This is an optimization exercise on Yosys and OpenROAD, whose aim is a short achievable clock period and few clock cycles, not a production implementation.
RTL that was checked went through simulation tests only; none was proved equivalent to the original.
Not every run is shown, and edits may drop behaviour that the tests do not exercise.
For runs 9 and 10, only the layout was checked, not whether the RTL still works.
Power figures rest on the tool's default switching activity, not on a simulated workload.

Fig. 1: run 1, IR drop over the die
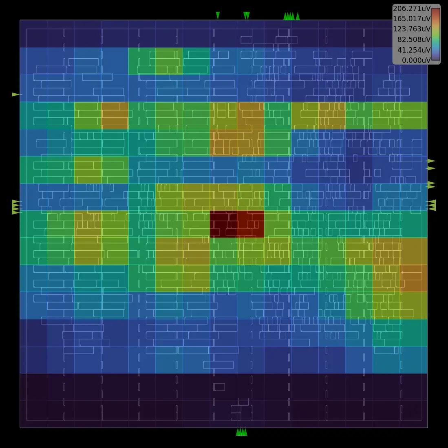
Fig. 2: run 1, clock distribution
Scale: 4 px per um.
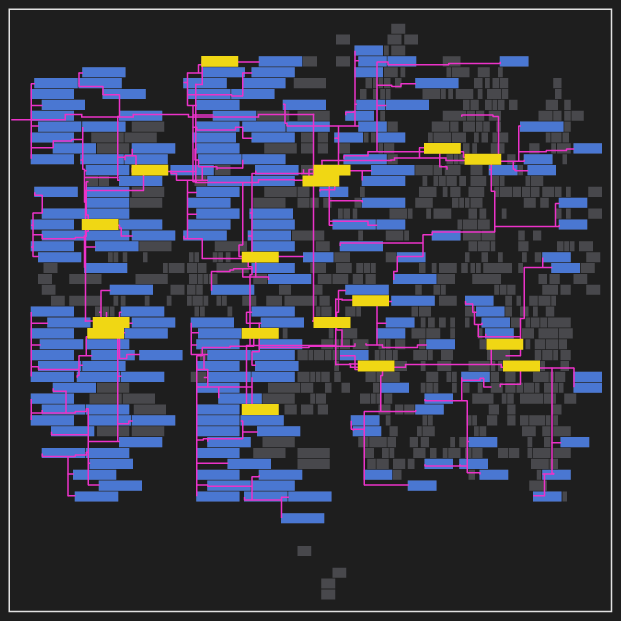
Fig. 3: run 1, met4 routing
Scale: 3 px per um.
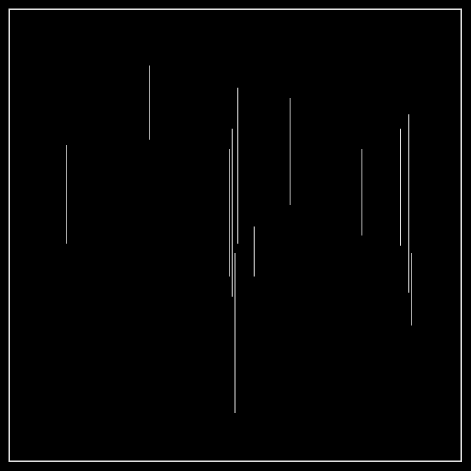
Fig. 4: run 1, layout detail
Region (13, 13) to (63, 63) um. Cells in grey, sequential cells in the stronger grey; small squares are vias.
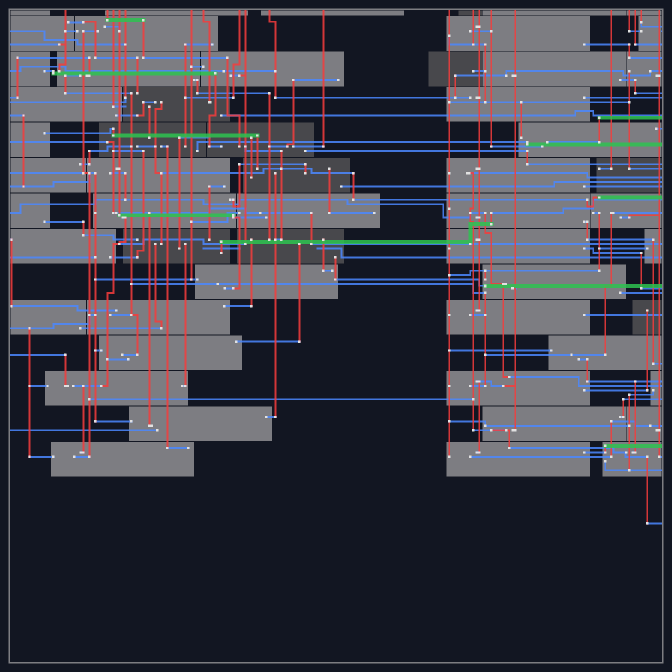
==> flow/design.v <==
module cpu(
    input            clk,
    input            rst,
    input            prog_we,
    input      [3:0] prog_addr,
    input      [7:0] prog_data,
    output reg [7:0] output_register,
    output reg       out_valid
);
localparam LDA = 4'b0001;
localparam ADD = 4'b0010;
localparam OUT = 4'b0011;
localparam JMP = 4'b0100;
localparam STA = 4'b0101;
localparam LDI = 4'b0110;
localparam SUB = 4'b0111;
reg pc_in;
reg pc_out;
reg pc_add;
reg mar_in;
reg ram_in;
reg ram_out;
reg ir_in;
reg ir_out;
reg a_in;
reg a_imm_in;
reg a_out;
reg b_in;
reg b_out;
reg alu_out;
reg output_in;
reg last_step;
reg [7:0] pc;
reg [3:0] mar;
reg [7:0] ram [0:15];
reg [7:0] ir;
reg [7:0] a_reg;
reg [7:0] b_reg;
reg [7:0] alu;
wire [7:0] bus;
assign bus =
    pc_out  ? pc :
    ram_out ? ram[mar] :
    ir_out  ? {4'b0, ir[3:0]} :
    a_out   ? a_reg :
    b_out   ? b_reg :
    alu_out ? alu :
    8'b0;
reg [2:0] step;
always @(posedge clk) begin
    if (rst)
        step <= 3'd1;
    else if (last_step)
        step <= 3'd1;
    else
        step <= step + 3'd1;
end
always @(posedge clk) begin
    if (rst) begin
        pc <= 8'd0;
    end else begin
        if (pc_add) begin
            pc <= pc + 8'd1;
        end
        if (pc_in) begin
            pc <= {4'b0, bus[3:0]};
        end
    end
end
always @(posedge clk) begin
    if (mar_in) begin
        mar <= bus[3:0];
    end
end
always @(posedge clk) begin
    if (rst) begin
        if (prog_we)
            ram[prog_addr] <= prog_data;
    end else if (ram_in) begin
        ram[mar] <= bus;
    end
end
always @(posedge clk) begin
    if (rst)
        ir <= 8'd0;
    else if (ir_in)
        ir <= bus;
end
always @(posedge clk) begin
    if (rst) begin
        output_register <= 8'd0;
        out_valid <= 1'b0;
    end else begin
        out_valid <= output_in;
        if (output_in) begin
            output_register <= bus;
        end
    end
end
always @(posedge clk) begin
    if (rst) begin
        a_reg <= 8'd0;
    end else if (a_in) begin
        a_reg <= bus;
    end else if (a_imm_in) begin
        a_reg <= {4'b0, bus[3:0]};
    end
end
always @(posedge clk) begin
    if (b_in) begin
        b_reg <= bus;
    end
end
always @(posedge clk) begin
    if (ir[7:4] == ADD)
        alu <= a_reg + b_reg;
    else if (ir[7:4] == SUB)
        alu <= a_reg - b_reg;
    else
        alu <= a_reg;
end
always @(*) begin
    pc_in = 0;
    pc_out = 0;
    pc_add = 0;
    mar_in = 0;
    ram_in = 0;
    ram_out = 0;
    ir_in = 0;
    ir_out = 0;
    a_in = 0;
    a_imm_in = 0;
    a_out = 0;
    b_in = 0;
    b_out = 0;
    alu_out = 0;
    output_in = 0;
    last_step = 0;
    if (step == 1) begin
        pc_out = 1;
        mar_in = 1;
    end
    else if (step == 2) begin
        ram_out = 1;
        ir_in = 1;
        pc_add = 1;
    end
    else if (ir[7:4] == ADD || ir[7:4] == SUB) begin  
        if (step == 3) begin
            ir_out = 1;
            mar_in = 1;
        end
        else if (step == 4) begin
            ram_out = 1;
            b_in = 1;
        end
        else if (step == 6) begin
            alu_out = 1;
            a_in = 1;
            last_step = 1;
        end
    end
    else if (ir[7:4] == LDA) begin  
        if (step == 3) begin
            ir_out = 1;
            mar_in = 1;
        end
        else if (step == 4) begin
            ram_out = 1;
            a_in = 1;
            last_step = 1;
        end
    end
    else if (ir[7:4] == LDI) begin  
        if (step == 3) begin
            ir_out = 1;
            a_imm_in = 1;
            last_step = 1;
        end
    end
    else if (ir[7:4] == STA) begin  
        if (step == 3) begin
            ir_out = 1;
            mar_in = 1;
        end
        else if (step == 4) begin
            a_out = 1;
            ram_in = 1;
            last_step = 1;
        end
    end
    else if (ir[7:4] == OUT) begin  
        if (step == 3) begin
            a_out = 1;
            output_in = 1;
            last_step = 1;
        end
    end
    else if (ir[7:4] == JMP) begin  
        if (step == 3) begin
            ir_out = 1;
            pc_in = 1;
            last_step = 1;
        end
    end
    else begin  
        if (step == 3)
            last_step = 1;
    end
end
endmodule
==> flow/run.sh <==
#!/bin/bash
# synth_recipe.tcl (not shown) runs the flow's synth.tcl, then flattens the netlist and writes it again
# the make line also repeats each setting of config.mk as NAME=value (left out here)
make -C /OpenROAD-flow-scripts/flow DESIGN_CONFIG=/design/flow/config.mk WORK_HOME=/design/flow/orfs CLKGATE_MAP_FILE= SYNTH_SCRIPT=/design/flow/synth_recipe.tcl finish
==> flow/config.mk <==
export PLATFORM = sky130hd
export DESIGN_NAME = cpu
export DESIGN_NICKNAME = cpu
export VERILOG_FILES = /design/flow/design.v
export SDC_FILE = /design/flow/constraint.sdc
export NUM_CORES = 4
export LEC_CHECK = 0
export CAP_MARGIN = 20
export CORE_MARGIN = 2
export CORE_UTILIZATION = 40
export SLEW_MARGIN = 20
==> flow/constraint.sdc <==
create_clock -name core_clock -period 6.0 [get_ports {clk}]
set_input_delay 1.2000 -clock core_clock [delete_from_list [all_inputs] [get_ports {clk}]]
set_output_delay 1.2000 -clock core_clock [all_outputs]
set_load 0.01 [all_outputs]
==> flow_summary.yaml, run 1 <==
synth:
  yosys_warnings: 1
  synth_compound_area_share_pct: 11.0
  netlist_area_um2: 8550
  netlist.area_leader.share_pct: 49.2
  synth_xor_area_share_pct: 0.922
  synthAdderAreaFrac_pct: 3.40
  async_reset_ff_share_pct: 0
  synthCells: 650
  synthMuxAreaShare_pct: 9.94
  ys_types: 68
  ys.flop_type: "edfxtp_1"
  synth-simple-area-share_pct: 11.3
  syn_nets: 687
  yosysSeqAreaShare_pct: 60.4
  synth_top_area_cell: "edfxtp_1"
  synth_seq_cells: 188
power:
  p_comb_mw: 0.712
  switching_share_pct: 31.2
  p_leak_nw: 3.19
  maxPowerGroup: "sequential cells"
placement:
  portBuffers: 23
  post-place-ws_ns: 2.22
  detailed_place_hpwl_um: 14500
grt:
  grt_use_met2_pct: 30.4
  grt_pass1_wl_um: 31200
  grt_max_degree: 41
  use_met1_pct: 24.8
  gr-total-overflow: 0
  grt_busiest_layer: "met2"
floorplan:
  dieArea_um2: 22600
  die_w_um: 150
  die_y_um: 150
  rows: 53
  initial_utilization_pct: 40.7
worst_setup_path:
  r2r-end: "ram[9][5]$_DFFE_PP_"
  r2r_slack_ns: 2.57
  critPathKind: "reg2reg"
  path_cells: "buf_4 -> mux4_2 -> a22o_1 -> nor2_1 -> o221ai_1 -> mux2_2"
  crit_path_max_fanout: 25
  critPathCaptureType: "register"
  cpLargestDelayFamily: "multiplexers"
  crit_arrival_ns: 3.55
  ff2ff_path_depth: 6
sta:
  fmax_mhz: 292
  setup_viol: 0
  finalWorstSetupSlack_ns: 2.57
  skew_ns: 0.0271
  rsz0062_at_grt: "false"
route:
  drcViolationCount: 0
  top_layer: "met4"
  dr_wl_met2_um: 9810
  postRouteAntennaNets: 0
  wirelength_um: 20200
layout:
  layout_commonest_cell: "edfxtp_1"
  largest_reg_flops: 128
  final_core_util_pct: 45.8
  final_cell_mix: "140 x edfxtp_1, 70 x nor2_1, 47 x dfxtp_1"
hold_path:
  hold_start: "step[0]$_SDFF_PP1_"
  holdCritPathClass: "reg2reg"
clock_tree:
  h-tree-depth: 4
  cts_tree: "built"
  clockBufferDepth: 2
  cts.sink_count: 188
job:
  maxCapViolations: 0
run_status:
  status: "finished clean"
Testbench counts for the RTL of run 1, summed over its fixed seeds: cycles 108,791.
Back to the opening pictures, Fig. 1:
Pint: 2.33 mW
Sw Pwr: 1.06 mW
Pwr Total: 3.38 mW
pwr/cell area: 351 nW/um2

Back to the opening pictures, Fig. 2:
[cells driving clock nets] yellow | count: 17
[flip-flops] blue | count: 188
[clock wires] magenta | length: 2100 um
routed clock nets: 18

Back to the opening pictures, Fig. 3:
main direction: vertical
wire length on this layer: 462 um
longest straight run: 59.2 um
nets with wire on the layer: 10
share of all routed wire: 2.3%

Back to the opening pictures, Fig. 4:
| layer | colour |
|---|---|
| met2 | red |
| met1 | blue |
| met3 | green |
netlist names of flops here include: ram (29)
sequential cells in the window: 29
cells with their middle in the window: 37
most frequent: edfxtp_1 (29), mux4_2 (6)

## run 1: worst min-delay path by stage
stage	to	cells past startpoint
after floorplan	step[0]$_SDFF_PP1_	1
after global placement	step[0]$_SDFF_PP1_	1
after detailed placement	step[0]$_SDFF_PP1_	1
after CTS	step[0]$_SDFF_PP1_	1
after global routing	step[0]$_SDFF_PP1_	1
final	step[0]$_SDFF_PP1_	1
## run 1: cell usage after synthesis, drive strengths merged (7+ instances only)
cell	count
clkbuf	21
a21oi	30
or3	7
mux4	32
nor3b	7
nor2b	10
nor2	70
ha	20
o21ai	15
buf	13
nand2	45
a211oi	15
a22o	9
mux2	7
a221oi	7
edfxtp	140
a22oi	8
nor3	21
dfxtp	48
inv	26
## run 1: layout make-up
type,count,area (um2),share of cell area (%)
multi-input combinational,400,3140,32.6
timing repair buffer,33,305,3.17
tap,275,344,3.57
clock inverter,15,153,1.58
sequential,188,5170,53.6
inverter,28,105,1.09
clock buffer,17,425,4.42
## run 1: through the flow
step	cells	hold slack (ns)	power, mW
after floorplan	650	0.392	2.09
after global placement	924	0.402	2.30
after detailed placement	924	0.422	2.30
after CTS	956	0.448	3.39
after global routing	956	0.474	3.53
final	956	0.442	3.38
==> run 1 -> run 2 <==
==> flow/design.v (replaced) <==
module cpu(
    input            clk,
    input            rst,
    input            prog_we,
    input      [3:0] prog_addr,
    input      [7:0] prog_data,
    output reg [7:0] output_register,
    output reg       out_valid
);
localparam LDA = 4'b0001;
localparam ADD = 4'b0010;
localparam OUT = 4'b0011;
localparam JMP = 4'b0100;
localparam STA = 4'b0101;
localparam LDI = 4'b0110;
localparam SUB = 4'b0111;
reg [7:0] ram [0:15];
reg [3:0] pc;
reg [7:0] ir;       
reg       ir_v;
reg [7:0] ex;       
reg       ex_v;
reg [7:0] opnd;
reg [7:0] a_reg;
wire ex_sta = ex_v && ex[7:4] == STA;
wire       fwd_f  = ex_sta && ex[3:0] == pc;
wire       stall  = ir_v && ir[7:4] == STA && ir[3:0] == pc;
wire [7:0] fetch  = fwd_f ? a_reg : ram[pc];
wire       f_jmp  = fetch[7:4] == JMP;
always @(posedge clk) begin
    if (rst) begin
        pc   <= 4'd0;
        ir_v <= 1'b0;
        ir   <= 8'd0;
    end else if (stall) begin
        ir_v <= 1'b0;
    end else begin
        ir_v <= 1'b1;
        ir   <= fetch;
        pc   <= f_jmp ? fetch[3:0] : pc + 4'd1;
    end
end
wire [7:0] mem_rd = (ex_sta && ex[3:0] == ir[3:0]) ? a_reg : ram[ir[3:0]];
always @(posedge clk) begin
    if (rst) begin
        ex_v <= 1'b0;
        ex   <= 8'd0;
    end else begin
        ex_v <= ir_v;
        ex   <= ir;
        opnd <= (ir[7:4] == LDI) ? {4'b0, ir[3:0]} : mem_rd;
    end
end
always @(posedge clk) begin
    if (rst) begin
        a_reg <= 8'd0;
        output_register <= 8'd0;
        out_valid <= 1'b0;
    end else begin
        out_valid <= ex_v && ex[7:4] == OUT;
        if (ex_v && ex[7:4] == OUT)
            output_register <= a_reg;
        if (ex_v) begin
            case (ex[7:4])
                LDA, LDI: a_reg <= opnd;
                ADD:      a_reg <= a_reg + opnd;
                SUB:      a_reg <= a_reg - opnd;
                default:  ;
            endcase
        end
    end
end
always @(posedge clk) begin
    if (rst) begin
        if (prog_we)
            ram[prog_addr] <= prog_data;
    end else if (ex_sta) begin
        ram[ex[3:0]] <= a_reg;
    end
end
endmodule
--- a/flow/config.mk
+++ b/flow/config.mk
@@ -5,7 +5,10 @@
 export SDC_FILE = /design/flow/constraint.sdc
 export NUM_CORES = 4
 export LEC_CHECK = 0
+export ABC_CLOCK_PERIOD_IN_PS = 1000
 export CAP_MARGIN = 20
 export CORE_MARGIN = 2
-export CORE_UTILIZATION = 40
+export CORE_UTILIZATION = 30
+export SETUP_SLACK_MARGIN = 4
 export SLEW_MARGIN = 20
+export TNS_END_PERCENT = 100
Fig. 5: run 2, IR drop over the die
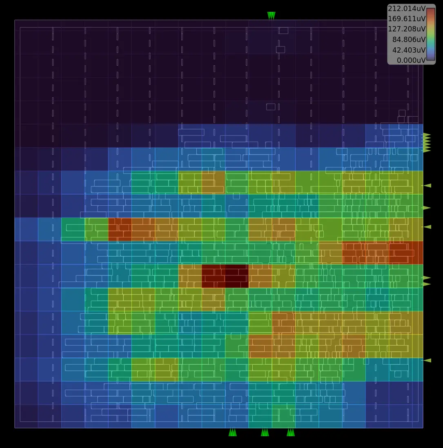
Pint: 3.14 mW
Pwr Total: 4.82 mW

Fig. 6: run 2, clock distribution
Scale: 3 px per um.
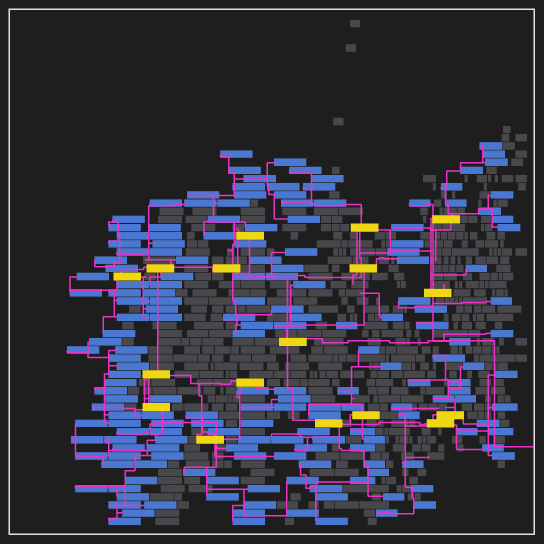
[clock wires] magenta | length: 2270 um
[flip-flops] blue | count: 183
[cells driving clock nets] yellow | count: 17
routed clock nets: 18

Fig. 7: run 2, met4 routing
Scale: 3 px per um.
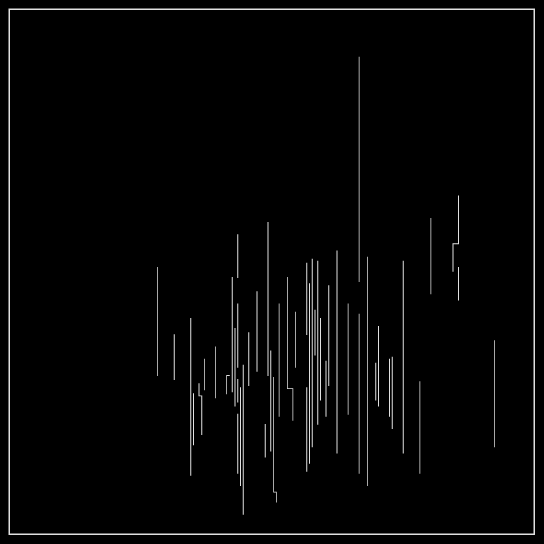
main direction: vertical
share of all routed wire: 5.8%
nets with wire on the layer: 40
longest straight run: 76.2 um

==> flow_summary.yaml, run 2 <==
grt:
  antenna_found_initial: 0
  gr-total-overflow: 0
  grt_pass1_wl_um: 39700
  grt_max_degree: 33
power:
  powerClk_mw: 1.18
  p_seq_share_pct: 35.1
  switching_share_pct: 34.9
  seq_power_mw: 1.70
  p_comb_mw: 1.95
  maxPowerGroup: "combinational cells"
  p_sw_mw: 1.68
  p_leak_nw: 4.08
  p_per_area_nw_per_um2: 408
  p_clk_share_pct: 24.4
synth:
  synthMuxAreaShare_pct: 24.2
  synth_compound_area_share_pct: 5.06
  async_reset_ff_share_pct: 0
  synth_seq_cells: 183
  synthAdderAreaFrac_pct: 1.52
  netlist.area_leader.share_pct: 46.8
  synth-simple-area-share_pct: 7.01
  synth_most_common_cell: "edfxtp_1"
  yosysSeqAreaShare_pct: 57.6
  netlist_area_um2: 8720
  synthCells: 571
  synth_xor_area_share_pct: 2.51
  synth_top_area_cell: "edfxtp_1"
  yosys-top-cells-count: "136 x edfxtp_1, 74 x mux4_2, 55 x nor2_1"
  syn_nets: 596
  ys.flop_type: "edfxtp_1"
  synth_top_family_by_area: "multiplexers"
  yosys_warnings: 1
  synth_area_leaders: "edfxtp_1 47%, mux4_2 19%, dfxtp_1 11%"
  ys_types: 54
clock_tree:
  cts.clk_slew.worst_paths_ns: 0.08
  cts.sink_count: 183
  h-tree-depth: 4
  cts_buffers: 17
  cts_tree: "built"
  clockBufferDepth: 2
floorplan:
  core_area_um2: 28700
  nWellTaps: 384
  die_y_um: 175
  rows: 62
  dieArea_um2: 30500
  initial_utilization_pct: 30.4
  ioPinCount: 24
  die_w_um: 175
sta:
  worst_slew_pin_slew_ns: 0.674
  hold_violations: 0
  setup_viol: 0
  fin_tns_setup_ns: 0
  fmax_mhz: 388
  rsz0062_at_grt: "true"
  period_needed_ns: 2.58
  post-route-period-util_pct: 42.9
  skew_ns: 0.0122
  finalMaxSlewViolations: 0
hold_path:
  hold_depth: 1
  holdPathEnd: "ex[5]$_SDFF_PP0_"
  holdCritPathClass: "reg2reg"
  hold_start: "ir[5]$_SDFFE_PP0N_"
layout:
  multi_input_cells: 356
  dominant-cell-class: "flip-flops and latches"
  final_cell_mix: "136 x edfxtp_1, 74 x mux4_2, 38 x buf_4"
  num-nonclk-inverters: 12
  multiInputGateArea_um2: 4270
  nFlopsAndLatches: 183
  final-seq-area_um2: 5060
  clkCellAreaFrac_pct: 5.28
  largest_reg_flops: 128
  clkbuf_count: 17
  seq_share_pct: 42.8
  final-nonclk-buf-share_pct: 11.4
  layout_commonest_cell: "edfxtp_1"
  n_all_buffers: 109
  multi_input_area_share_pct: 36.1
run_status:
  status: "finished clean"
route:
  postRouteAntennaNets: 0
  wirelength_um: 27200
  drcViolationCount: 0
worst_setup_path:
  critPathCaptureType: "register"
  r2r_slack_ns: 3.42
  ff2ff_path_depth: 7
  path_cells: "buf_8 -> mux4_2 -> mux4_2 -> mux2i_4 -> a21oi_4 -> and2_4 -> a311o_1"
  cpLargestDelayFamily: "multiplexers"
  crit_arrival_ns: 2.90
  crit_path_max_fanout: 6
  critPathKind: "reg2reg"
  worstPathRequired_ns: 6.33
placement:
  gp_congestion: 0.893
  portBuffers: 23
  detailed_place_hpwl_um: 16400
job:
  maxCapViolations: 0
Testbench counts for the RTL of run 2, summed over its fixed seeds: cycles 28,098.
## run 2: logic make-up after synthesis
group	count (synthesis)
multiplexers	117
adder cells (fa/ha/maj)	10
buffers and inverters	41
AND/OR/NAND/NOR	128
AO/OA/AOI/OAI	67
XOR/XNOR	25
flip-flops	183
## run 2: metrics by stage
stage	hold slack [ns]	utilization, %	cells	cell area [um2]	worst slack [ns]
finish	0.476	41.2	1076	11800	3.42
global route	0.484	41.2	1076	11800	3.39
CTS	0.477	39.5	1046	11300	3.43
detailed placement	0.471	33.4	954	9570	2.62
global placement	0.463	33.4	954	9570	2.69
floorplan	0.445	-	571	9040	3.62
## run 2: worst reg2reg max path, stage by stage (launching register included)
cell and delay (ns):
dfxtp_4 0.39, buf_8 0.15, mux4_2 0.57, mux4_2 0.54
mux2i_4 0.22, a21oi_4 0.07, and2_4 0.20, a311o_1 0.32
## run 2: layer usage
layer	track usage, %	share of wire (%)	vias to the layer above
met3	5.60	10	102
met4	8.82	5.8	0
met1	22.3	37	3118
li1	-	-	2488
met5	0	0	-
met2	28.3	47	348
## run 2: repair_timing
item                                    in CTS  in global routing
endpoints found under the setup margin     301                299
setup buffers                               45                 29
resized for setup                          156                 47
cloned                                      15                  1
pin swaps                                   38                 26
==> run 2 -> run 3 <==
==> flow/config.mk (replaced) <==
export PLATFORM = sky130hd
export DESIGN_NAME = cpu
export DESIGN_NICKNAME = cpu
export VERILOG_FILES = /design/flow/design.v
export SDC_FILE = /design/flow/constraint.sdc
export NUM_CORES = 4
export LEC_CHECK = 0
export ABC_CLOCK_PERIOD_IN_PS = 1500
export CAP_MARGIN = 20
export CORE_MARGIN = 2
export CORE_UTILIZATION = 40
export SETUP_SLACK_MARGIN = 4
export SLEW_MARGIN = 20
Fig. 8: run 3, clock distribution
Scale: 4 px per um.
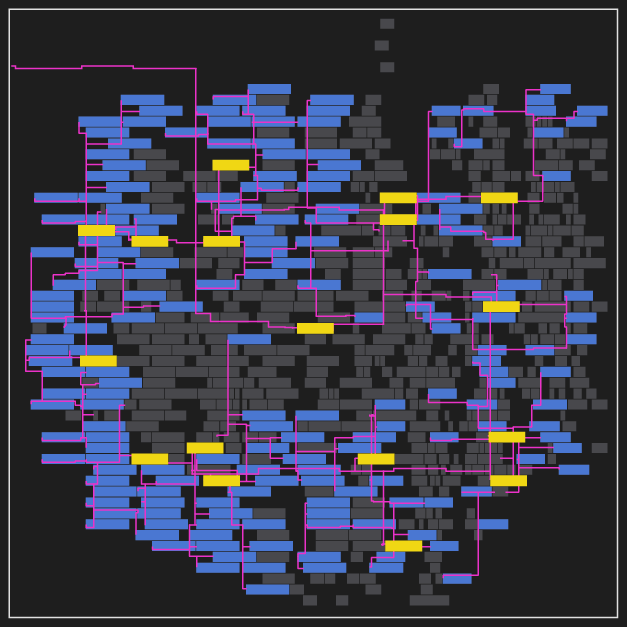
[cells driving clock nets] yellow | count: 17
[clock wires] magenta | length: 2180 um
[flip-flops] blue | count: 183
flops lie: spread over the die

Fig. 9: run 3, met4 routing
Scale: 3 px per um.
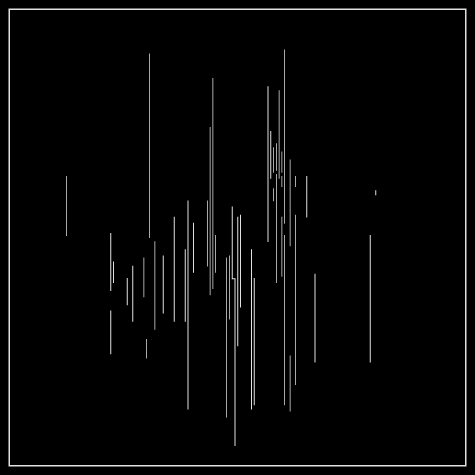
longest straight run: 70.0 um
nets with wire on the layer: 39
share of all routed wire: 5.1%

Fig. 10: run 3, IR drop over the die
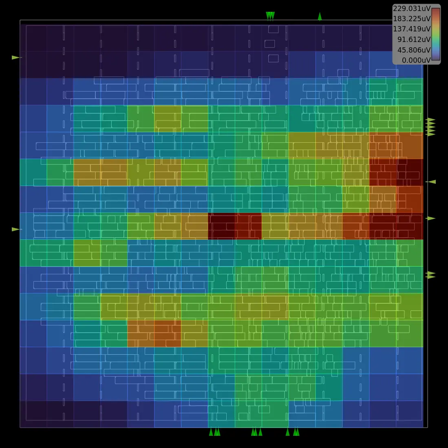
Pwr Total: 4.76 mW
pwr/cell area: 419 nW/um2
Pint: 3.17 mW

==> flow_summary.yaml, run 3 <==
run_status:
  status: "finished clean"
floorplan:
  nWellTaps: 280
  dieArea_um2: 23000
  ioPinCount: 24
  die_y_um: 152
  core_area_um2: 21600
  initial_utilization_pct: 40.3
  die_w_um: 152
  rows: 54
synth:
  yosys_warnings: 1
  synth_area_leaders: "edfxtp_1 47%, mux4_2 19%, dfxtp_1 11%"
  yosys-top-cells-count: "136 x edfxtp_1, 74 x mux4_2, 55 x nor2_1"
  synth_top_area_cell: "edfxtp_1"
  netlist.area_leader.share_pct: 46.8
  netlist_area_um2: 8720
  yosysSeqAreaShare_pct: 57.6
  synth_edf_count: 136
  syn_nets: 596
  synth_most_common_cell: "edfxtp_1"
  async_reset_ff_share_pct: 0
  ys.flop_type: "edfxtp_1"
  ys_types: 54
  avgSynthCellArea_um2: 15.3
  synthCells: 571
  synth_seq_cells: 183
route:
  wirelength_met1_um: 10100
  drcViolationCount: 0
  dr_wl_met2_um: 12800
  wirelength_um: 26300
  viasPerCell: 6.14
  dr_wl_met3_um: 2080
  dr.pass1.iters: 5
  postRouteAntennaNets: 0
  route.vias.total: 5840
  avgRoutedWirePerCell_um: 27.7
  top_layer: "met5"
worst_setup_path:
  critPathKind: "reg2reg"
  path_cells: "buf_12 -> mux4_2 -> mux4_2 -> mux2i_4 -> a21oi_4 -> and2_4 -> a311o_1"
  cp-start-kind: "register"
  critPathCaptureType: "register"
  crit_path_max_fanout: 8
  crit_arrival_ns: 2.84
  r2r_slack_ns: 3.48
  worst_path_max_delay_cell: "mux4_2"
  crit_path_frequent_cell: "mux4_2"
  ff2ff_path_depth: 7
  worstPathRequired_ns: 6.32
  slowest_delay_ns: 0.56
layout:
  final_core_util_pct: 52.6
  num-nonclk-inverters: 12
  seq_share_pct: 44.5
  largest_reg_flops: 128
  layout_commonest_cell: "edfxtp_1"
  multi_input_cells: 356
  final-seq-area_um2: 5060
  clkbuf_count: 17
  syn_to_final_growth_pct: 30.3
  multi_input_area_share_pct: 37.3
  multiInputGateArea_um2: 4250
  final_cells: 951
  dominant-cell-class: "flip-flops and latches"
  fill_cells: 1742
  final_cell_mix: "136 x edfxtp_1, 74 x mux4_2, 34 x nor2_1"
  nets: 683
  final-nonclk-buf-share_pct: 9.44
  top_register: "ram"
  clkCellAreaFrac_pct: 5.22
  post-route-cell-area_um2: 11400
  num_antenna_cells: 0
  nFlopsAndLatches: 183
  n_all_buffers: 88
  drive_gt1_share_pct: 45.2
sta:
  holdWs_ns: 0.472
  rsz0062_at_grt: "true"
  fmax_mhz: 397
  skew_ns: 0.00759
  finalWorstSetupSlack_ns: 3.48
  setup_viol: 0
  worst_slew_pin_slew_ns: 1.04
  hold_violations: 0
  post-route-period-util_pct: 42.0
  finalMaxSlewViolations: 0
  fin_tns_setup_ns: 0
  period_needed_ns: 2.52
grt:
  gr-total-overflow: 0
  use_met1_pct: 30.2
  grt_pass1_vias: 5814
  grt_busiest_layer: "met2"
  grt_pass1_wl_um: 38400
  grt_use_met2_pct: 38.7
  grt_max_degree: 33
  antenna_found_initial: 2
  track_usage_pct: 24.1
  met3_usage_pct: 6.71
clock_tree:
  clockBufferDepth: 2
  cts.sink_count: 183
  cts_buffers: 17
  cts_tree: "built"
  cts_setup_buffers: 40
  cts.clk_slew.worst_paths_ns: 0.07
  worstSkewPairLatency_ns: 0.44
  cts_resized: 151
  h-tree-depth: 4
  cts_root_buf: "clkbuf_16"
power:
  switching_share_pct: 33.5
  ir_drop_uv: 229
  maxPowerGroup: "combinational cells"
  p_leak_nw: 3.94
  p_comb_mw: 1.94
  seq_power_mw: 1.69
  p_seq_share_pct: 35.4
  powerClk_mw: 1.14
  power.share.combinational_pct: 40.7
  p_sw_mw: 1.60
  p_clk_share_pct: 23.9
placement:
  dpl-instance-area_um2: 9440
  post-place-ws_ns: 2.60
  gp_congestion: 0.854
  detailed_place_hpwl_um: 16500
  portBuffers: 23
  dp_cells: 849
hold_path:
  holdCritPathClass: "reg2reg"
  hold_depth: 1
  hold_start: "ir[5]$_SDFFE_PP0N_"
  holdPathEnd: "ex[5]$_SDFF_PP0_"
job:
  maxCapViolations: 0
## run 3: cell counts after synthesis
No cell type changed its count.
## run 3: logic make-up (layout without fill, tap and decap cells)
kind of cell,after synthesis,after routing,share of synthesized area [%]
AND/OR/NAND/NOR,128,129,7.01
adder cells (fa/ha/maj),10,10,1.52
buffers and inverters,41,132,2.12
flip-flops,183,183,57.6
XOR/XNOR,25,25,2.51
AO/OA/AOI/OAI,67,67,5.06
multiplexers,117,125,24.2
## run 3: worst max-delay path by stage
stage / cells after the start / slack [ns] / endpoint
finish: 7 / 3.48 / register
global route: 13 / 3.40 / a_reg[6]$_SDFFE_PP0P_
CTS: 11 / 3.45 / a_reg[5]$_SDFFE_PP0P_
detailed placement: 5 / 2.60 / ram[7][3]$_DFFE_PP_
global placement: 5 / 2.63 / ram[7][5]$_DFFE_PP_
floorplan: 4 / 3.62 / ram[1][0]$_DFFE_PP_
## run 3: critical path: cells and delay by family, from the launching register on
kind | cells | cell delay, ns
compound gates | 2 | 0.40
simple gates | 1 | 0.17
mux | 3 | 1.29
buf+inv | 1 | 0.14
flops | 1 | 0.40
==> run 3 -> run 4 <==
==> flow/config.mk (replaced) <==
export PLATFORM = sky130hd
export DESIGN_NAME = cpu
export DESIGN_NICKNAME = cpu
export VERILOG_FILES = /design/flow/design.v
export SDC_FILE = /design/flow/constraint.sdc
export NUM_CORES = 4
export LEC_CHECK = 0
export CAP_MARGIN = 20
export CORE_MARGIN = 2
export CORE_UTILIZATION = 40
export SLEW_MARGIN = 20
Fig. 11: run 4, IR drop over the die
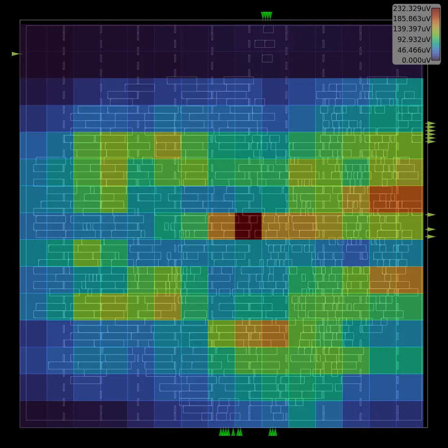
pwr/cell area: 423 nW/um2
Pwr Total: 4.15 mW
Sw Pwr: 1.36 mW
Pint: 2.79 mW

Fig. 12: run 4, the metal 3 layer
Scale: 4 px per um.
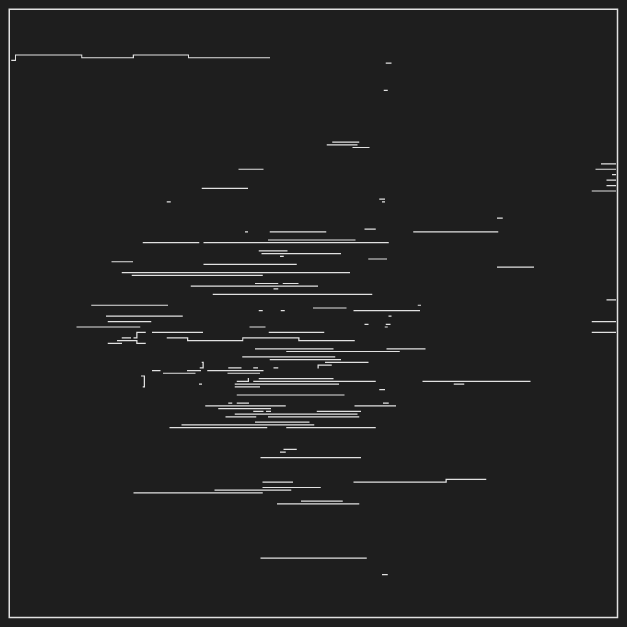
share of all routed wire: 6.3%
wire length on this layer: 1390 um
main direction: horizontal
longest straight run: 56.8 um

Fig. 13: run 4, clock distribution
Scale: 4 px per um.
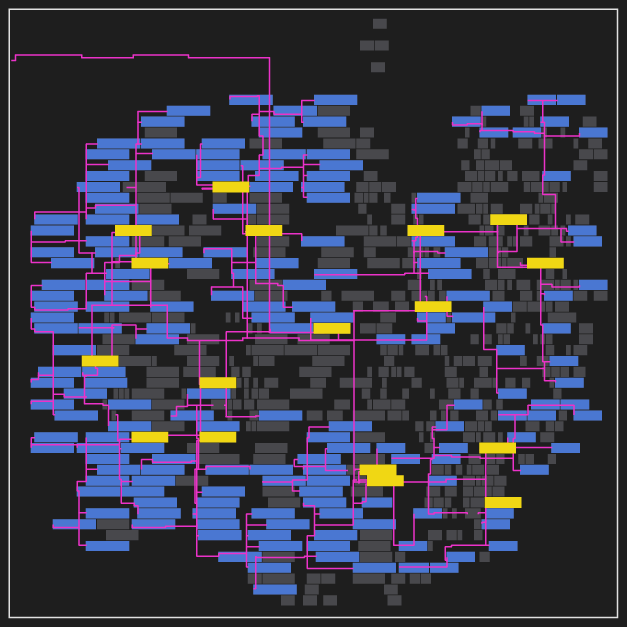
[cells driving clock nets] yellow | count: 17
[flip-flops] blue | count: 183
[clock wires] magenta | length: 2180 um
flops lie: spread over the die
routed clock nets: 18

==> flow_summary.yaml, run 4 <==
run_status:
  status: "finished clean"
clock_tree:
  cts.clk_slew.worst_paths_ns: 0.07
  cts_tree: "built"
  cts_resized: 0
  worstSkewPairLatency_ns: 0.44
  h-tree-depth: 4
  clockBufferDepth: 2
  cts_buffers: 17
  cts_setup_buffers: 0
  cts.sink_count: 183
  cts_root_buf: "clkbuf_16"
worst_setup_path:
  r2r_slack_ns: 2.67
  crit_path_frequent_cell: "mux4_2"
  critPathCaptureType: "register"
  path_buf_inv: 1
  worst_path_max_delay_cell: "dfxtp_2"
  crit_path_max_fanout: 19
  path_cells: "buf_4 -> mux4_2 -> mux4_2 -> mux2i_1 -> a21oi_2 -> and2_4 -> a311o_1"
  cp-start-kind: "register"
  worstPathRequired_ns: 6.32
  critPathKind: "reg2reg"
  cpLargestDelayFamily: "multiplexers"
  crit_arrival_ns: 3.65
  slowest_delay_ns: 0.79
  ff2ff_path_depth: 7
  path_depth: 7
layout:
  multiInputGateArea_um2: 3510
  layout_commonest_cell: "edfxtp_1"
  final_cells: 884
  syn_to_final_growth_pct: 12.5
  top_register: "ram"
  num_antenna_cells: 0
  nets: 616
  final_core_util_pct: 45.4
  largest_reg_flops: 128
  final-seq-area_um2: 5030
  post-route-cell-area_um2: 9810
  drive_gt1_share_pct: 19.7
  final_cell_mix: "136 x edfxtp_1, 74 x mux4_2, 55 x nor2_1"
  fill_cells: 1918
hold_path:
  holdPathEnd: "ex[6]$_SDFF_PP0_"
  hold_depth: 1
  hold_start: "ir[6]$_SDFFE_PP0N_"
  holdCritPathClass: "reg2reg"
route:
  avgRoutedWirePerCell_um: 25.0
  dr_wl_met3_um: 1390
  drcViolationCount: 0
  dr_wl_met2_um: 11000
  postRouteAntennaNets: 0
  dr.pass1.iters: 5
  wirelength_met1_um: 8930
  wirelength_um: 22100
  route.vias.total: 5196
  top_layer: "met4"
  viasPerCell: 5.88
floorplan:
  core_area_um2: 21600
  initial_utilization_pct: 40.3
  ioPinCount: 24
  dieArea_um2: 23000
  rows: 54
  die_y_um: 152
  die_w_um: 152
power:
  p_clk_share_pct: 27.5
  power.share.combinational_pct: 31.8
  switching_share_pct: 32.7
  ir_drop_uv: 193
  p_leak_nw: 3.30
grt:
  grt_max_degree: 41
  track_usage_pct: 20.6
  met3_usage_pct: 4.46
  grt_busiest_layer: "met2"
  grt_use_met2_pct: 33.4
  antenna_found_initial: 0
  gr-total-overflow: 0
  grt_pass1_wl_um: 33400
  use_met1_pct: 26.5
  grt_pass1_vias: 5240
sta:
  setup_viol: 0
  rsz0062_at_grt: "false"
  post-route-period-util_pct: 55.4
  finalWorstSetupSlack_ns: 2.67
  finalMaxSlewViolations: 0
  hold_violations: 0
  skew_ns: 0.0115
  worst_slew_pin_slew_ns: 1.07
  relSlewSlack_pct: 28.4
  fmax_mhz: 301
  period_needed_ns: 3.33
  fin_tns_setup_ns: 0
synth:
  avgSynthCellArea_um2: 15.3
  synth_seq_cells: 183
  async_reset_ff_share_pct: 0
  synth_most_common_cell: "edfxtp_1"
  yosys_warnings: 1
  synthCells: 571
  ys_types: 54
  syn_nets: 596
  ys.flop_type: "edfxtp_1"
  yosysSeqAreaShare_pct: 57.6
  synth_top_area_cell: "edfxtp_1"
  netlist_area_um2: 8720
  yosys-top-cells-count: "136 x edfxtp_1, 74 x mux4_2, 55 x nor2_1"
  netlist.area_leader.share_pct: 46.8
  synth_area_leaders: "edfxtp_1 47%, mux4_2 19%, dfxtp_1 11%"
  synth_edf_count: 136
job:
  maxCapViolations: 0
placement:
  gp_congestion: 0.886
  dpl-instance-area_um2: 9220
  post-place-ws_ns: 2.26
  detailed_place_hpwl_um: 16000
  portBuffers: 23
  dp_cells: 852
run 4: power groups by stage:
stage,clock (mW),combinational [mW],sequential [mW]
after detailed placement,0,1.31,1.71
after global placement,0,1.31,1.71
after global routing,1.21,1.42,1.71
after floorplan,0,1.09,1.58
after CTS,1.15,1.32,1.69
final,1.14,1.32,1.69
run 4: kinds of logic after synthesis:
group / count (synthesis) / share of synthesized area, %
XOR/XNOR: 25 / 2.51
multiplexers: 117 / 24.2
buffers and inverters: 41 / 2.12
AND/OR/NAND/NOR: 128 / 7.01
flip-flops: 183 / 57.6
adder cells (fa/ha/maj): 10 / 1.52
AO/OA/AOI/OAI: 67 / 5.06
run 4: layout make-up:
class | count | area share [%]
Timing Repair Buffer | 30 | 2.88
Inverter | 12 | 0.459
Multi-Input combinational cell | 347 | 35.8
Clock buffer | 19 | 4.41
Clock inverter | 13 | 1.64
Sequential cell | 183 | 51.2
Tap cell | 280 | 3.57
run 4: metrics by stage:
step | hold slack [ns] | power [mW]
floorplan | 0.445 | 2.67
global placement | 0.463 | 3.02
detailed placement | 0.475 | 3.03
CTS | 0.483 | 4.16
global route | 0.499 | 4.34
finish | 0.478 | 4.15
--- run 5 (changed files replaced; the others as in run 4) ---
==> flow/design.v <==
module cpu(
    input            clk,
    input            rst,
    input            prog_we,
    input      [3:0] prog_addr,
    input      [7:0] prog_data,
    output reg [7:0] output_register,
    output reg       out_valid
);
localparam K = 3;
localparam LDA = 4'b0001;
localparam ADD = 4'b0010;
localparam OUT = 4'b0011;
localparam JMP = 4'b0100;
localparam STA = 4'b0101;
localparam LDI = 4'b0110;
localparam SUB = 4'b0111;
reg  [7:0]   ram [0:15];
wire [127:0] mem;
reg  [7:0]   a_reg;
reg  [3:0]   pc;
reg [K-1:0]   r_v;
reg [8*K-1:0] r_ins;
reg [K-1:0]   e_v;
reg [K-1:0]   e_sta;
reg [K-1:0]   e_out;
reg [4*K-1:0] e_n;
reg [8*K-1:0] e_x;      
reg [K-1:0]   e_xa;     
reg [K:0]       e_keep;
reg [K*K+K-1:0] e_use;
reg [K-1:0]     e_neg;
genvar g;
generate
    for (g = 0; g < 16; g = g + 1) begin : mem_rd
        assign mem[8*g +: 8] = ram[g];
    end
endgenerate
reg [8*K-1:0]   xv;
reg [8*K+7:0]   aval;     
reg [7:0]       t, s, c, s2, c2;
integer         ei, ej;
always @(*) begin
    for (ej = 0; ej < K; ej = ej + 1)
        xv[8*ej +: 8] = e_xa[ej] ? a_reg : e_x[8*ej +: 8];
    aval[7:0] = a_reg;
    for (ej = 1; ej <= K; ej = ej + 1) begin
        s = e_keep[ej] ? a_reg : 8'd0;
        c = 8'd0;
        for (ei = 0; ei < K; ei = ei + 1) begin
            t = e_use[K*ej + ei] ? (e_neg[ei] ? ~xv[8*ei +: 8] : xv[8*ei +: 8]) : 8'd0;
            s2 = s ^ c ^ t;
            c2 = (s & c) | (s & t) | (c & t);
            s = s2;
            c = {c2[6:0], e_use[K*ej + ei] & e_neg[ei]};
        end
        aval[8*ej +: 8] = s + c;
    end
end
reg       any_out;
reg [7:0] out_val;
integer   oj;
always @(*) begin
    any_out = 1'b0;
    out_val = a_reg;
    for (oj = 0; oj < K; oj = oj + 1)
        if (e_v[oj] && e_out[oj]) begin
            any_out = 1'b1;
            out_val = aval[8*oj +: 8];
        end
end
always @(posedge clk) begin
    if (rst) begin
        a_reg <= 8'd0;
        output_register <= 8'd0;
        out_valid <= 1'b0;
    end else begin
        a_reg <= aval[8*K +: 8];
        out_valid <= any_out;
        if (any_out)
            output_register <= out_val;
    end
end
generate
    for (g = 0; g < 16; g = g + 1) begin : mem_wr
        reg       st;
        reg [7:0] sv;
        integer   wj;
        always @(*) begin
            st = 1'b0;
            sv = aval[7:0];
            for (wj = 0; wj < K; wj = wj + 1)
                if (e_v[wj] && e_sta[wj] && e_n[4*wj +: 4] == g) begin
                    st = 1'b1;
                    sv = aval[8*wj +: 8];
                end
        end
        always @(posedge clk) begin
            if (rst) begin
                if (prog_we && prog_addr == g)
                    ram[g] <= prog_data;
            end else if (st) begin
                ram[g] <= sv;
            end
        end
    end
endgenerate
reg [8*K-1:0]   rd;
reg [K:0]       keep_n;
reg [K*K+K-1:0] use_n;
reg [K-1:0]     neg_n, xa_n, sta_n, out_n;
reg [3:0]       rop, rn;
reg             ld;
integer         ri, rj;
always @(*) begin
    for (rj = 0; rj < K; rj = rj + 1) begin
        rop = r_ins[8*rj+4 +: 4];
        rn  = r_ins[8*rj +: 4];
        rd[8*rj +: 8] = mem[8*rn +: 8];
        for (ri = 0; ri < K; ri = ri + 1)
            if (e_v[ri] && e_sta[ri] && e_n[4*ri +: 4] == rn)
                rd[8*rj +: 8] = aval[8*ri +: 8];
        if (rop == LDI)
            rd[8*rj +: 8] = {4'b0, rn};
        neg_n[rj] = rop == SUB;
        sta_n[rj] = rop == STA;
        out_n[rj] = rop == OUT;
        xa_n[rj]  = (rj > 0) && r_ins[7:4] == STA && r_ins[3:0] == rn &&
                    (rop == LDA || rop == ADD || rop == SUB);
    end
    for (rj = 0; rj <= K; rj = rj + 1) begin
        keep_n[rj] = 1'b1;
        use_n[K*rj +: K] = {K{1'b0}};
        for (ri = 0; ri < K; ri = ri + 1)
            if (ri < rj && r_v[ri]) begin
                rop = r_ins[8*ri+4 +: 4];
                ld = rop == LDA || rop == LDI;
                if (ld) begin
                    keep_n[rj] = 1'b0;
                    use_n[K*rj +: K] = {K{1'b0}};
                end
                if (ld || rop == ADD || rop == SUB)
                    use_n[K*rj + ri] = 1'b1;
            end
    end
end
always @(posedge clk) begin
    e_sta  <= sta_n;
    e_out  <= out_n;
    e_n    <= {r_ins[8*2 +: 4], r_ins[8*1 +: 4], r_ins[0 +: 4]};
    e_x    <= rd;
    e_xa   <= xa_n;
    e_keep <= keep_n;
    e_neg  <= neg_n;
    e_use  <= use_n;
    if (rst)
        e_v <= {K{1'b0}};
    else
        e_v <= r_v;
end
reg [4*K-1:0] fa;
reg [8*K-1:0] w;
reg [K-1:0]   fv;
reg [3:0]     npc, fj, wop, wn, iop, in_;
reg           haz, stop;
integer       fi, fk;
always @(*) begin
    for (fk = 0; fk < K; fk = fk + 1) begin
        fj = pc + fk;
        fa[4*fk +: 4] = fj;
        w[8*fk +: 8] = (e_v[0] && e_sta[0] && e_n[3:0] == fj) ? a_reg : mem[8*fj +: 8];
    end
    fv = {K{1'b0}};
    npc = pc;
    stop = 1'b0;
    for (fk = 0; fk < K; fk = fk + 1) begin
        fj  = fa[4*fk +: 4];
        wop = w[8*fk+4 +: 4];
        wn  = w[8*fk +: 4];
        haz = 1'b0;
        for (fi = 0; fi < K; fi = fi + 1) begin
            if (r_v[fi] && r_ins[8*fi+4 +: 4] == STA && r_ins[8*fi +: 4] == fj)
                haz = 1'b1;
            if (fi > 0 && e_v[fi] && e_sta[fi] && e_n[4*fi +: 4] == fj)
                haz = 1'b1;
        end
        for (fi = 0; fi < K; fi = fi + 1)
            if (fi < fk) begin
                iop = w[8*fi+4 +: 4];
                in_ = w[8*fi +: 4];
                if (iop == STA && in_ == fj)
                    haz = 1'b1;
                if (iop == OUT && wop == OUT)
                    haz = 1'b1;
                if (fi > 0 && iop == STA && in_ == wn &&
                    (wop == LDA || wop == ADD || wop == SUB))
                    haz = 1'b1;
            end
        if (haz)
            stop = 1'b1;
        if (!stop) begin
            fv[fk] = 1'b1;
            npc = (wop == JMP) ? wn : fj + 4'd1;
            if (wop == JMP)
                stop = 1'b1;
        end
    end
end
always @(posedge clk) begin
    r_ins <= w;
    if (rst) begin
        pc  <= 4'd0;
        r_v <= {K{1'b0}};
    end else begin
        pc  <= npc;
        r_v <= fv;
    end
end
endmodule
==> flow/config.mk <==
export PLATFORM = sky130hd
export DESIGN_NAME = cpu
export DESIGN_NICKNAME = cpu
export VERILOG_FILES = /design/flow/design.v
export SDC_FILE = /design/flow/constraint.sdc
export NUM_CORES = 4
export LEC_CHECK = 0
export ABC_CLOCK_PERIOD_IN_PS = 1500
export CAP_MARGIN = 20
export CORE_MARGIN = 2
export CORE_UTILIZATION = 40
export SETUP_SLACK_MARGIN = 4
export SLEW_MARGIN = 20
Fig. 14: run 5, layout detail
Region (36, 36) to (86, 86) um. Cells in grey, sequential cells in the stronger grey; small squares are vias.
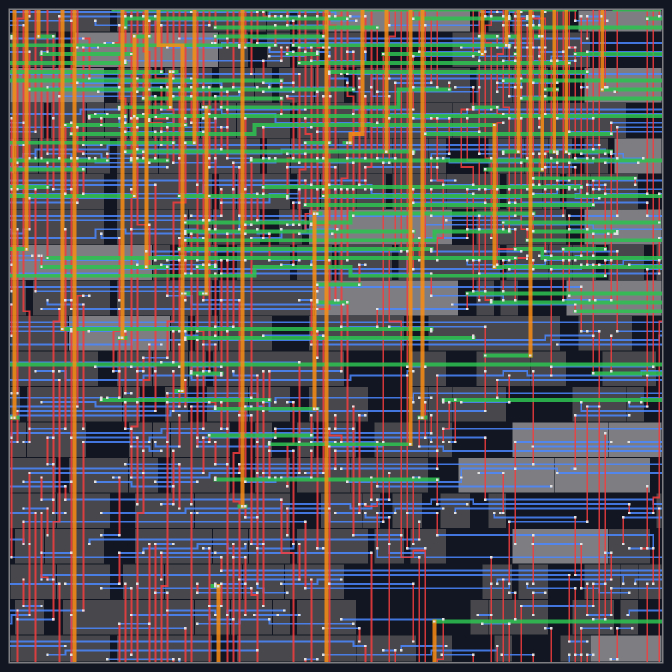
| layer | colour |
|---|---|
| met4 | orange |
| met1 | blue |
| met3 | green |
| met2 | red |
cells with their middle in the window: 194
most frequent: buf_4 (17), buf_6 (16), ha_1 (14)
sequential cells in the window: 17
netlist names of flops here include: ram (10), e_x (3), e_keep (2)

Fig. 15: run 5, clock distribution
Scale: 2 px per um.
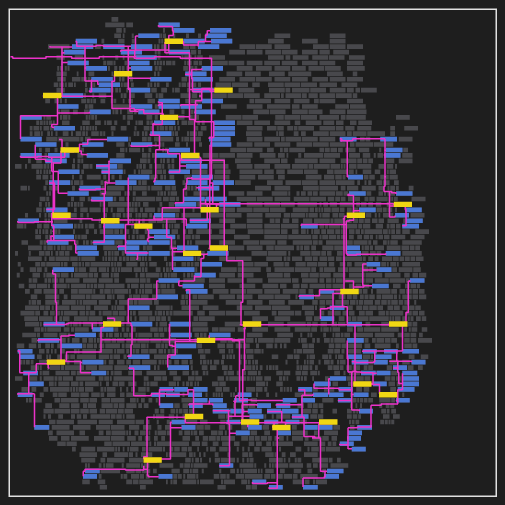
[clock wires] magenta | length: 3800 um
[cells driving clock nets] yellow | count: 28
[flip-flops] blue | count: 235
routed clock nets: 29

Fig. 16: run 5, met4 routing
Scale: 2 px per um.
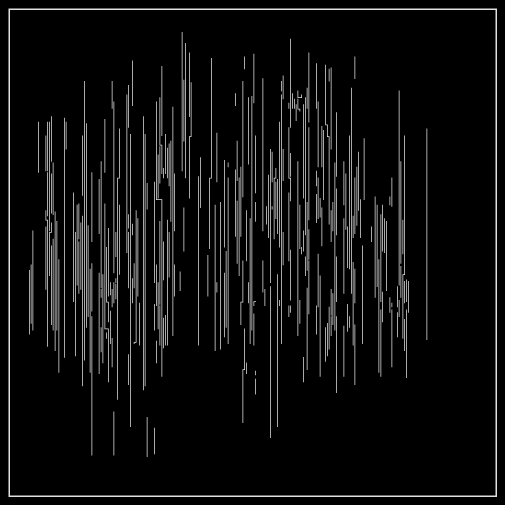
nets with wire on the layer: 198
share of all routed wire: 8.6%
main direction: vertical

==> flow_summary.yaml, run 5 <==
worst_setup_path:
  crit_path_max_fanout: 6
  ff2ff_path_depth: 13
  endpoint: "pc[0]$_SDFFE_PP0P_"
  slowest_delay_ns: 0.51
  r2r_slack_ns: 2.07
  path_cells: "buf_12 -> mux4_2 -> mux2_4 -> a21oi_4 -> or4b_4 -> buf_4 -> a21oi_4 -> buf_4 -> mux2i_2 -> a211oi_4 -> a41o_1 -> nor3_2 -> a211oi_1"
  worst_path_max_delay_cell: "mux4_2"
  worstPathRequired_ns: 6.43
  r2r-end: "pc[0]$_SDFFE_PP0P_"
  critPathKind: "reg2reg"
  path_depth: 13
  cp-start-kind: "register"
  crit_arrival_ns: 4.35
  path_buf_inv: 3
  critPathCaptureType: "register"
power:
  p_per_area_nw_per_um2: 560
  p_sw_mw: 8.08
  p_comb_mw: 12.9
  p_clk_share_pct: 11.1
  p_leak_nw: 11.8
  switching_share_pct: 45.7
  p_seq_share_pct: 15.8
  maxPowerGroup: "combinational cells"
  p_int_mw: 9.61
  powerClk_mw: 1.96
  seq_power_mw: 2.79
layout:
  dominant-cell-class: "multi-input combinational cells"
  multi_input_cells: 1838
  final_core_util_pct: 56.1
  nets: 2696
  final-seq-area_um2: 6110
  largest_reg_flops: 128
  nFlopsAndLatches: 235
  multi_input_area_share_pct: 56.8
  final-nonclk-buf-share_pct: 16.7
  clkbuf_count: 36
  num_antenna_cells: 3
  final_cell_mix: "226 x nand2_1, 218 x mux4_2, 200 x buf_4"
  fill_cells: 4632
  final_cells: 3374
  syn_to_final_growth_pct: 38.7
  post-route-cell-area_um2: 31600
  seq_share_pct: 19.3
route:
  avgRoutedWirePerCell_um: 31.8
  dr_wl_met2_um: 44600
  route.vias.total: 23161
  dr_wl_met3_um: 16200
  top_layer: "met4"
  wirelength_um: 107000
  drcViolationCount: 0
  viasPerCell: 6.86
grt:
  track_usage_pct: 34.1
  grt_busiest_layer: "met2"
  antenna_found_initial: 1
  met3_usage_pct: 10.2
  use_met1_pct: 44.3
  grt_pass1_wl_um: 148000
  gr-total-overflow: 0
clock_tree:
  cts_setup_buffers: 184
  cts_resized: 498
  clockBufferDepth: 3
  cts.sink_count: 235
placement:
  detailed_place_hpwl_um: 64700
  dp_cells: 2979
  post-place-ws_ns: 1.36
  gp_congestion: 1.00
  portBuffers: 23
hold_path:
  holdCritPathClass: "reg2reg"
  hold_start: "r_v[2]$_SDFF_PP0_"
sta:
  holdWs_ns: 0.479
  fmax_mhz: 255
  period_needed_ns: 3.93
  finalWorstSetupSlack_ns: 2.07
  rsz0062_at_grt: "true"
  skew_ns: 0.0148
  setup_viol: 0
  worst_slew_pin_slew_ns: 0.845
  hold_violations: 0
floorplan:
  die_y_um: 243
  initial_utilization_pct: 40.4
  rows: 87
  die_w_um: 243
synth:
  async_reset_ff_share_pct: 0
  yosys_warnings: 2
  netlist_area_um2: 22800
  ys.flop_type: "edfxtp_1"
  synth_seq_cells: 235
  syn_nets: 2472
  ys_types: 89
run_status:
  status: "finished clean"
Testbench counts for the RTL of run 5, summed over its fixed seeds: cycles 11,977.
==> run 5: cell types whose count changed in the layout (fill, tap and decap cells not counted), sizes merged, moves of 50 or more <==
| cell | before | now |
|---|---|---|
| a21oi | 19 | 174 |
| and2 | 3 | 64 |
| buf | 7 | 395 |
| dfxtp | 47 | 107 |
| ha | 9 | 64 |
| inv | 18 | 68 |
| mux2i | 34 | 108 |
| mux4 | 74 | 222 |
| nand2 | 24 | 246 |
| nand3 | 6 | 81 |
| nor2 | 55 | 199 |
| o21ai | 11 | 222 |
| xnor2 | 13 | 121 |
==> run 5: kinds of logic after synthesis <==
group | after synthesis | share of synthesized area [%]
simple gates | 708 | 14.4
compound gates | 521 | 13.0
mux | 345 | 27.6
buf+inv | 299 | 5.87
flops | 235 | 26.3
xor+xnor | 173 | 7.23
fa+ha+maj | 88 | 5.62
==> run 5: worst register-to-register path: stages, from the launching register on <==
cell and delay, ns:
dfxtp_4 0.44, buf_12 0.16, mux4_2 0.51, mux2_4 0.31
a21oi_4 0.30, or4b_4 0.52, buf_4 0.16, a21oi_4 0.30
buf_4 0.25, mux2i_2 0.28, a211oi_4 0.08, a41o_1 0.22
nor3_2 0.17, a211oi_1 0.08
==> run 5 -> run 6 <==
--- a/flow/design.v
+++ b/flow/design.v
@@ -147,73 +147,94 @@
 always @(posedge clk) begin
     e_sta  <= sta_n;
     e_out  <= out_n;
-    e_n    <= {r_ins[8*2 +: 4], r_ins[8*1 +: 4], r_ins[0 +: 4]};
+    for (rj = 0; rj < K; rj = rj + 1)
+        e_n[4*rj +: 4] <= r_ins[8*rj +: 4];
     e_x    <= rd;
     e_xa   <= xa_n;
-    e_keep <= keep_n;
     e_neg  <= neg_n;
-    e_use  <= use_n;
+    if (rst) begin
+        e_keep <= {(K+1){1'b1}};
+        e_use  <= {(K*K+K){1'b0}};
+    end else begin
+        e_keep <= keep_n;
+        e_use  <= use_n;
+    end
     if (rst)
         e_v <= {K{1'b0}};
     else
         e_v <= r_v;
 end
-reg [4*K-1:0] fa;
+function [K+3:0] group;
+    input [3:0]     base;
+    input [8*K-1:0] words;
+    input [K-1:0]   blocked;
+    reg   [K-1:0]   gv;
+    reg   [3:0]     gpc, ga, wop, wn, iop, in_;
+    reg             haz, stop;
+    integer         gi, gk;
+    begin
+        gv = {K{1'b0}};
+        gpc = base;
+        stop = 1'b0;
+        for (gk = 0; gk < K; gk = gk + 1) begin
+            ga  = base + gk;
+            wop = words[8*gk+4 +: 4];
+            wn  = words[8*gk +: 4];
+            haz = blocked[gk];
+            for (gi = 0; gi < K; gi = gi + 1)
+                if (gi < gk) begin
+                    iop = words[8*gi+4 +: 4];
+                    in_ = words[8*gi +: 4];
+                    if (iop == STA && in_ == ga)
+                        haz = 1'b1;
+                    if (iop == OUT && wop == OUT)
+                        haz = 1'b1;
+                    if (gi > 0 && iop == STA && in_ == wn &&
+                        (wop == LDA || wop == ADD || wop == SUB))
+                        haz = 1'b1;
+                end
+            if (haz)
+                stop = 1'b1;
+            if (!stop) begin
+                gv[gk] = 1'b1;
+                gpc = (wop == JMP) ? wn : ga + 4'd1;
+                if (wop == JMP)
+                    stop = 1'b1;
+            end
+        end
+        group = {gpc, gv};
+    end
+endfunction
 reg [8*K-1:0] w;
-reg [K-1:0]   fv;
-reg [3:0]     npc, fj, wop, wn, iop, in_;
-reg           haz, stop;
+reg [K-1:0]   blk;
+reg [3:0]     fj;
 integer       fi, fk;
 always @(*) begin
     for (fk = 0; fk < K; fk = fk + 1) begin
         fj = pc + fk;
-        fa[4*fk +: 4] = fj;
         w[8*fk +: 8] = (e_v[0] && e_sta[0] && e_n[3:0] == fj) ? a_reg : mem[8*fj +: 8];
-    end
-    fv = {K{1'b0}};
-    npc = pc;
-    stop = 1'b0;
-    for (fk = 0; fk < K; fk = fk + 1) begin
-        fj  = fa[4*fk +: 4];
-        wop = w[8*fk+4 +: 4];
-        wn  = w[8*fk +: 4];
-        haz = 1'b0;
+        blk[fk] = 1'b0;
         for (fi = 0; fi < K; fi = fi + 1) begin
             if (r_v[fi] && r_ins[8*fi+4 +: 4] == STA && r_ins[8*fi +: 4] == fj)
-                haz = 1'b1;
+                blk[fk] = 1'b1;
             if (fi > 0 && e_v[fi] && e_sta[fi] && e_n[4*fi +: 4] == fj)
-                haz = 1'b1;
-        end
-        for (fi = 0; fi < K; fi = fi + 1)
-            if (fi < fk) begin
-                iop = w[8*fi+4 +: 4];
-                in_ = w[8*fi +: 4];
-                if (iop == STA && in_ == fj)
-                    haz = 1'b1;
-                if (iop == OUT && wop == OUT)
-                    haz = 1'b1;
-                if (fi > 0 && iop == STA && in_ == wn &&
-                    (wop == LDA || wop == ADD || wop == SUB))
-                    haz = 1'b1;
-            end
-        if (haz)
-            stop = 1'b1;
-        if (!stop) begin
-            fv[fk] = 1'b1;
-            npc = (wop == JMP) ? wn : fj + 4'd1;
-            if (wop == JMP)
-                stop = 1'b1;
-        end
-    end
-end
+                blk[fk] = 1'b1;
+        end
+    end
+end
+wire [K+3:0] grp = group(pc, w, blk);
+wire [8*K-1:0] w0   = mem[8*K-1:0];
+wire [K+3:0]   grp0 = group(4'd0, w0, {K{1'b0}});
+wire           pre_hit = prog_we && prog_addr < K;
 always @(posedge clk) begin
-    r_ins <= w;
     if (rst) begin
-        pc  <= 4'd0;
-        r_v <= {K{1'b0}};
+        r_ins <= w0;
+        pc    <= pre_hit ? 4'd0 : grp0[K +: 4];
+        r_v   <= pre_hit ? {K{1'b0}} : grp0[K-1:0];
     end else begin
-        pc  <= npc;
-        r_v <= fv;
+        r_ins <= w;
+        pc    <= grp[K +: 4];
+        r_v   <= grp[K-1:0];
     end
 end
 endmodule
Fig. 17: run 6, layout detail
Region (37, 37) to (87, 87) um. Cells in grey, sequential cells in the stronger grey; small squares are vias.
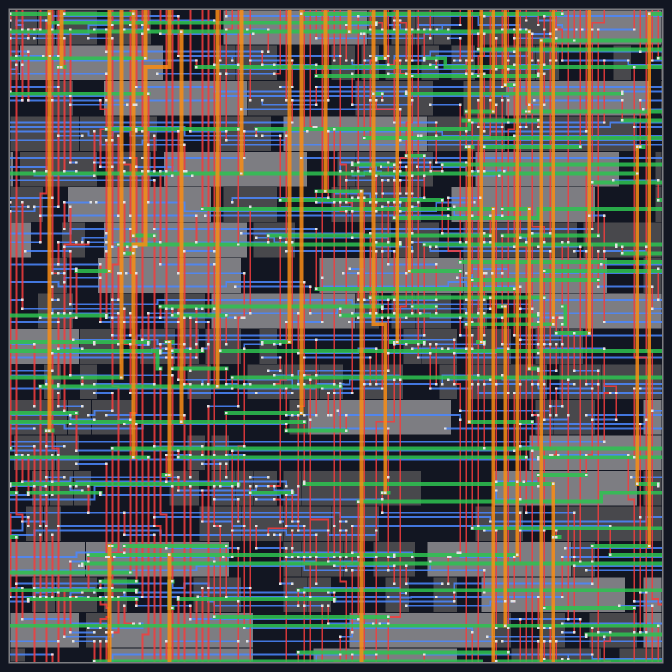
| layer | colour |
|---|---|
| met3 | green |
| met1 | blue |
| met4 | orange |
| met2 | red |
most frequent: edfxtp_1 (25), a21oi_1 (22), nand2_1 (19)
sequential cells in the window: 25
cells with their middle in the window: 146
netlist names of flops here include: ram (25)

Fig. 18: run 6, clock distribution
Scale: 2 px per um.
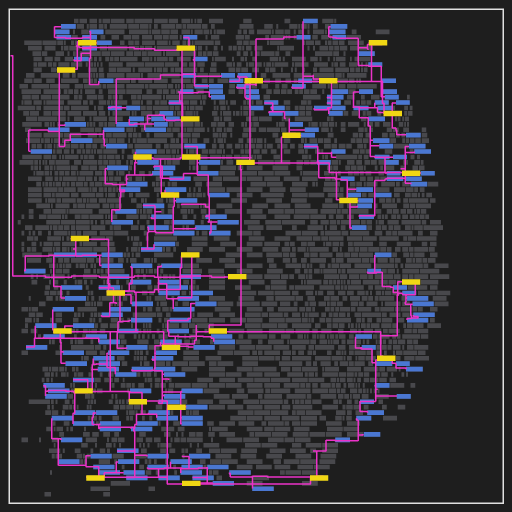
[flip-flops] blue | count: 235
[clock wires] magenta | length: 3860 um
[cells driving clock nets] yellow | count: 30
routed clock nets: 31
flops lie: spread over the die

Fig. 19: run 6, the metal 3 layer
Scale: 2 px per um.
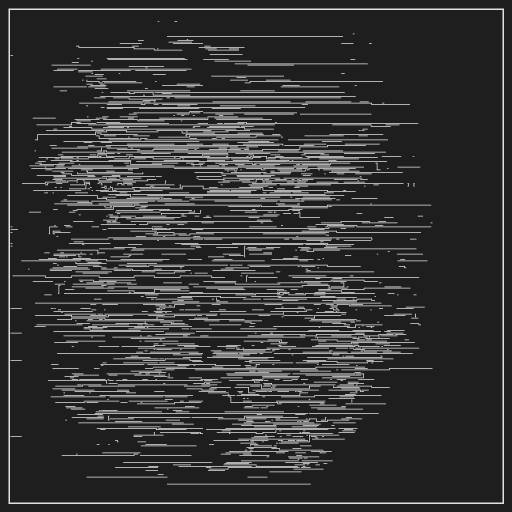
share of all routed wire: 16%
nets with wire on the layer: 599
longest straight run: 173 um
main direction: horizontal
wire length on this layer: 18500 um

==> flow_summary.yaml, run 6 <==
run_status:
  status: "finished clean"
placement:
  dp_cells: 3016
  dpl-instance-area_um2: 25000
  portBuffers: 23
  detailed_place_hpwl_um: 67100
  gp_congestion: 1.01
  post-place-ws_ns: 1.49
layout:
  largest_reg_flops: 128
  syn_to_final_growth_pct: 43.6
  final_cells: 3449
  post-route-cell-area_um2: 33700
  drive_gt1_share_pct: 47.0
  top_register: "ram"
  final_cell_mix: "220 x mux4_2, 197 x buf_4, 193 x nand2_1"
  fill_cells: 4437
  final_core_util_pct: 58.3
  layout_commonest_cell: "mux4_2"
floorplan:
  dieArea_um2: 60600
  initial_utilization_pct: 40.6
  rows: 88
  ioPinCount: 24
  die_y_um: 246
  core_area_um2: 57800
  die_w_um: 246
sta:
  relSlewSlack_pct: 38.6
  period_needed_ns: 4.08
  holdWs_ns: 0.477
  hold_violations: 0
  finalWorstSetupSlack_ns: 1.92
  post-route-period-util_pct: 68.0
  finalMaxSlewViolations: 0
  fin_tns_setup_ns: 0
  worst_slew_pin_slew_ns: 0.919
  fmax_mhz: 245
  setup_viol: 0
  skew_ns: 0.0335
  rsz0062_at_grt: "true"
hold_path:
  holdPathEnd: "output_register[5]$_SDFFE_PP0P_"
  hold_start: "output_register[5]$_SDFFE_PP0P_"
  hold_depth: 2
  holdCritPathClass: "reg2reg"
worst_setup_path:
  path_cells: "buf_6 -> mux2i_2 -> xnor2_1 -> nand2_1 -> fa_1 -> inv_2 -> ha_4 -> fa_2 -> a21oi_2 -> nor2_2 -> nor2_2 -> o21bai_1 -> a21oi_2 -> xnor2_2 -> buf_4 -> clkbuf_16 -> a21oi_2 -> o21ai_1"
  crit_path_frequent_cell: "a21oi_2"
  critPathCaptureType: "register"
  ff2ff_path_depth: 18
  cp-start-kind: "register"
  crit_arrival_ns: 4.40
  critPathKind: "reg2reg"
  crit_path_max_fanout: 8
  r2r-end: "ram[14][7]$_DFFE_PP_"
  slowest_delay_ns: 0.61
  worstPathRequired_ns: 6.32
  worst_path_max_delay_cell: "fa_1"
  r2r_slack_ns: 1.92
  endpoint: "ram[14][7]$_DFFE_PP_"
grt:
  use_met1_pct: 46.3
  grt_busiest_layer: "met2"
  grt_max_degree: 52
  grt_pass1_vias: 22556
  met3_usage_pct: 12.3
  grt_use_met2_pct: 52.0
  track_usage_pct: 36.4
  grt_pass1_wl_um: 160000
  gr-total-overflow: 0
  antenna_found_initial: 3
synth:
  yosysSeqAreaShare_pct: 25.7
  synthCells: 2417
  syn_nets: 2519
  netlist_area_um2: 23500
  async_reset_ff_share_pct: 0
  yosys_warnings: 2
  synth_top_area_cell: "mux4_2"
  synth_most_common_cell: "nand2_1"
  ys_types: 84
  yosys-top-cells-count: "222 x nand2_1, 220 x mux4_2, 212 x o21ai_0"
  synth_area_leaders: "mux4_2 21%, edfxtp_1 17%, dfxtp_1 8.8%"
  avgSynthCellArea_um2: 9.71
  netlist.area_leader.share_pct: 21.1
  ys.flop_type: "edfxtp_1"
  synth_seq_cells: 235
clock_tree:
  cts.clk_slew.worst_paths_ns: 0.07
  cts_buffers: 30
  cts.sink_count: 235
  cts_setup_buffers: 242
  h-tree-depth: 1
  cts_resized: 522
  worstSkewPairLatency_ns: 0.61
  clockBufferDepth: 3
  cts_tree: "built"
  cts_root_buf: "clkbuf_16"
route:
  dr.pass1.iters: 12
  avgRoutedWirePerCell_um: 34.2
  wirelength_um: 118000
  route.vias.total: 24345
  drcViolationCount: 0
  viasPerCell: 7.06
  postRouteAntennaNets: 0
power:
  power.share.combinational_pct: 75.7
  seq_power_mw: 2.89
  p_seq_share_pct: 14.4
  p_clk_share_pct: 9.8
  p_leak_nw: 12.5
  powerClk_mw: 1.97
  p_int_mw: 10.9
  maxPowerGroup: "combinational cells"
  p_comb_mw: 15.2
  finalPower_mw: 20.0
  ir_drop_uv: 307
  p_sw_mw: 9.14
  p_per_area_nw_per_um2: 594
job:
  maxCapViolations: 0
Testbench counts for the RTL of run 6, summed over its fixed seeds: cycles 11,644.
-- run 6: critical path: cells and delay by family (launching register included) --
kind                     cells  cell delay, ns
AO/OA/AOI/OAI                5            0.69
XOR/XNOR                     2            0.33
adder cells (fa/ha/maj)      3            1.22
buffers and inverters        4            0.52
flip-flops                   1            0.45
multiplexers                 1            0.25
AND/OR/NAND/NOR              3            0.33
-- run 6: kinds of logic after synthesis --
kind of cell	synth area share, %
XOR/XNOR	7.15
multiplexers	29.2
adder cells (fa/ha/maj)	5.41
buffers and inverters	5.39
AND/OR/NAND/NOR	13.7
AO/OA/AOI/OAI	13.5
flip-flops	25.7
-- run 6: per-layer routing --
layer | share of wire [%] | up-vias
met1 | 34 | 11807
met5 | 0.011 | -
met3 | 16 | 640
met2 | 41 | 2405
met4 | 9.2 | 2
li1 | - | 9491
-- run 6: layout make-up --
class	instances	area (um2)	area share, %
Timing Repair Buffer	451	5820	17.3
Sequential cell	235	6130	18.2
Inverter	62	269	0.798
Multi-Input combinational cell	1877	19400	57.7
Timing Repair inverter	2	22.5	0.0668
Tap cell	765	957	2.84
Antenna cell	2	5.00	0.0149
Clock buffer	35	833	2.47
Clock inverter	20	218	0.646
## Run 7: files that changed since run 6, shown whole
==> flow/design.v <==
module cpu(
    input            clk,
    input            rst,
    input            prog_we,
    input      [3:0] prog_addr,
    input      [7:0] prog_data,
    output reg [7:0] output_register,
    output reg       out_valid
);
localparam K = 3;
localparam LDA = 4'b0001;
localparam ADD = 4'b0010;
localparam OUT = 4'b0011;
localparam JMP = 4'b0100;
localparam STA = 4'b0101;
localparam LDI = 4'b0110;
localparam SUB = 4'b0111;
reg  [7:0]   ram [0:15];
wire [127:0] mem;
reg  [7:0]   a_reg;
reg  [15:0]  pc;        
reg [K-1:0]    r_v;
reg [8*K-1:0]  r_ins;
reg [16*K-1:0] r_sel;   
reg [K-1:0]    e_v;
reg [16*K-1:0] e_st;    
reg [K-1:0]    e_out;   
reg [K:1]      e_keep;  
reg [8*K+7:0]  e_s, e_c;
genvar g;
generate
    for (g = 0; g < 16; g = g + 1) begin : mem_rd
        assign mem[8*g +: 8] = ram[g];
    end
endgenerate
reg [8*K+7:0] aval;     
reg [7:0]     ka, cs, cc;
integer       ep;
always @(*) begin
    aval[7:0] = a_reg;
    for (ep = 1; ep <= K; ep = ep + 1) begin
        ka = e_keep[ep] ? a_reg : 8'd0;
        cs = ka ^ e_s[8*ep +: 8] ^ e_c[8*ep +: 8];
        cc = (ka & e_s[8*ep +: 8]) | (ka & e_c[8*ep +: 8]) | (e_s[8*ep +: 8] & e_c[8*ep +: 8]);
        aval[8*ep +: 8] = cs + {cc[6:0], 1'b0};
    end
end
reg       any_out;
reg [7:0] out_val;
integer   oj;
always @(*) begin
    any_out = 1'b0;
    out_val = 8'd0;
    for (oj = 0; oj < K; oj = oj + 1)
        if (e_v[oj] && e_out[oj]) begin
            any_out = 1'b1;
            out_val = out_val | aval[8*oj +: 8];
        end
end
always @(posedge clk) begin
    if (rst) begin
        a_reg <= 8'd0;
        output_register <= 8'd0;
        out_valid <= 1'b0;
    end else begin
        a_reg <= aval[8*K +: 8];
        out_valid <= any_out;
        if (any_out)
            output_register <= out_val;
    end
end
generate
    for (g = 0; g < 16; g = g + 1) begin : mem_wr
        reg       st;
        reg [7:0] sv;
        integer   wj;
        always @(*) begin
            st = 1'b0;
            sv = 8'd0;
            for (wj = 0; wj < K; wj = wj + 1)
                if (e_v[wj] && e_st[16*wj + g]) begin
                    st = 1'b1;
                    sv = sv | aval[8*wj +: 8];
                end
        end
        always @(posedge clk) begin
            if (rst) begin
                if (prog_we && prog_addr == g)
                    ram[g] <= prog_data;
            end else if (st) begin
                ram[g] <= sv;
            end
        end
    end
endgenerate
reg [8*K-1:0]   x, t;
reg [K-1:0]     cin;
reg [K:1]       keep_n;
reg [8*K+7:0]   s_n, c_n;
reg [16*K-1:0]  st_n;
reg [K-1:0]     out_n;
reg [3:0]       rop;
reg [7:0]       s1, c1, tz;
reg             ld, lds;
integer         ri, rj, rb;
always @(*) begin
    for (rj = 0; rj < K; rj = rj + 1) begin
        rop = r_ins[8*rj+4 +: 4];
        x[8*rj +: 8] = 8'd0;
        for (rb = 0; rb < 16; rb = rb + 1)
            if (r_sel[16*rj + rb])
                x[8*rj +: 8] = x[8*rj +: 8] | mem[8*rb +: 8];
        if (rop == LDI)
            x[8*rj +: 8] = {4'b0, r_ins[8*rj +: 4]};
        out_n[rj] = r_v[rj] && rop == OUT;
        for (rb = 0; rb < 16; rb = rb + 1) begin
            st_n[16*rj + rb] = r_v[rj] && rop == STA && r_ins[8*rj +: 4] == rb;
            for (ri = 0; ri < K; ri = ri + 1)
                if (ri > rj && r_v[ri] && r_ins[8*ri+4 +: 4] == STA && r_ins[8*ri +: 4] == rb)
                    st_n[16*rj + rb] = 1'b0;
        end
    end
    s_n[7:0] = 8'd0;
    c_n[7:0] = 8'd0;
    for (rj = 1; rj <= K; rj = rj + 1) begin
        keep_n[rj] = 1'b1;
        t = {8*K{1'b0}};
        cin = {K{1'b0}};
        for (ri = 0; ri < K; ri = ri + 1)
            if (ri < rj && r_v[ri]) begin
                rop = r_ins[8*ri+4 +: 4];
                ld = rop == LDA || rop == LDI;
                if (ld) begin
                    keep_n[rj] = 1'b0;
                    t = {8*K{1'b0}};
                    cin = {K{1'b0}};
                end
                if (ld || rop == ADD)
                    t[8*ri +: 8] = x[8*ri +: 8];
                if (rop == SUB) begin
                    t[8*ri +: 8] = ~x[8*ri +: 8];
                    cin[ri] = 1'b1;
                end
            end
        s1 = t[7:0];
        c1 = {7'd0, cin[0]};
        for (ri = 1; ri < K; ri = ri + 1) begin
            tz = t[8*ri +: 8];
            {s1, c1} = {s1 ^ c1 ^ tz,
                        ((s1 & c1) | (s1 & tz) | (c1 & tz)) << 1 | cin[ri]};
        end
        s_n[8*rj +: 8] = s1;
        c_n[8*rj +: 8] = c1;
    end
end
always @(posedge clk) begin
    e_st  <= st_n;
    e_out <= out_n;
    if (rst) begin
        e_v    <= {K{1'b0}};
        e_keep <= {K{1'b1}};
        e_s    <= {(8*K+8){1'b0}};
        e_c    <= {(8*K+8){1'b0}};
    end else begin
        e_v    <= r_v;
        e_keep <= keep_n;
        e_s    <= s_n;
        e_c    <= c_n;
    end
end
reg  [127:0] mf;
reg  [15:0]  is_jmp, is_out, is_sta, is_rd, blocked, rmask, raw_r;
reg  [255:0] nxt;        
reg  [16*K-1:0] cond;    
reg  [7:0]   wb, wf;
reg          bad;
integer      fb, fi, fj, fd;
always @(*) begin
    for (fb = 0; fb < 16; fb = fb + 1) begin
        mf[8*fb +: 8] = (e_v[0] && e_st[fb]) ? a_reg : mem[8*fb +: 8];
        wb = mf[8*fb +: 8];
        is_jmp[fb] = wb[7:4] == JMP;
        is_out[fb] = wb[7:4] == OUT;
        is_sta[fb] = wb[7:4] == STA;
        is_rd[fb]  = wb[7:4] == LDA || wb[7:4] == ADD || wb[7:4] == SUB;
        nxt[16*fb +: 16] = is_jmp[fb] ? (16'd1 << wb[3:0]) : (16'd1 << ((fb + 1) % 16));
        blocked[fb] = 1'b0;
        rmask[fb] = 1'b0;
        for (fi = 0; fi < K; fi = fi + 1) begin
            if (r_v[fi] && r_ins[8*fi+4 +: 4] == STA && r_ins[8*fi +: 4] == fb) begin
                blocked[fb] = 1'b1;
                rmask[fb] = 1'b1;
            end
            if (fi > 0 && e_v[fi] && e_st[16*fi + fb])
                blocked[fb] = 1'b1;
        end
    end
    for (fb = 0; fb < 16; fb = fb + 1) begin
        wb = mf[8*fb +: 8];
        raw_r[fb] = is_rd[fb] && rmask[wb[3:0]];
    end
    for (fj = 0; fj < K; fj = fj + 1)
        for (fb = 0; fb < 16; fb = fb + 1) begin
            bad = blocked[fb] || raw_r[fb];
            if (fj > 0 && is_jmp[(fb + 15) % 16])
                bad = 1'b1;
            for (fi = 0; fi < K; fi = fi + 1)
                if (fi < fj) begin
                    fd = fj - fi;
                    wb = mf[8*((fb + 16 - fd) % 16) +: 8];
                    wf = mf[8*fb +: 8];
                    if (wb[7:4] == STA && wb[3:0] == fb)
                        bad = 1'b1;
                    if (wb[7:4] == STA && is_rd[fb] && wb[3:0] == wf[3:0])
                        bad = 1'b1;
                    if (wb[7:4] == OUT && is_out[fb])
                        bad = 1'b1;
                end
            cond[16*fj + fb] = !bad;
        end
end
reg [K-1:0]   fv;
reg [8*K-1:0] w;
reg [16*K-1:0] wsel;
reg [15:0]    npc, nj;
reg           ok;
integer       sj, sb;
always @(*) begin
    npc = 16'd0;
    for (sj = 0; sj < K; sj = sj + 1) begin
        ok = 1'b0;
        w[8*sj +: 8] = 8'd0;
        nj = 16'd0;
        for (sb = 0; sb < 16; sb = sb + 1)
            if (pc[sb]) begin
                ok = ok | cond[16*sj + (sb + sj) % 16];
                w[8*sj +: 8] = w[8*sj +: 8] | mf[8*((sb + sj) % 16) +: 8];
                nj = nj | nxt[16*((sb + sj) % 16) +: 16];
            end
        fv[sj] = ok && (sj == 0 || fv[sj-1]);
        if (fv[sj])
            npc = nj;
        wsel[16*sj +: 16] = 16'd1 << w[8*sj +: 4];
    end
    if (!fv[0])
        npc = pc;
end
reg  [K-1:0]   fv0;
reg  [15:0]    npc0;
reg  [7:0]     za, zb;
reg            bad0;
integer        zi, zj;
always @(*) begin
    npc0 = 16'd1;
    for (zj = 0; zj < K; zj = zj + 1) begin
        za = mem[8*zj +: 8];
        bad0 = zj > 0 && !fv0[zj-1];
        for (zi = 0; zi < K; zi = zi + 1)
            if (zi < zj) begin
                zb = mem[8*zi +: 8];
                if (zb[7:4] == JMP && zi == zj - 1)
                    bad0 = 1'b1;
                if (zb[7:4] == STA && zb[3:0] == zj)
                    bad0 = 1'b1;
                if (zb[7:4] == STA && zb[3:0] == za[3:0] &&
                    (za[7:4] == LDA || za[7:4] == ADD || za[7:4] == SUB))
                    bad0 = 1'b1;
                if (zb[7:4] == OUT && za[7:4] == OUT)
                    bad0 = 1'b1;
            end
        fv0[zj] = !bad0;
        if (!bad0)
            npc0 = (za[7:4] == JMP) ? (16'd1 << za[3:0]) : (16'd1 << (zj + 1));
    end
end
wire pre_hit = prog_we && prog_addr < K;
reg [16*K-1:0] wsel0;
integer        qj;
always @(*)
    for (qj = 0; qj < K; qj = qj + 1)
        wsel0[16*qj +: 16] = 16'd1 << mem[8*qj +: 4];
always @(posedge clk) begin
    if (rst) begin
        r_ins <= mem[8*K-1:0];
        r_sel <= wsel0;
        pc    <= pre_hit ? 16'd1 : npc0;
        r_v   <= pre_hit ? {K{1'b0}} : fv0;
    end else begin
        r_ins <= w;
        r_sel <= wsel;
        pc    <= npc;
        r_v   <= fv;
    end
end
endmodule
==> flow_summary.yaml, run 7 <==
floorplan:
  die_w_um: 312
  die_y_um: 312
  rows: 112
  initial_utilization_pct: 40.5
  ioPinCount: 24
run_status:
  haltStage: "global routing (5_1_grt)"
  status: "stopped before the end"
  stop_error: "[ERROR GRT-0232] Routing congestion too high. Check the congestion heatmap in the GUI."
synth:
  netlist.area_leader.share_pct: 11.4
  ys.flop_type: "dfxtp_1"
  synthCells: 5157
  ys_types: 107
  avgSynthCellArea_um2: 7.34
  yosys-top-cells-count: "546 x nand2_1, 422 x clkbuf_1, 416 x nor2_1"
  syn_nets: 5244
  netlist_area_um2: 37900
  yosys_warnings: 4
  yosysSeqAreaShare_pct: 21.4
  synth_most_common_cell: "nand2_1"
  synth_top_area_cell: "edfxtp_1"
  synth_edf_count: 144
  synth_seq_cells: 333
  async_reset_ff_share_pct: 0
  synth_area_leaders: "edfxtp_1 11%, dfxtp_1 10%, a221oi_1 5.8%"
grt:
  gr-total-overflow: 2
  use_met1_pct: 79.9
  grt_max_degree: 87
  grt_busiest_layer: "met2"
  met3_usage_pct: 67.0
  grt_use_met2_pct: 85.7
  track_usage_pct: 76.0
clock_tree:
  cts_buffers: 41
  clockBufferDepth: 3
  cts.sink_count: 333
  cts_root_buf: "clkbuf_16"
  h-tree-depth: 2
placement:
  dp_cells: 6313
  post-place-ws_ns: 0.555
  dpl-instance-area_um2: 43000
  detailed_place_hpwl_um: 259000
  portBuffers: 23
  gp_congestion: 1.28
Testbench counts for the RTL of run 7, summed over its fixed seeds: cycles 12,005.
==> run 7: cell types whose count changed after synthesis, moves of 220 or more <==
| cell | previous run | this run |
|---|---|---|
| nand2_1 | 222 | 546 |
| a221oi_1 | 2 | 251 |
| clkbuf_1 | 176 | 422 |
| nor2_1 | 170 | 416 |
| a21oi_1 | 154 | 392 |
| mux4_2 | 220 | 0 |
==> run 7: kinds of logic after synthesis <==
logic type,Yosys count,share of synthesized area (%)
simple gates,1908,25.0
compound gates,1879,36.1
buf+inv,655,6.91
flops,333,21.4
xor+xnor,183,4.23
mux,127,3.46
fa+ha+maj,72,2.89
==> run 7: how the worst max path moves through the flow <==
stage                                  from                to  slack (ns)  cells after the start
after floorplan           r_ins[14]$_DFF_P_  pc[10]$_DFFE_PP_        2.08                     14
after detailed placement  r_ins[20]$_DFF_P_   pc[1]$_DFFE_PP_        0.56                     14
after CTS                  r_ins[1]$_DFF_P_   pc[8]$_DFFE_PP_        1.59                     16
after global placement    r_ins[20]$_DFF_P_   pc[1]$_DFFE_PP_        0.54                     14
==> run 7: what timing repair did <==
item,in CTS
hold buffers,0
setup buffers,363
endpoints found under the hold margin,0
gates resized for setup,742
cloned,8
setup endpoints to repair,457
pin swaps,131
==> run 7 -> run 8 <==
--- a/flow/design.v
+++ b/flow/design.v
@@ -7,7 +7,7 @@
     output reg [7:0] output_register,
     output reg       out_valid
 );
-localparam K = 3;
+localparam K = 4;
 localparam LDA = 4'b0001;
 localparam ADD = 4'b0010;
 localparam OUT = 4'b0011;
==> flow_summary.yaml, run 8 <==
run_status:
  status: "stopped before the end"
  haltStage: "global routing (5_1_grt)"
  stop_error: "[ERROR GRT-0116] Global routing finished with congestion. Check the congestion regions in the DRC Viewer."
floorplan:
  initial_utilization_pct: 40.2
  die_y_um: 348
  ioPinCount: 24
  die_w_um: 348
  rows: 126
synth:
  synth_most_common_cell: "clkbuf_1"
  ys.flop_type: "dfxtp_1"
  synthCells: 6307
  synth_seq_cells: 391
  netlist.area_leader.share_pct: 10.5
  avgSynthCellArea_um2: 7.50
  netlist_area_um2: 47300
  ys_types: 120
  yosys_warnings: 4
  synth_top_area_cell: "dfxtp_1"
  yosysSeqAreaShare_pct: 19.6
  async_reset_ff_share_pct: 0
  syn_nets: 6443
  synth_edf_count: 144
  synth_area_leaders: "dfxtp_1 10%, edfxtp_1 9.1%, a22oi_1 8.1%"
  yosys-top-cells-count: "539 x clkbuf_1, 510 x a22oi_1, 482 x nor2_1"
grt:
  grt_pass1_vias: 77819
  grt_use_met2_pct: 92.9
  grt_busiest_layer: "met2"
  grt_pass1_wl_um: 716000
  gr-total-overflow: 440
  met3_usage_pct: 72.2
  use_met1_pct: 81.9
  grt_max_degree: 97
  track_usage_pct: 81.4
clock_tree:
  clockBufferDepth: 3
  cts_buffers: 46
  cts.sink_count: 391
  h-tree-depth: 2
  cts_setup_buffers: 404
  cts_resized: 1008
  cts_hold_buf: 0
  cts_root_buf: "clkbuf_16"
placement:
  gp_congestion: 1.27
  portBuffers: 23
  detailed_place_hpwl_um: 317000
Testbench counts for the RTL of run 8, summed over its fixed seeds: cycles 10,286.
==> run 8: kinds of logic after synthesis <==
family          after synthesis  share of synthesized area, %
xor+xnor                    259                          4.80
simple gates               2227                          24.5
compound gates             2321                          36.7
buf+inv                     843                          7.21
fa+ha+maj                   121                          3.95
mux                         145                          3.29
flops                       391                          19.6
==> run 8: how the worst min path moves through the flow <==
stage                                          from  slack (ns)  cells after the start                              end
floorplan                         r_ins[14]$_DFF_P_        0.45                      1                 e_out[1]$_DFF_P_
CTS                 output_register[2]$_SDFFE_PP0P_        0.48                      2  output_register[2]$_SDFFE_PP0P_
detailed placement  output_register[2]$_SDFFE_PP0P_        0.47                      2  output_register[2]$_SDFFE_PP0P_
global placement    output_register[2]$_SDFFE_PP0P_        0.48                      2  output_register[2]$_SDFFE_PP0P_
==> run 8: per-stage QoR <==
| step | instances | TNS, ns | util, % | setup WS (ns) | area, um2 |
|---|---|---|---|---|---|
| 3_3_place_gp | 7810 | -0.128 | 46.0 | -0.128 | 54100 |
| 2_1_floorplan | 6307 | 0 | - | 2.03 | 50700 |
| 3_5_place_dp | 7810 | 0 | 46.0 | 0.155 | 54100 |
| 4_1_cts | 8320 | 0 | 54.5 | 1.25 | 64100 |
## Run 9: files that changed since run 8, shown whole
==> flow/design.v <==
module cpu_group #(parameter K = 3) (
    input      [8*K-1:0]      w,       
    input      [16*K+15:0]    pcoh,    
    input      [K-1:0]        blk,     
    input      [K-1:0]        r_sta,   
    input      [8*K-1:0]      r_ins,
    output reg [K-1:0]        v,       
    output reg [15:0]         npc_oh,  
    output reg [16*K-1:0]     sel,     
    output reg [15:0]         stm      
);
    localparam LDA = 4'b0001;
    localparam ADD = 4'b0010;
    localparam OUT = 4'b0011;
    localparam JMP = 4'b0100;
    localparam STA = 4'b0101;
    localparam SUB = 4'b0111;
    reg [K-1:0] jmp, sta, out, rd, haz, last;
    reg [3:0]   n [0:K-1];
    reg [4*K-1:0] pcb;     
    integer     i, j, k;
    always @(*) begin
        for (j = 0; j < K; j = j + 1) begin
            pcb[4*j +: 4] = 4'd0;
            for (k = 0; k < 16; k = k + 1)
                if (pcoh[16*j + k])
                    pcb[4*j +: 4] = pcb[4*j +: 4] | k;
        end
        for (j = 0; j < K; j = j + 1) begin
            n[j]   = w[8*j +: 4];
            jmp[j] = w[8*j+4 +: 4] == JMP;
            sta[j] = w[8*j+4 +: 4] == STA;
            out[j] = w[8*j+4 +: 4] == OUT;
            rd[j]  = w[8*j+4 +: 4] == LDA || w[8*j+4 +: 4] == ADD ||
                     w[8*j+4 +: 4] == SUB;
            sel[16*j +: 16] = 16'd1 << n[j];
        end
        for (j = 0; j < K; j = j + 1) begin
            haz[j] = blk[j];
            for (i = 0; i < K; i = i + 1) begin
                if (rd[j] && r_sta[i] && r_ins[8*i +: 4] == n[j])
                    haz[j] = 1'b1;
                if (i < j) begin
                    if (sta[i] && n[i] == pcb[4*j +: 4])
                        haz[j] = 1'b1;
                    if (sta[i] && rd[j] && n[i] == n[j])
                        haz[j] = 1'b1;
                    if (out[i] && out[j])
                        haz[j] = 1'b1;
                    if (jmp[i])
                        haz[j] = 1'b1;
                end
            end
        end
        for (j = 0; j < K; j = j + 1)
            v[j] = (haz & ((2 << j) - 1)) == 0;
        for (j = 0; j < K; j = j + 1)
            last[j] = v[j] && (j == K - 1 || !v[j+1]);
        npc_oh = v[0] ? 16'd0 : pcoh[15:0];
        stm = 16'd0;
        for (j = 0; j < K; j = j + 1) begin
            if (last[j]) begin
                npc_oh = npc_oh | (jmp[j] ? sel[16*j +: 16] : pcoh[16*(j+1) +: 16]);
            end
            if (v[j] && sta[j])
                stm = stm | sel[16*j +: 16];
        end
    end
endmodule
module cpu(
    input            clk,
    input            rst,
    input            prog_we,
    input      [3:0] prog_addr,
    input      [7:0] prog_data,
    output reg [7:0] output_register,
    output reg       out_valid
);
localparam K = 4;
localparam LDA = 4'b0001;
localparam ADD = 4'b0010;
localparam OUT = 4'b0011;
localparam JMP = 4'b0100;
localparam STA = 4'b0101;
localparam LDI = 4'b0110;
localparam SUB = 4'b0111;
reg  [7:0]   ram [0:15];
wire [127:0] mem;
reg  [7:0]   a_reg;
reg  [16*K+15:0] pcoh;   
reg [K-1:0]    r_v;
reg [8*K-1:0]  r_ins;
reg [16*K-1:0] r_sel;   
reg [K-1:0]    r_sta;   
reg [15:0]     r_stm;   
reg [K-1:0]    e_v;
reg [16*K-1:0] e_st;    
reg [15:0]     e_stm;   
reg [K-1:0]    e_out;   
reg [K:1]      e_keep;  
reg [8*K+7:0]  e_s, e_c;
reg [2*K+1:0]  e_ci;    
genvar g;
generate
    for (g = 0; g < 16; g = g + 1) begin : mem_rd
        assign mem[8*g +: 8] = ram[g];
    end
endgenerate
reg [8*K+7:0] aval;     
reg [7:0]     ka, cs, cc;
integer       ep;
always @(*) begin
    aval[7:0] = a_reg;
    for (ep = 1; ep <= K; ep = ep + 1) begin
        ka = e_keep[ep] ? a_reg : 8'd0;
        cs = ka ^ e_s[8*ep +: 8] ^ e_c[8*ep +: 8];
        cc = (ka & e_s[8*ep +: 8]) | (ka & e_c[8*ep +: 8]) | (e_s[8*ep +: 8] & e_c[8*ep +: 8]);
        aval[8*ep +: 8] = cs + {cc[6:0], e_ci[2*ep]} + e_ci[2*ep+1];
    end
end
reg       any_out;
reg [7:0] out_val;
integer   oj;
always @(*) begin
    any_out = 1'b0;
    out_val = 8'd0;
    for (oj = 0; oj < K; oj = oj + 1)
        if (e_out[oj]) begin
            any_out = 1'b1;
            out_val = out_val | aval[8*oj +: 8];
        end
end
always @(posedge clk) begin
    if (rst) begin
        a_reg <= 8'd0;
        output_register <= 8'd0;
        out_valid <= 1'b0;
    end else begin
        a_reg <= aval[8*K +: 8];
        out_valid <= any_out;
        if (any_out)
            output_register <= out_val;
    end
end
generate
    for (g = 0; g < 16; g = g + 1) begin : mem_wr
        reg       st;
        reg [7:0] sv;
        integer   wj;
        always @(*) begin
            st = 1'b0;
            sv = 8'd0;
            for (wj = 0; wj < K; wj = wj + 1)
                if (e_st[16*wj + g]) begin
                    st = 1'b1;
                    sv = sv | aval[8*wj +: 8];
                end
        end
        always @(posedge clk) begin
            if (rst) begin
                if (prog_we && prog_addr == g)
                    ram[g] <= prog_data;
            end else if (st) begin
                ram[g] <= sv;
            end
        end
    end
endgenerate
reg [8*K-1:0]   x, t;
reg [K-1:0]     cin;
reg [K:1]       keep_n;
reg [8*K+7:0]   s_n, c_n;
reg [2*K+1:0]   ci_n;
reg [16*K-1:0]  st_n;
reg [15:0]      stm_n;
reg [K-1:0]     out_n;
reg [3:0]       rop;
reg [7:0]       s1, c1, tz;
reg             ld;
integer         ri, rj, rb;
always @(*) begin
    stm_n = 16'd0;
    for (rj = 0; rj < K; rj = rj + 1) begin
        rop = r_ins[8*rj+4 +: 4];
        x[8*rj +: 8] = 8'd0;
        for (rb = 0; rb < 16; rb = rb + 1)
            if (r_sel[16*rj + rb])
                x[8*rj +: 8] = x[8*rj +: 8] | mem[8*rb +: 8];
        if (rop == LDI)
            x[8*rj +: 8] = {4'b0, r_ins[8*rj +: 4]};
        out_n[rj] = r_v[rj] && rop == OUT;
        st_n[16*rj +: 16] = r_sta[rj] ? r_sel[16*rj +: 16] : 16'd0;
        for (ri = 0; ri < K; ri = ri + 1)
            if (ri > rj && r_sta[ri])
                st_n[16*rj +: 16] = st_n[16*rj +: 16] & ~r_sel[16*ri +: 16];
        stm_n = stm_n | st_n[16*rj +: 16];
    end
    s_n[7:0] = 8'd0;
    c_n[7:0] = 8'd0;
    ci_n[1:0] = 2'd0;
    for (rj = 1; rj <= K; rj = rj + 1) begin
        keep_n[rj] = 1'b1;
        t = {8*K{1'b0}};
        cin = {K{1'b0}};
        for (ri = 0; ri < K; ri = ri + 1)
            if (ri < rj && r_v[ri]) begin
                rop = r_ins[8*ri+4 +: 4];
                ld = rop == LDA || rop == LDI;
                if (ld) begin
                    keep_n[rj] = 1'b0;
                    t = {8*K{1'b0}};
                    cin = {K{1'b0}};
                end
                if (ld || rop == ADD)
                    t[8*ri +: 8] = x[8*ri +: 8];
                if (rop == SUB) begin
                    t[8*ri +: 8] = ~x[8*ri +: 8];
                    cin[ri] = 1'b1;
                end
            end
        if (K == 1) begin
            s1 = t[7:0];
            c1 = 8'd0;
            ci_n[2*rj +: 2] = {1'b0, cin[0]};
        end else if (K == 2) begin
            s1 = t[7:0];
            c1 = t[15:8];
            ci_n[2*rj +: 2] = cin[1:0];
        end else begin
            s1 = t[7:0];
            c1 = t[15:8];
            for (ri = 2; ri < K; ri = ri + 1) begin
                tz = t[8*ri +: 8];
                {s1, c1} = {s1 ^ c1 ^ tz,
                            ((s1 & c1) | (s1 & tz) | (c1 & tz)) << 1 | cin[ri-2]};
            end
            ci_n[2*rj +: 2] = cin[K-1:K-2];
        end
        s_n[8*rj +: 8] = s1;
        c_n[8*rj +: 8] = c1;
    end
end
always @(posedge clk) begin
    if (rst) begin
        e_v    <= {K{1'b0}};
        e_out  <= {K{1'b0}};
        e_st   <= {16*K{1'b0}};
        e_stm  <= 16'd0;
        e_keep <= {K{1'b1}};
        e_s    <= {(8*K+8){1'b0}};
        e_c    <= {(8*K+8){1'b0}};
        e_ci   <= {(2*K+2){1'b0}};
    end else begin
        e_v    <= r_v;
        e_out  <= out_n;
        e_st   <= st_n;
        e_stm  <= stm_n;
        e_keep <= keep_n;
        e_s    <= s_n;
        e_c    <= c_n;
        e_ci   <= ci_n;
    end
end
reg [8*K-1:0] w;
reg [K-1:0]   blk;
integer       fj, fb;
always @(*)
    for (fj = 0; fj < K; fj = fj + 1) begin
        w[8*fj +: 8] = 8'd0;
        for (fb = 0; fb < 16; fb = fb + 1)
            if (pcoh[16*fj + fb])
                w[8*fj +: 8] = w[8*fj +: 8] | mem[8*fb +: 8];
        blk[fj] = |(pcoh[16*fj +: 16] & (r_stm | e_stm));
    end
wire [K-1:0]     fv;
wire [15:0]      npc_oh, stm;
wire [16*K-1:0]  wsel;
cpu_group #(.K(K)) fetch_group (
    .w(w), .pcoh(pcoh), .blk(blk), .r_sta(r_sta), .r_ins(r_ins),
    .v(fv), .npc_oh(npc_oh), .sel(wsel), .stm(stm));
wire [16*K+15:0] pcoh0;
generate
    for (g = 0; g < 16; g = g + 1) begin : reset_pc
        if (g <= K)
            assign pcoh0[16*g +: 16] = 16'd1 << g;
    end
endgenerate
wire [K-1:0]     fv0;
wire [15:0]      npc_oh0, stm0;
wire [16*K-1:0]  wsel0;
cpu_group #(.K(K)) reset_group (
    .w(mem[8*K-1:0]), .pcoh(pcoh0), .blk({K{1'b0}}),
    .r_sta({K{1'b0}}), .r_ins({8*K{1'b0}}),
    .v(fv0), .npc_oh(npc_oh0), .sel(wsel0), .stm(stm0));
wire pre_hit = prog_we && prog_addr < K;
integer pj;
always @(posedge clk) begin
    if (rst) begin
        r_ins <= mem[8*K-1:0];
        r_sel <= wsel0;
        if (pre_hit) begin
            pcoh  <= pcoh0;
            r_v   <= {K{1'b0}};
            r_sta <= {K{1'b0}};
            r_stm <= 16'd0;
        end else begin
            for (pj = 0; pj <= K; pj = pj + 1)
                pcoh[16*pj +: 16] <= {npc_oh0, npc_oh0} >> (16 - pj);
            r_v   <= fv0;
            for (pj = 0; pj < K; pj = pj + 1)
                r_sta[pj] <= fv0[pj] && mem[8*pj+4 +: 4] == STA;
            r_stm <= stm0;
        end
    end else begin
        r_ins <= w;
        r_sel <= wsel;
        for (pj = 0; pj <= K; pj = pj + 1)
            pcoh[16*pj +: 16] <= {npc_oh, npc_oh} >> (16 - pj);
        r_v   <= fv;
        for (pj = 0; pj < K; pj = pj + 1)
            r_sta[pj] <= fv[pj] && w[8*pj+4 +: 4] == STA;
        r_stm <= stm;
    end
end
endmodule
==> flow_summary.yaml, run 9 <==
grt:
  use_met1_pct: 57.9
  grt_max_degree: 158
  grt_use_met2_pct: 67.6
  grt_busiest_layer: "met2"
  track_usage_pct: 54.0
  gr-total-overflow: 1
  met3_usage_pct: 39.4
floorplan:
  die_w_um: 289
  die_y_um: 289
  ioPinCount: 24
  rows: 104
  initial_utilization_pct: 40.3
clock_tree:
  h-tree-depth: 2
  cts_buffers: 52
  cts_hold_buf: 0
  cts.sink_count: 429
  cts_root_buf: "clkbuf_16"
  clockBufferDepth: 3
synth:
  synthMuxAreaShare_pct: 2.59
  yosys-top-cells-count: "395 x clkbuf_1, 322 x a221oi_1, 301 x dfxtp_1"
  synth_area_leaders: "dfxtp_1 19%, edfxtp_1 12%, a221oi_1 8.7%"
  synthCells: 3893
  synth_top_family_by_area: "compound AO/OA/AOI/OAI gates"
  synth_compound_area_share_pct: 32.3
  synthAdderAreaFrac_pct: 5.01
  yosys_warnings: 5
  async_reset_ff_share_pct: 0
  ys.flop_type: "dfxtp_1"
  synth-simple-area-share_pct: 16.4
  synth_top_area_cell: "dfxtp_1"
  syn_nets: 4009
  synth_xor_area_share_pct: 4.78
  synth_most_common_cell: "clkbuf_1"
  netlist.area_leader.share_pct: 18.6
  avgSynthCellArea_um2: 8.33
  synth_seq_cells: 429
  yosysSeqAreaShare_pct: 30.4
  ys_types: 78
  synth_edf_count: 128
  netlist_area_um2: 32400
placement:
  portBuffers: 23
  detailed_place_hpwl_um: 131000
  gp_congestion: 1.16
run_status:
  status: "stopped before the end"
  stop_error: "[ERROR GRT-0232] Routing congestion too high. Check the congestion heatmap in the GUI."
  haltStage: "global routing (5_1_grt)"
==> run 9: cell count changes after synthesis, moves of 64 or more <==
| cell | before | now |
|---|---|---|
| a22oi_1 | 510 | 137 |
| nor2_1 | 482 | 287 |
| nand3_1 | 238 | 47 |
| nand2_1 | 457 | 292 |
| o22ai_1 | 160 | 14 |
| clkbuf_1 | 539 | 395 |
| xnor2_1 | 208 | 101 |
| a21oi_1 | 349 | 263 |
| nor3_1 | 152 | 66 |
| nand4_1 | 149 | 64 |
| a21o_1 | 86 | 15 |
| nor4_1 | 114 | 43 |
| a211oi_1 | 71 | 4 |
| and3_1 | 112 | 48 |
==> run 9: repair_timing <==
item,CTS
gates cloned,13
gates resized for setup,660
buffers inserted,526
setup endpoints to repair,531
pin swaps,198
hold endpoints to repair,0
==> run 9: per-stage QoR <==
step,area (um2),std cells,setup WS (ns)
floorplan,35000,3893,2.48
global placement,34100,4515,1.23
detailed placement,34100,4516,1.24
CTS,43400,5151,2.42
==> run 9: power by group through the flow <==
stage / combinational [mW] / sequential, mW / clock [mW]
4_1_cts: 18.1 / 4.96 / 3.31
2_1_floorplan: 10.1 / 3.72 / 0
3_5_place_dp: 12.8 / 5.30 / 0
3_3_place_gp: 12.8 / 5.34 / 0
==> run 9 -> run 10 <==
--- a/flow/config.mk
+++ b/flow/config.mk
@@ -8,6 +8,7 @@
 export ABC_CLOCK_PERIOD_IN_PS = 1500
 export CAP_MARGIN = 20
 export CORE_MARGIN = 2
-export CORE_UTILIZATION = 40
+export CORE_UTILIZATION = 55
+export PLACE_DENSITY = 0.72
 export SETUP_SLACK_MARGIN = 4
 export SLEW_MARGIN = 20
==> flow_summary.yaml, run 10 <==
synth:
  synthAdderAreaFrac_pct: 5.01
  synth_top_family_by_area: "compound AO/OA/AOI/OAI gates"
  synth_seq_cells: 429
  synth_compound_area_share_pct: 32.3
  netlist_area_um2: 32400
  avgSynthCellArea_um2: 8.33
  netlist.area_leader.share_pct: 18.6
  synth-simple-area-share_pct: 16.4
  ys_types: 78
  yosys_warnings: 5
  syn_nets: 4009
  async_reset_ff_share_pct: 0
  yosysSeqAreaShare_pct: 30.4
  synthCells: 3893
  synth_top_area_cell: "dfxtp_1"
  synth_edf_count: 128
  synth_xor_area_share_pct: 4.78
  synth_most_common_cell: "clkbuf_1"
  synthMuxAreaShare_pct: 2.59
  ys.flop_type: "dfxtp_1"
  synth_area_leaders: "dfxtp_1 19%, edfxtp_1 12%, a221oi_1 8.7%"
  yosys-top-cells-count: "395 x clkbuf_1, 322 x a221oi_1, 301 x dfxtp_1"
clock_tree:
  cts.sink_count: 429
  clockBufferDepth: 3
  h-tree-depth: 2
  cts_buffers: 49
  cts_root_buf: "clkbuf_16"
  cts_hold_buf: 0
placement:
  gp_congestion: 1.18
  portBuffers: 23
  dpl-instance-area_um2: 33700
  dp_cells: 4224
  post-place-ws_ns: 0.898
  detailed_place_hpwl_um: 129000
run_status:
  stop_error: "[ERROR GRT-0116] Global routing finished with congestion. Check the congestion regions in the DRC Viewer."
  haltStage: "global routing (5_1_grt)"
  status: "stopped before the end"
floorplan:
  initial_utilization_pct: 55.9
  die_y_um: 247
  rows: 88
  die_w_um: 247
  ioPinCount: 24
grt:
  grt_pass1_wl_um: 369000
  grt_pass1_vias: 46238
  gr-total-overflow: 791
  grt_max_degree: 82
  track_usage_pct: 81.8
-- run 10: cell counts after synthesis --
Identical to the previous run, type by type.
-- run 10: layer usage --
| metal | overflow | track usage, % |
|---|---|---|
| met1 | 23 | 83.1 |
| met2 | 428 | 95.6 |
| met3 | 38 | 70.0 |
| met4 | 289 | 77.7 |
| met5 | 13 | 38.3 |
-- run 10: worst min-delay path by stage --
stage	endpoint	slack (ns)	cells after the start
after floorplan	e_out[2]$_SDFF_PP0_	0.44	2
after global placement	output_register[1]$_SDFFE_PP0P_	0.46	2
after detailed placement	output_register[1]$_SDFFE_PP0P_	0.47	2
after CTS	output_register[1]$_SDFFE_PP0P_	0.52	2
-- run 10: power groups by stage --
| stage | Sequential (mW) | Clock (mW) | Combinational, mW |
|---|---|---|---|
| 4_1_cts | 4.90 | 3.28 | 18.8 |
| 3_5_place_dp | 5.09 | 0 | 12.8 |
| 3_3_place_gp | 5.09 | 0 | 12.6 |
| 2_1_floorplan | 3.72 | 0 | 10.1 |
-- run 10: repair_timing --
action                                  in CTS
buffers inserted                           484
gates cloned                                18
endpoints found under the setup margin     510
pin swaps                                  181
resized for setup                          806
==> run 10 -> run 11 <==
--- a/flow/design.v
+++ b/flow/design.v
@@ -91,6 +91,8 @@
 reg [K-1:0]    r_v;
 reg [8*K-1:0]  r_ins;
 reg [16*K-1:0] r_sel;   
+reg [16*K-1:0] r_pos;   
+reg [16*K-1:0] r_neg;   
 reg [K-1:0]    r_sta;   
 reg [15:0]     r_stm;   
 reg [K-1:0]    e_v;
@@ -182,12 +184,13 @@
     stm_n = 16'd0;
     for (rj = 0; rj < K; rj = rj + 1) begin
         rop = r_ins[8*rj+4 +: 4];
-        x[8*rj +: 8] = 8'd0;
-        for (rb = 0; rb < 16; rb = rb + 1)
-            if (r_sel[16*rj + rb])
+        x[8*rj +: 8] = (rop == LDI) ? {4'b0, r_ins[8*rj +: 4]} : 8'd0;
+        for (rb = 0; rb < 16; rb = rb + 1) begin
+            if (r_pos[16*rj + rb])
                 x[8*rj +: 8] = x[8*rj +: 8] | mem[8*rb +: 8];
-        if (rop == LDI)
-            x[8*rj +: 8] = {4'b0, r_ins[8*rj +: 4]};
+            if (r_neg[16*rj + rb])
+                x[8*rj +: 8] = x[8*rj +: 8] | ~mem[8*rb +: 8];
+        end
         out_n[rj] = r_v[rj] && rop == OUT;
         st_n[16*rj +: 16] = r_sta[rj] ? r_sel[16*rj +: 16] : 16'd0;
         for (ri = 0; ri < K; ri = ri + 1)
@@ -211,12 +214,10 @@
                     t = {8*K{1'b0}};
                     cin = {K{1'b0}};
                 end
-                if (ld || rop == ADD)
+                if (ld || rop == ADD || rop == SUB)
                     t[8*ri +: 8] = x[8*ri +: 8];
-                if (rop == SUB) begin
-                    t[8*ri +: 8] = ~x[8*ri +: 8];
+                if (rop == SUB)
                     cin[ri] = 1'b1;
-                end
             end
         if (K == 1) begin
             s1 = t[7:0];
@@ -298,6 +299,10 @@
     if (rst) begin
         r_ins <= mem[8*K-1:0];
         r_sel <= wsel0;
+        for (pj = 0; pj < K; pj = pj + 1) begin
+            r_pos[16*pj +: 16] <= (mem[8*pj+4 +: 4] == LDA || mem[8*pj+4 +: 4] == ADD) ? wsel0[16*pj +: 16] : 16'd0;
+            r_neg[16*pj +: 16] <= (mem[8*pj+4 +: 4] == SUB) ? wsel0[16*pj +: 16] : 16'd0;
+        end
         if (pre_hit) begin
             pcoh  <= pcoh0;
             r_v   <= {K{1'b0}};
@@ -314,6 +319,10 @@
     end else begin
         r_ins <= w;
         r_sel <= wsel;
+        for (pj = 0; pj < K; pj = pj + 1) begin
+            r_pos[16*pj +: 16] <= (w[8*pj+4 +: 4] == LDA || w[8*pj+4 +: 4] == ADD) ? wsel[16*pj +: 16] : 16'd0;
+            r_neg[16*pj +: 16] <= (w[8*pj+4 +: 4] == SUB) ? wsel[16*pj +: 16] : 16'd0;
+        end
         for (pj = 0; pj <= K; pj = pj + 1)
             pcoh[16*pj +: 16] <= {npc_oh, npc_oh} >> (16 - pj);
         r_v   <= fv;
--- a/flow/config.mk
+++ b/flow/config.mk
@@ -8,7 +8,6 @@
 export ABC_CLOCK_PERIOD_IN_PS = 1500
 export CAP_MARGIN = 20
 export CORE_MARGIN = 2
-export CORE_UTILIZATION = 55
-export PLACE_DENSITY = 0.72
+export CORE_UTILIZATION = 30
 export SETUP_SLACK_MARGIN = 4
 export SLEW_MARGIN = 20
Fig. 20: run 11, met4 routing
Scale: 1 px per um.
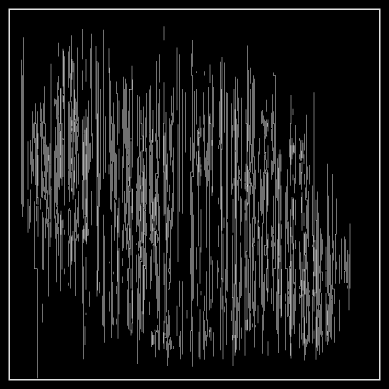
wire length on this layer: 30.4 mm
longest straight run: 231 um

Fig. 21: run 11, layout detail
Region (67, 67) to (117, 117) um. Cells in grey, sequential cells in the stronger grey; small squares are vias.
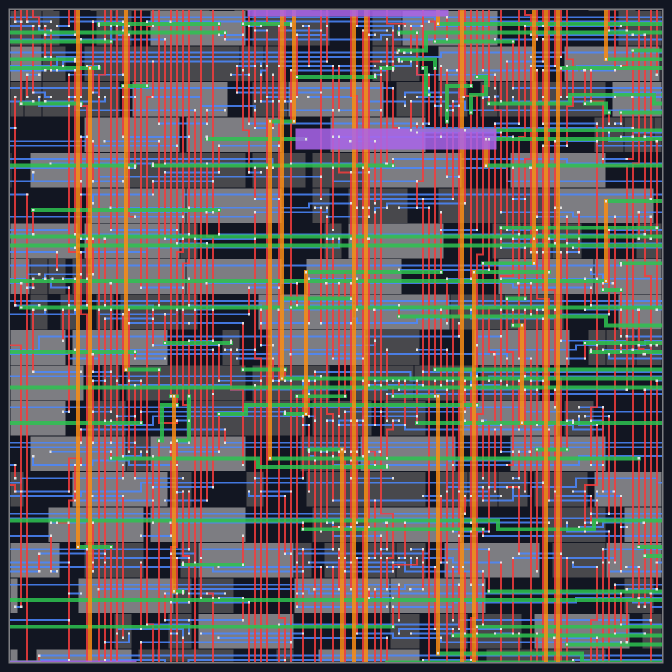
| layer | colour |
|---|---|
| met4 | orange |
| met5 | purple |
| met2 | red |
| met1 | blue |
| met3 | green |
most frequent: dfxtp_1 (51), nand2_1 (21), o22ai_1 (16)
sequential cells in the window: 51
netlist names of flops here include: r_sel (20), r_neg (12), r_pos (12)
cells with their middle in the window: 139

Fig. 22: run 11, clock distribution
Scale: 1.5 px per um.
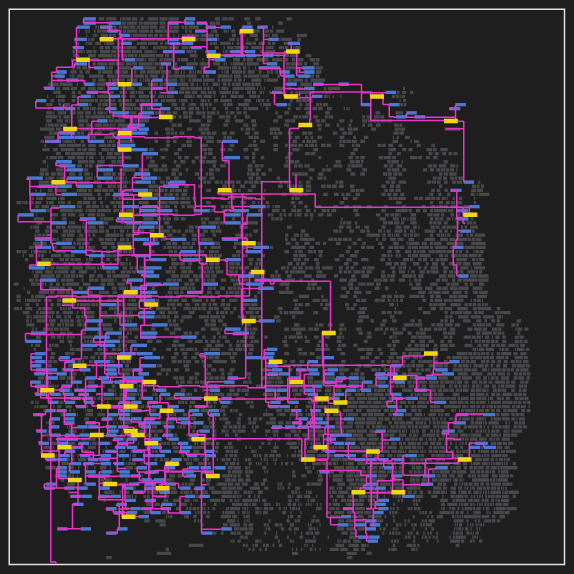
[cells driving clock nets] yellow | count: 67
[flip-flops] blue | count: 557
[clock wires] magenta | length: 9000 um
routed clock nets: 68

==> flow_summary.yaml, run 11 <==
run_status:
  status: "finished clean"
synth:
  yosys-top-cells-count: "526 x mux2i_1, 445 x nand2_1, 429 x dfxtp_1"
  netlist.area_leader.share_pct: 21.5
  ys_types: 91
  synth_area_leaders: "dfxtp_1 21%, mux2i_1 13%, edfxtp_1 9.6%"
  avgSynthCellArea_um2: 8.46
  synth_most_common_cell: "mux2i_1"
  synthCells: 4729
  yosysSeqAreaShare_pct: 31.1
  synth_edf_count: 128
  async_reset_ff_share_pct: 0
  synth_top_area_cell: "dfxtp_1"
layout:
  nets: 5358
  final_cell_mix: "545 x buf_4, 516 x mux2i_1, 380 x dfxtp_1"
  fill_cells: 11827
  final_cells: 7055
  multi_input_area_share_pct: 52.0
  multiInputGateArea_um2: 32300
  drive_gt1_share_pct: 43.6
  num-nonclk-inverters: 106
  top_register: "ram"
  final-seq-area_um2: 12600
  multi_input_cells: 3429
  post-route-cell-area_um2: 62100
  layout_commonest_cell: "buf_4"
  nFlopsAndLatches: 557
  largest_reg_flops: 128
  n_all_buffers: 1081
  final-nonclk-buf-share_pct: 19.7
  seq_share_pct: 20.2
clock_tree:
  cts_buffers: 67
  worstSkewPairLatency_ns: 0.71
  cts_root_buf: "clkbuf_16"
  cts.sink_count: 557
  clockBufferDepth: 3
floorplan:
  nWellTaps: 1755
  dieArea_um2: 136000
  initial_utilization_pct: 30.3
  core_area_um2: 132000
  rows: 133
  die_w_um: 369
  ioPinCount: 24
route:
  route.vias.total: 49173
  avgRoutedWirePerCell_um: 42.6
  dr.pass1.iters: 12
  dr_wl_met2_um: 114000
  drcViolationCount: 0
  wirelength_met1_um: 106000
  dr_wl_met3_um: 49700
  viasPerCell: 6.97
  top_layer: "met5"
grt:
  grt_max_degree: 166
  track_usage_pct: 41.5
  grt_busiest_layer: "met2"
  gr-total-overflow: 0
  met3_usage_pct: 22.1
  grt_pass1_vias: 45032
  use_met1_pct: 49.4
sta:
  holdWs_ns: 0.457
  finalMaxSlewViolations: 0
  skew_ns: 0.0540
  period_needed_ns: 3.88
  hold_violations: 0
  finalWorstSetupSlack_ns: 2.12
  post-route-period-util_pct: 64.6
  fmax_mhz: 258
worst_setup_path:
  r2r-end: "r_stm[6]$_DFF_P_"
  ff2ff_path_depth: 15
  path_cells: "buf_6 -> buf_4 -> buf_4 -> a221oi_2 -> and4_4 -> xnor2_2 -> nor3_1 -> a31oi_2 -> a31oi_4 -> buf_6 -> nor2_4 -> nand3_4 -> buf_6 -> or4_4 -> o221ai_2"
  path_buf_inv: 5
  critPathKind: "reg2reg"
  crit_path_frequent_cell: "buf_6"
  cp-start-kind: "register"
  r2r_slack_ns: 2.12
  worst_path_max_delay_cell: "or4_4"
  cpLargestDelayFamily: "simple AND/OR/NAND/NOR gates"
  path_depth: 15
  worstPathRequired_ns: 6.63
  slowest_delay_ns: 0.60
  critPathCaptureType: "register"
placement:
  dpl-instance-area_um2: 43700
  portBuffers: 23
  gp_congestion: 1.12
  detailed_place_hpwl_um: 204000
  post-place-ws_ns: 1.27
  dp_cells: 6089
hold_path:
  holdCritPathClass: "reg2reg"
  hold_depth: 1
  hold_start: "r_ins[30]$_DFF_P_"
job:
  maxCapViolations: 0
power:
  p_per_area_nw_per_um2: 511
Testbench counts for the RTL of run 11, summed over its fixed seeds: cycles 10,569.
## run 11: changes by cell type after synthesis, moves of 38 or more
cell,before,now
dfxtp_1,301,429
nor3b_1,1,40
nor4_1,43,81
o22ai_1,14,140
a221oi_1,322,203
mux2i_1,59,526
and3_1,48,8
a21oi_1,263,220
a22o_1,217,112
nand4_1,64,165
nand2_1,292,445
buf_1,62,186
## run 11: cells by family after synthesis
| group | Yosys count | synth area share (%) |
|---|---|---|
| AND/OR/NAND/NOR | 1395 | 17.7 |
| flip-flops | 557 | 31.1 |
| buffers and inverters | 754 | 7.59 |
| multiplexers | 537 | 13.5 |
| XOR/XNOR | 179 | 3.92 |
| adder cells (fa/ha/maj) | 101 | 4.06 |
| AO/OA/AOI/OAI | 1206 | 22.2 |
## run 11: where the power goes
part	switching (mW)	internal [mW]	total [mW]
combinational	12.3	9.71	22.0
sequential	1.01	4.34	5.35
clock	1.95	2.39	4.34
total	15.3	16.4	31.7
## run 11: repair_timing
item,in CTS,in global routing
gates cloned,29,6
pin swaps,334,260
gates resized for setup,1267,507
hold buffers,0,0
buffers inserted,628,176
endpoints found under the setup margin,669,519
==> run 11 -> run 12 <==
--- a/flow/design.v
+++ b/flow/design.v
@@ -76,7 +76,7 @@
     output reg [7:0] output_register,
     output reg       out_valid
 );
-localparam K = 4;
+localparam K = 3;
 localparam LDA = 4'b0001;
 localparam ADD = 4'b0010;
 localparam OUT = 4'b0011;
--- a/flow/config.mk
+++ b/flow/config.mk
@@ -8,6 +8,6 @@
 export ABC_CLOCK_PERIOD_IN_PS = 1500
 export CAP_MARGIN = 20
 export CORE_MARGIN = 2
-export CORE_UTILIZATION = 30
+export CORE_UTILIZATION = 35
 export SETUP_SLACK_MARGIN = 4
 export SLEW_MARGIN = 20
Fig. 23: run 12, clock distribution
Scale: 2 px per um.
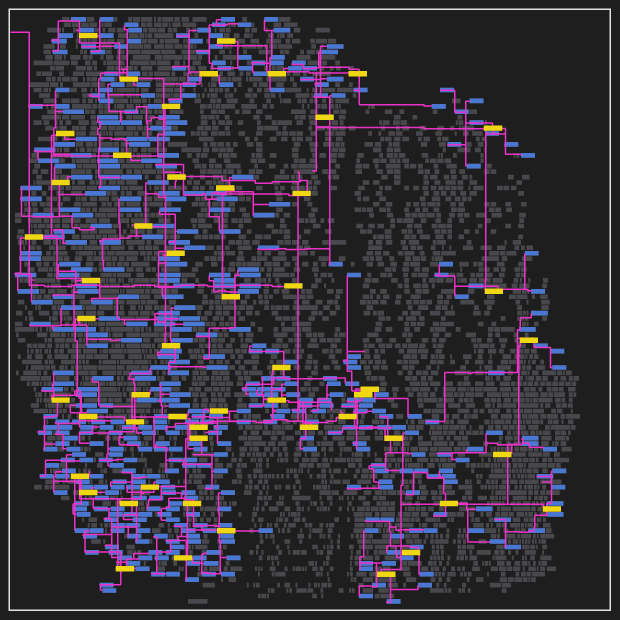
[cells driving clock nets] yellow | count: 53
[clock wires] magenta | length: 6760 um
[flip-flops] blue | count: 465
routed clock nets: 54

Fig. 24: run 12, IR drop over the die
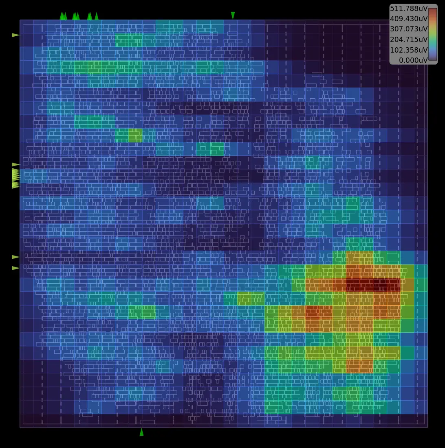
pwr/cell area: 544 nW/um2
Sw Pwr: 11.8 mW
Pint: 12.7 mW
Pwr Total: 24.5 mW

Fig. 25: run 12, layout detail
Region (50, 50) to (100, 100) um. Cells in grey, sequential cells in the stronger grey; small squares are vias.
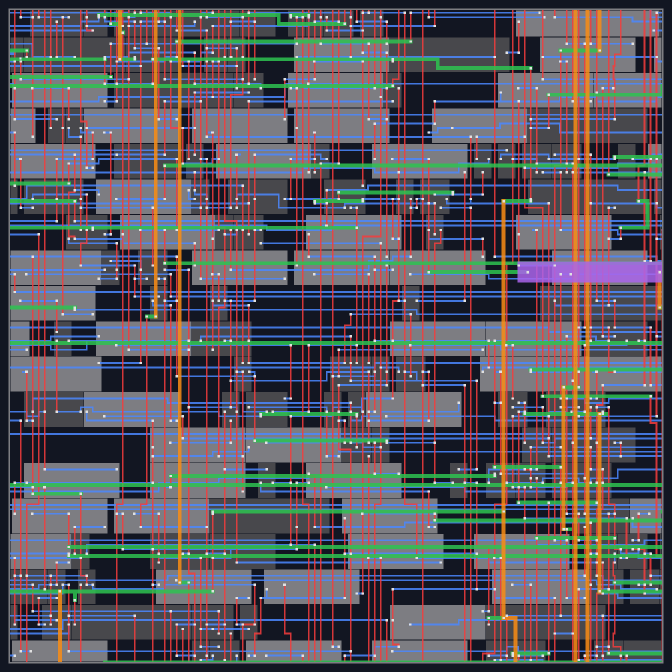
| layer | colour |
|---|---|
| met3 | green |
| met4 | orange |
| met2 | red |
| met5 | purple |
| met1 | blue |
sequential cells in the window: 50
most frequent: dfxtp_1 (49), nand2_1 (27)
cells with their middle in the window: 141
netlist names of flops here include: r_sel (20), e_st (18), r_neg (5)

==> flow_summary.yaml, run 12 <==
placement:
  dp_cells: 4420
  gp_congestion: 1.07
  portBuffers: 23
  post-place-ws_ns: 1.33
  detailed_place_hpwl_um: 130000
  dpl-instance-area_um2: 32700
worst_setup_path:
  crit_path_frequent_cell: "buf_4"
  cp-start-kind: "register"
  endpoint: "r_stm[5]$_DFF_P_"
  slowest_delay_ns: 0.60
  crit_arrival_ns: 4.16
  crit_path_max_fanout: 9
  critPathKind: "reg2reg"
  crit_start: "ram[0][0]$_DFFE_PP_"
  path_cells: "buf_4 -> a22o_1 -> a221oi_1 -> and4_4 -> buf_12 -> xor2_1 -> nor4_1 -> nand2_1 -> a311oi_2 -> or3_4 -> buf_4 -> or4_4 -> o221ai_2"
  r2r-end: "r_stm[5]$_DFF_P_"
  worst_path_max_delay_cell: "or4_4"
  path_depth: 13
  critPathCaptureType: "register"
  worstPathRequired_ns: 6.56
  ff2ff_path_depth: 13
  cpLargestDelayFamily: "simple AND/OR/NAND/NOR gates"
  path_buf_inv: 3
  r2r_slack_ns: 2.40
power:
  maxPowerGroup: "combinational cells"
  p_clk_share_pct: 14.2
  ir_drop_uv: 500
  p_leak_nw: 18.1
  p_seq_share_pct: 18.9
  powerClk_mw: 3.47
  p_comb_mw: 16.4
  power.share.combinational_pct: 66.9
  seq_power_mw: 4.62
  switching_share_pct: 48.1
floorplan:
  die_y_um: 300
  dieArea_um2: 89900
  ioPinCount: 24
  initial_utilization_pct: 35.3
  die_w_um: 300
  rows: 108
  core_area_um2: 86800
layout:
  post-route-cell-area_um2: 45000
  final_cells: 5097
  drive_gt1_share_pct: 41.7
  nets: 3965
  layout_commonest_cell: "buf_4"
  top_register: "ram"
  syn_to_final_growth_pct: 46.9
  final_core_util_pct: 51.9
  fill_cells: 7567
  final_cell_mix: "423 x buf_4, 394 x mux2i_1, 304 x dfxtp_1"
  largest_reg_flops: 128
clock_tree:
  cts.clk_slew.worst_paths_ns: 0.06
  worstSkewPairLatency_ns: 0.65
  h-tree-depth: 2
  cts_resized: 802
  cts.sink_count: 465
  cts_buffers: 53
  cts_tree: "built"
  cts_setup_buffers: 396
  clockBufferDepth: 3
  cts_root_buf: "clkbuf_16"
  cts_hold_buf: 0
hold_path:
  hold_depth: 2
  hold_start: "output_register[1]$_SDFFE_PP0P_"
  holdCritPathClass: "reg2reg"
  holdPathEnd: "output_register[1]$_SDFFE_PP0P_"
synth:
  syn_nets: 3688
  synth_compound_area_share_pct: 20.8
  synth-simple-area-share_pct: 17.8
  synth_top_family_by_area: "compound AO/OA/AOI/OAI gates"
  synthCells: 3615
  netlist_area_um2: 30600
  yosysSeqAreaShare_pct: 34.6
  yosys_warnings: 5
  synthMuxAreaShare_pct: 13.3
  synth_edf_count: 128
  synth_most_common_cell: "nand2_1"
  synth_area_leaders: "dfxtp_1 22%, mux2i_1 13%, edfxtp_1 13%"
  ys_types: 73
  avgSynthCellArea_um2: 8.47
  synthAdderAreaFrac_pct: 3.01
  netlist.area_leader.share_pct: 22.0
  synth_xor_area_share_pct: 2.89
  ys.flop_type: "dfxtp_1"
  synth_seq_cells: 465
  async_reset_ff_share_pct: 0
  synth_top_area_cell: "dfxtp_1"
  yosys-top-cells-count: "449 x nand2_1, 400 x mux2i_1, 337 x dfxtp_1"
sta:
  rsz0062_at_grt: "true"
  finalWorstSetupSlack_ns: 2.40
  setup_viol: 0
  relSlewSlack_pct: 26.9
  fin_tns_setup_ns: 0
  skew_ns: 0.0386
  finalMaxSlewViolations: 0
  holdWs_ns: 0.471
  hold_violations: 0
  worst_slew_pin_slew_ns: 1.09
  post-route-period-util_pct: 60.0
  period_needed_ns: 3.60
  fmax_mhz: 278
grt:
  grt_pass1_vias: 32575
  grt_busiest_layer: "met2"
  grt_use_met2_pct: 57.3
  met3_usage_pct: 18.5
  antenna_found_initial: 18
  gr-total-overflow: 0
  track_usage_pct: 40.9
  use_met1_pct: 51.1
  grt_pass1_wl_um: 260000
  grt_max_degree: 77
job:
  maxCapViolations: 0
route:
  wirelength_met1_um: 70500
  viasPerCell: 7.05
  dr_wl_met2_um: 76800
  avgRoutedWirePerCell_um: 38.7
  wirelength_um: 197000
  postRouteAntennaNets: 0
  drcViolationCount: 0
  route.vias.total: 35931
  dr_wl_met3_um: 32100
  top_layer: "met5"
  dr.pass1.iters: 9
run_status:
  status: "finished clean"
Testbench counts for the RTL of run 12, summed over its fixed seeds: cycles 12,419.
-- run 12: cell count changes in the layout (fill, tap and decap cells not counted), sizes merged, moves of 41 or more --
| cell | previous run | this run |
|---|---|---|
| xor2 | 75 | 27 |
| mux2i | 526 | 400 |
| buf | 1056 | 703 |
| dfxtp | 429 | 337 |
| a221o | 61 | 0 |
| a222oi | 53 | 4 |
| inv | 101 | 60 |
| a22oi | 108 | 49 |
| nor2 | 257 | 131 |
-- run 12: logic make-up after synthesis --
group | Yosys count
DFF | 465
muxes | 405
adders and majority gates | 58
buffers and inverters | 569
AOI/OAI and AO/OA | 921
and+or+nand+nor | 1096
xor gates and xnor gates | 101
-- run 12: layout make-up --
| cell class | count | area [um2] | area share (%) |
|---|---|---|---|
| antenna | 6 | 15.0 | 0.0334 |
| clock buffer | 72 | 1490 | 3.31 |
| clock inverter | 27 | 338 | 0.751 |
| inverter | 60 | 280 | 0.623 |
| multi-input combinational | 2586 | 23100 | 51.3 |
| sequential | 465 | 10700 | 23.7 |
| tap | 1155 | 1450 | 3.21 |
| timing repair buffer | 725 | 7640 | 17.0 |
| timing repair inverter | 1 | 16.3 | 0.0362 |

## Gallery

Met4 routing.
shot_01.png
Scale: 1.5 px per um.
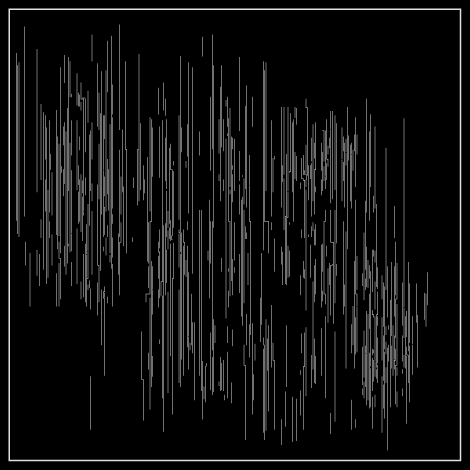
shot_02.png
Scale: 2 px per um.
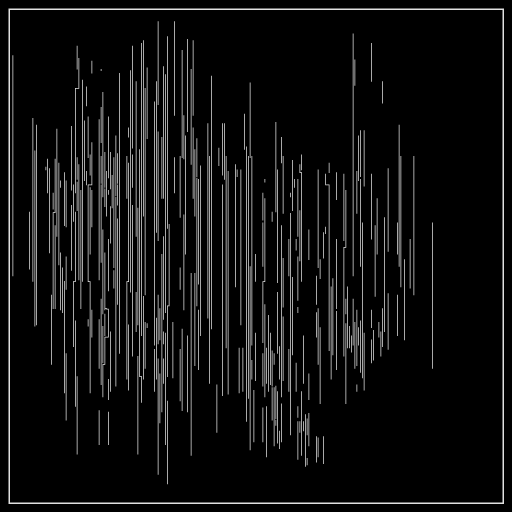
shot_03.png
Scale: 3 px per um.
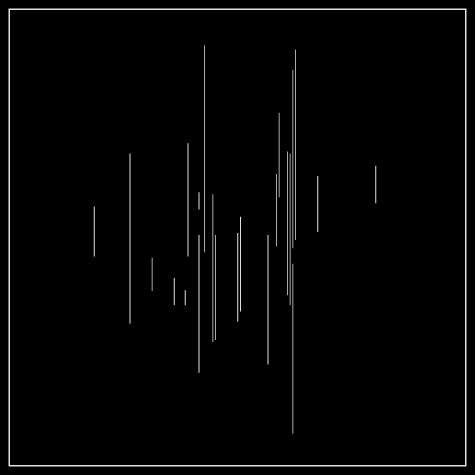
shot_01.png: run 12
shot_02.png: run 6
shot_03.png: run 4

Key to shot_03.png:
main direction: vertical
share of all routed wire: 3.6%
nets with wire on the layer: 19
wire length on this layer: 800 um


==> screenshots <==
The metal 3 layer.
panel A
Scale: 4 px per um.
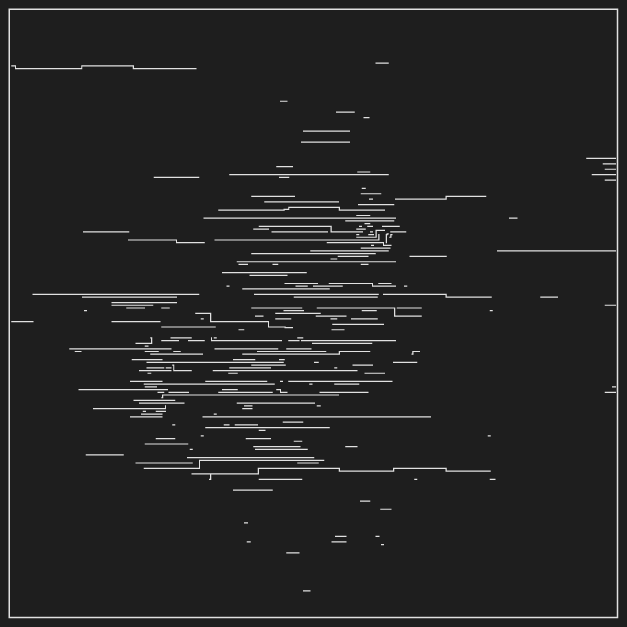
panel B
Scale: 4 px per um.
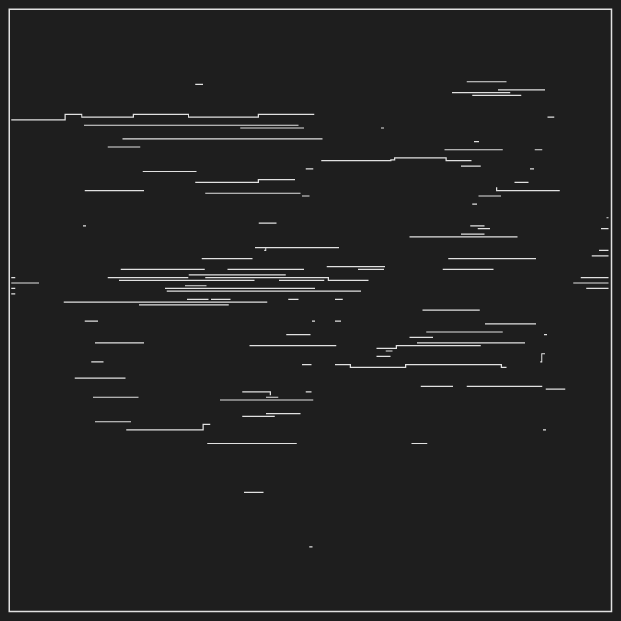
panel C
Scale: 2 px per um.
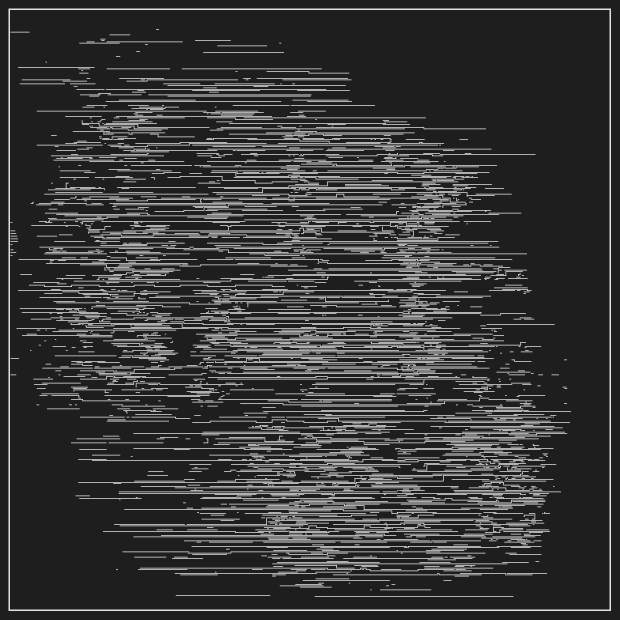
panel D
Scale: 2 px per um.
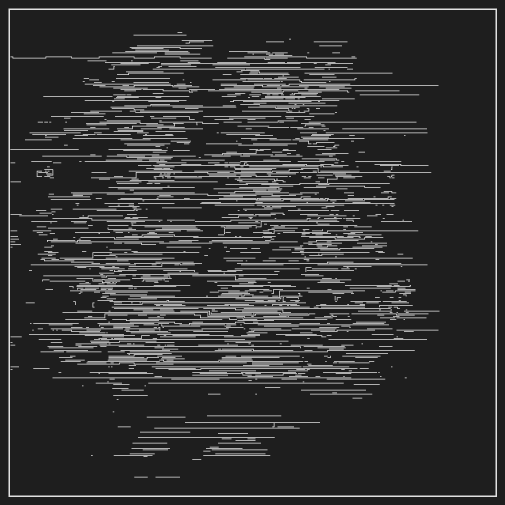
Run 12 is panel C.
Run 3 is panel A.
Run 5 is panel D.
Run 1 is panel B.

static timing again, ports no longer ideal:
How much do the figures lean on ideal ports? The routed layouts below were timed once more, with nothing changed but the port constraints.
Step 1 assumes that a clkbuf_16 drives the clock port and a buf_2 every other input.
Step 2 adds t to the input delays and takes it off the output delays; t is the mean of the earliest and latest rising clock arrival at the registers after step 1. Input paths then give back, and output paths get back, about the clock's delay inside the block.
Slacks: ideal / step 1 / step 2; pairs: ideal / step 1.
| run | t (ns) | setup WS [ns] | hold slack, ns | worst setup path after step 2 | clock arrival spread, ns |
|---|---|---|---|---|---|
| run 1 | 0.479 | 2.573 / 2.573 / 2.231 | 0.442 / 0.442 / 0.442 | input to register | 0.027 / 0.027 |
| run 2 | 0.496 | 3.425 / 3.425 / 3.211 | 0.476 / 0.476 / 0.476 | input to register | 0.013 / 0.012 |
| run 3 | 0.487 | 3.482 / 3.482 / 3.148 | 0.472 / 0.472 / 0.472 | input to register | 0.008 / 0.008 |
| run 4 | 0.483 | 2.674 / 2.674 / 2.224 | 0.478 / 0.478 / 0.478 | input to register | 0.011 / 0.011 |
| run 5 | 0.641 | 2.073 / 2.073 / 2.073 | 0.479 / 0.479 / 0.479 | register to register | 0.015 / 0.014 |
| run 6 | 0.651 | 1.920 / 1.920 / 1.920 | 0.477 / 0.477 / 0.477 | register to register | 0.035 / 0.035 |
| run 11 | 0.772 | 2.122 / 2.122 / 2.122 | 0.457 / 0.457 / 0.457 | register to register | 0.057 / 0.057 |
| run 12 | 0.705 | 2.401 / 2.401 / 2.175 | 0.471 / 0.471 / 0.471 | input to register | 0.039 / 0.039 |
After both steps setup and hold are still met in every run listed. For run 4, which loses most, drivers alone change the setup slack by 0.000 ns; drivers and shift together by -0.450 ns.
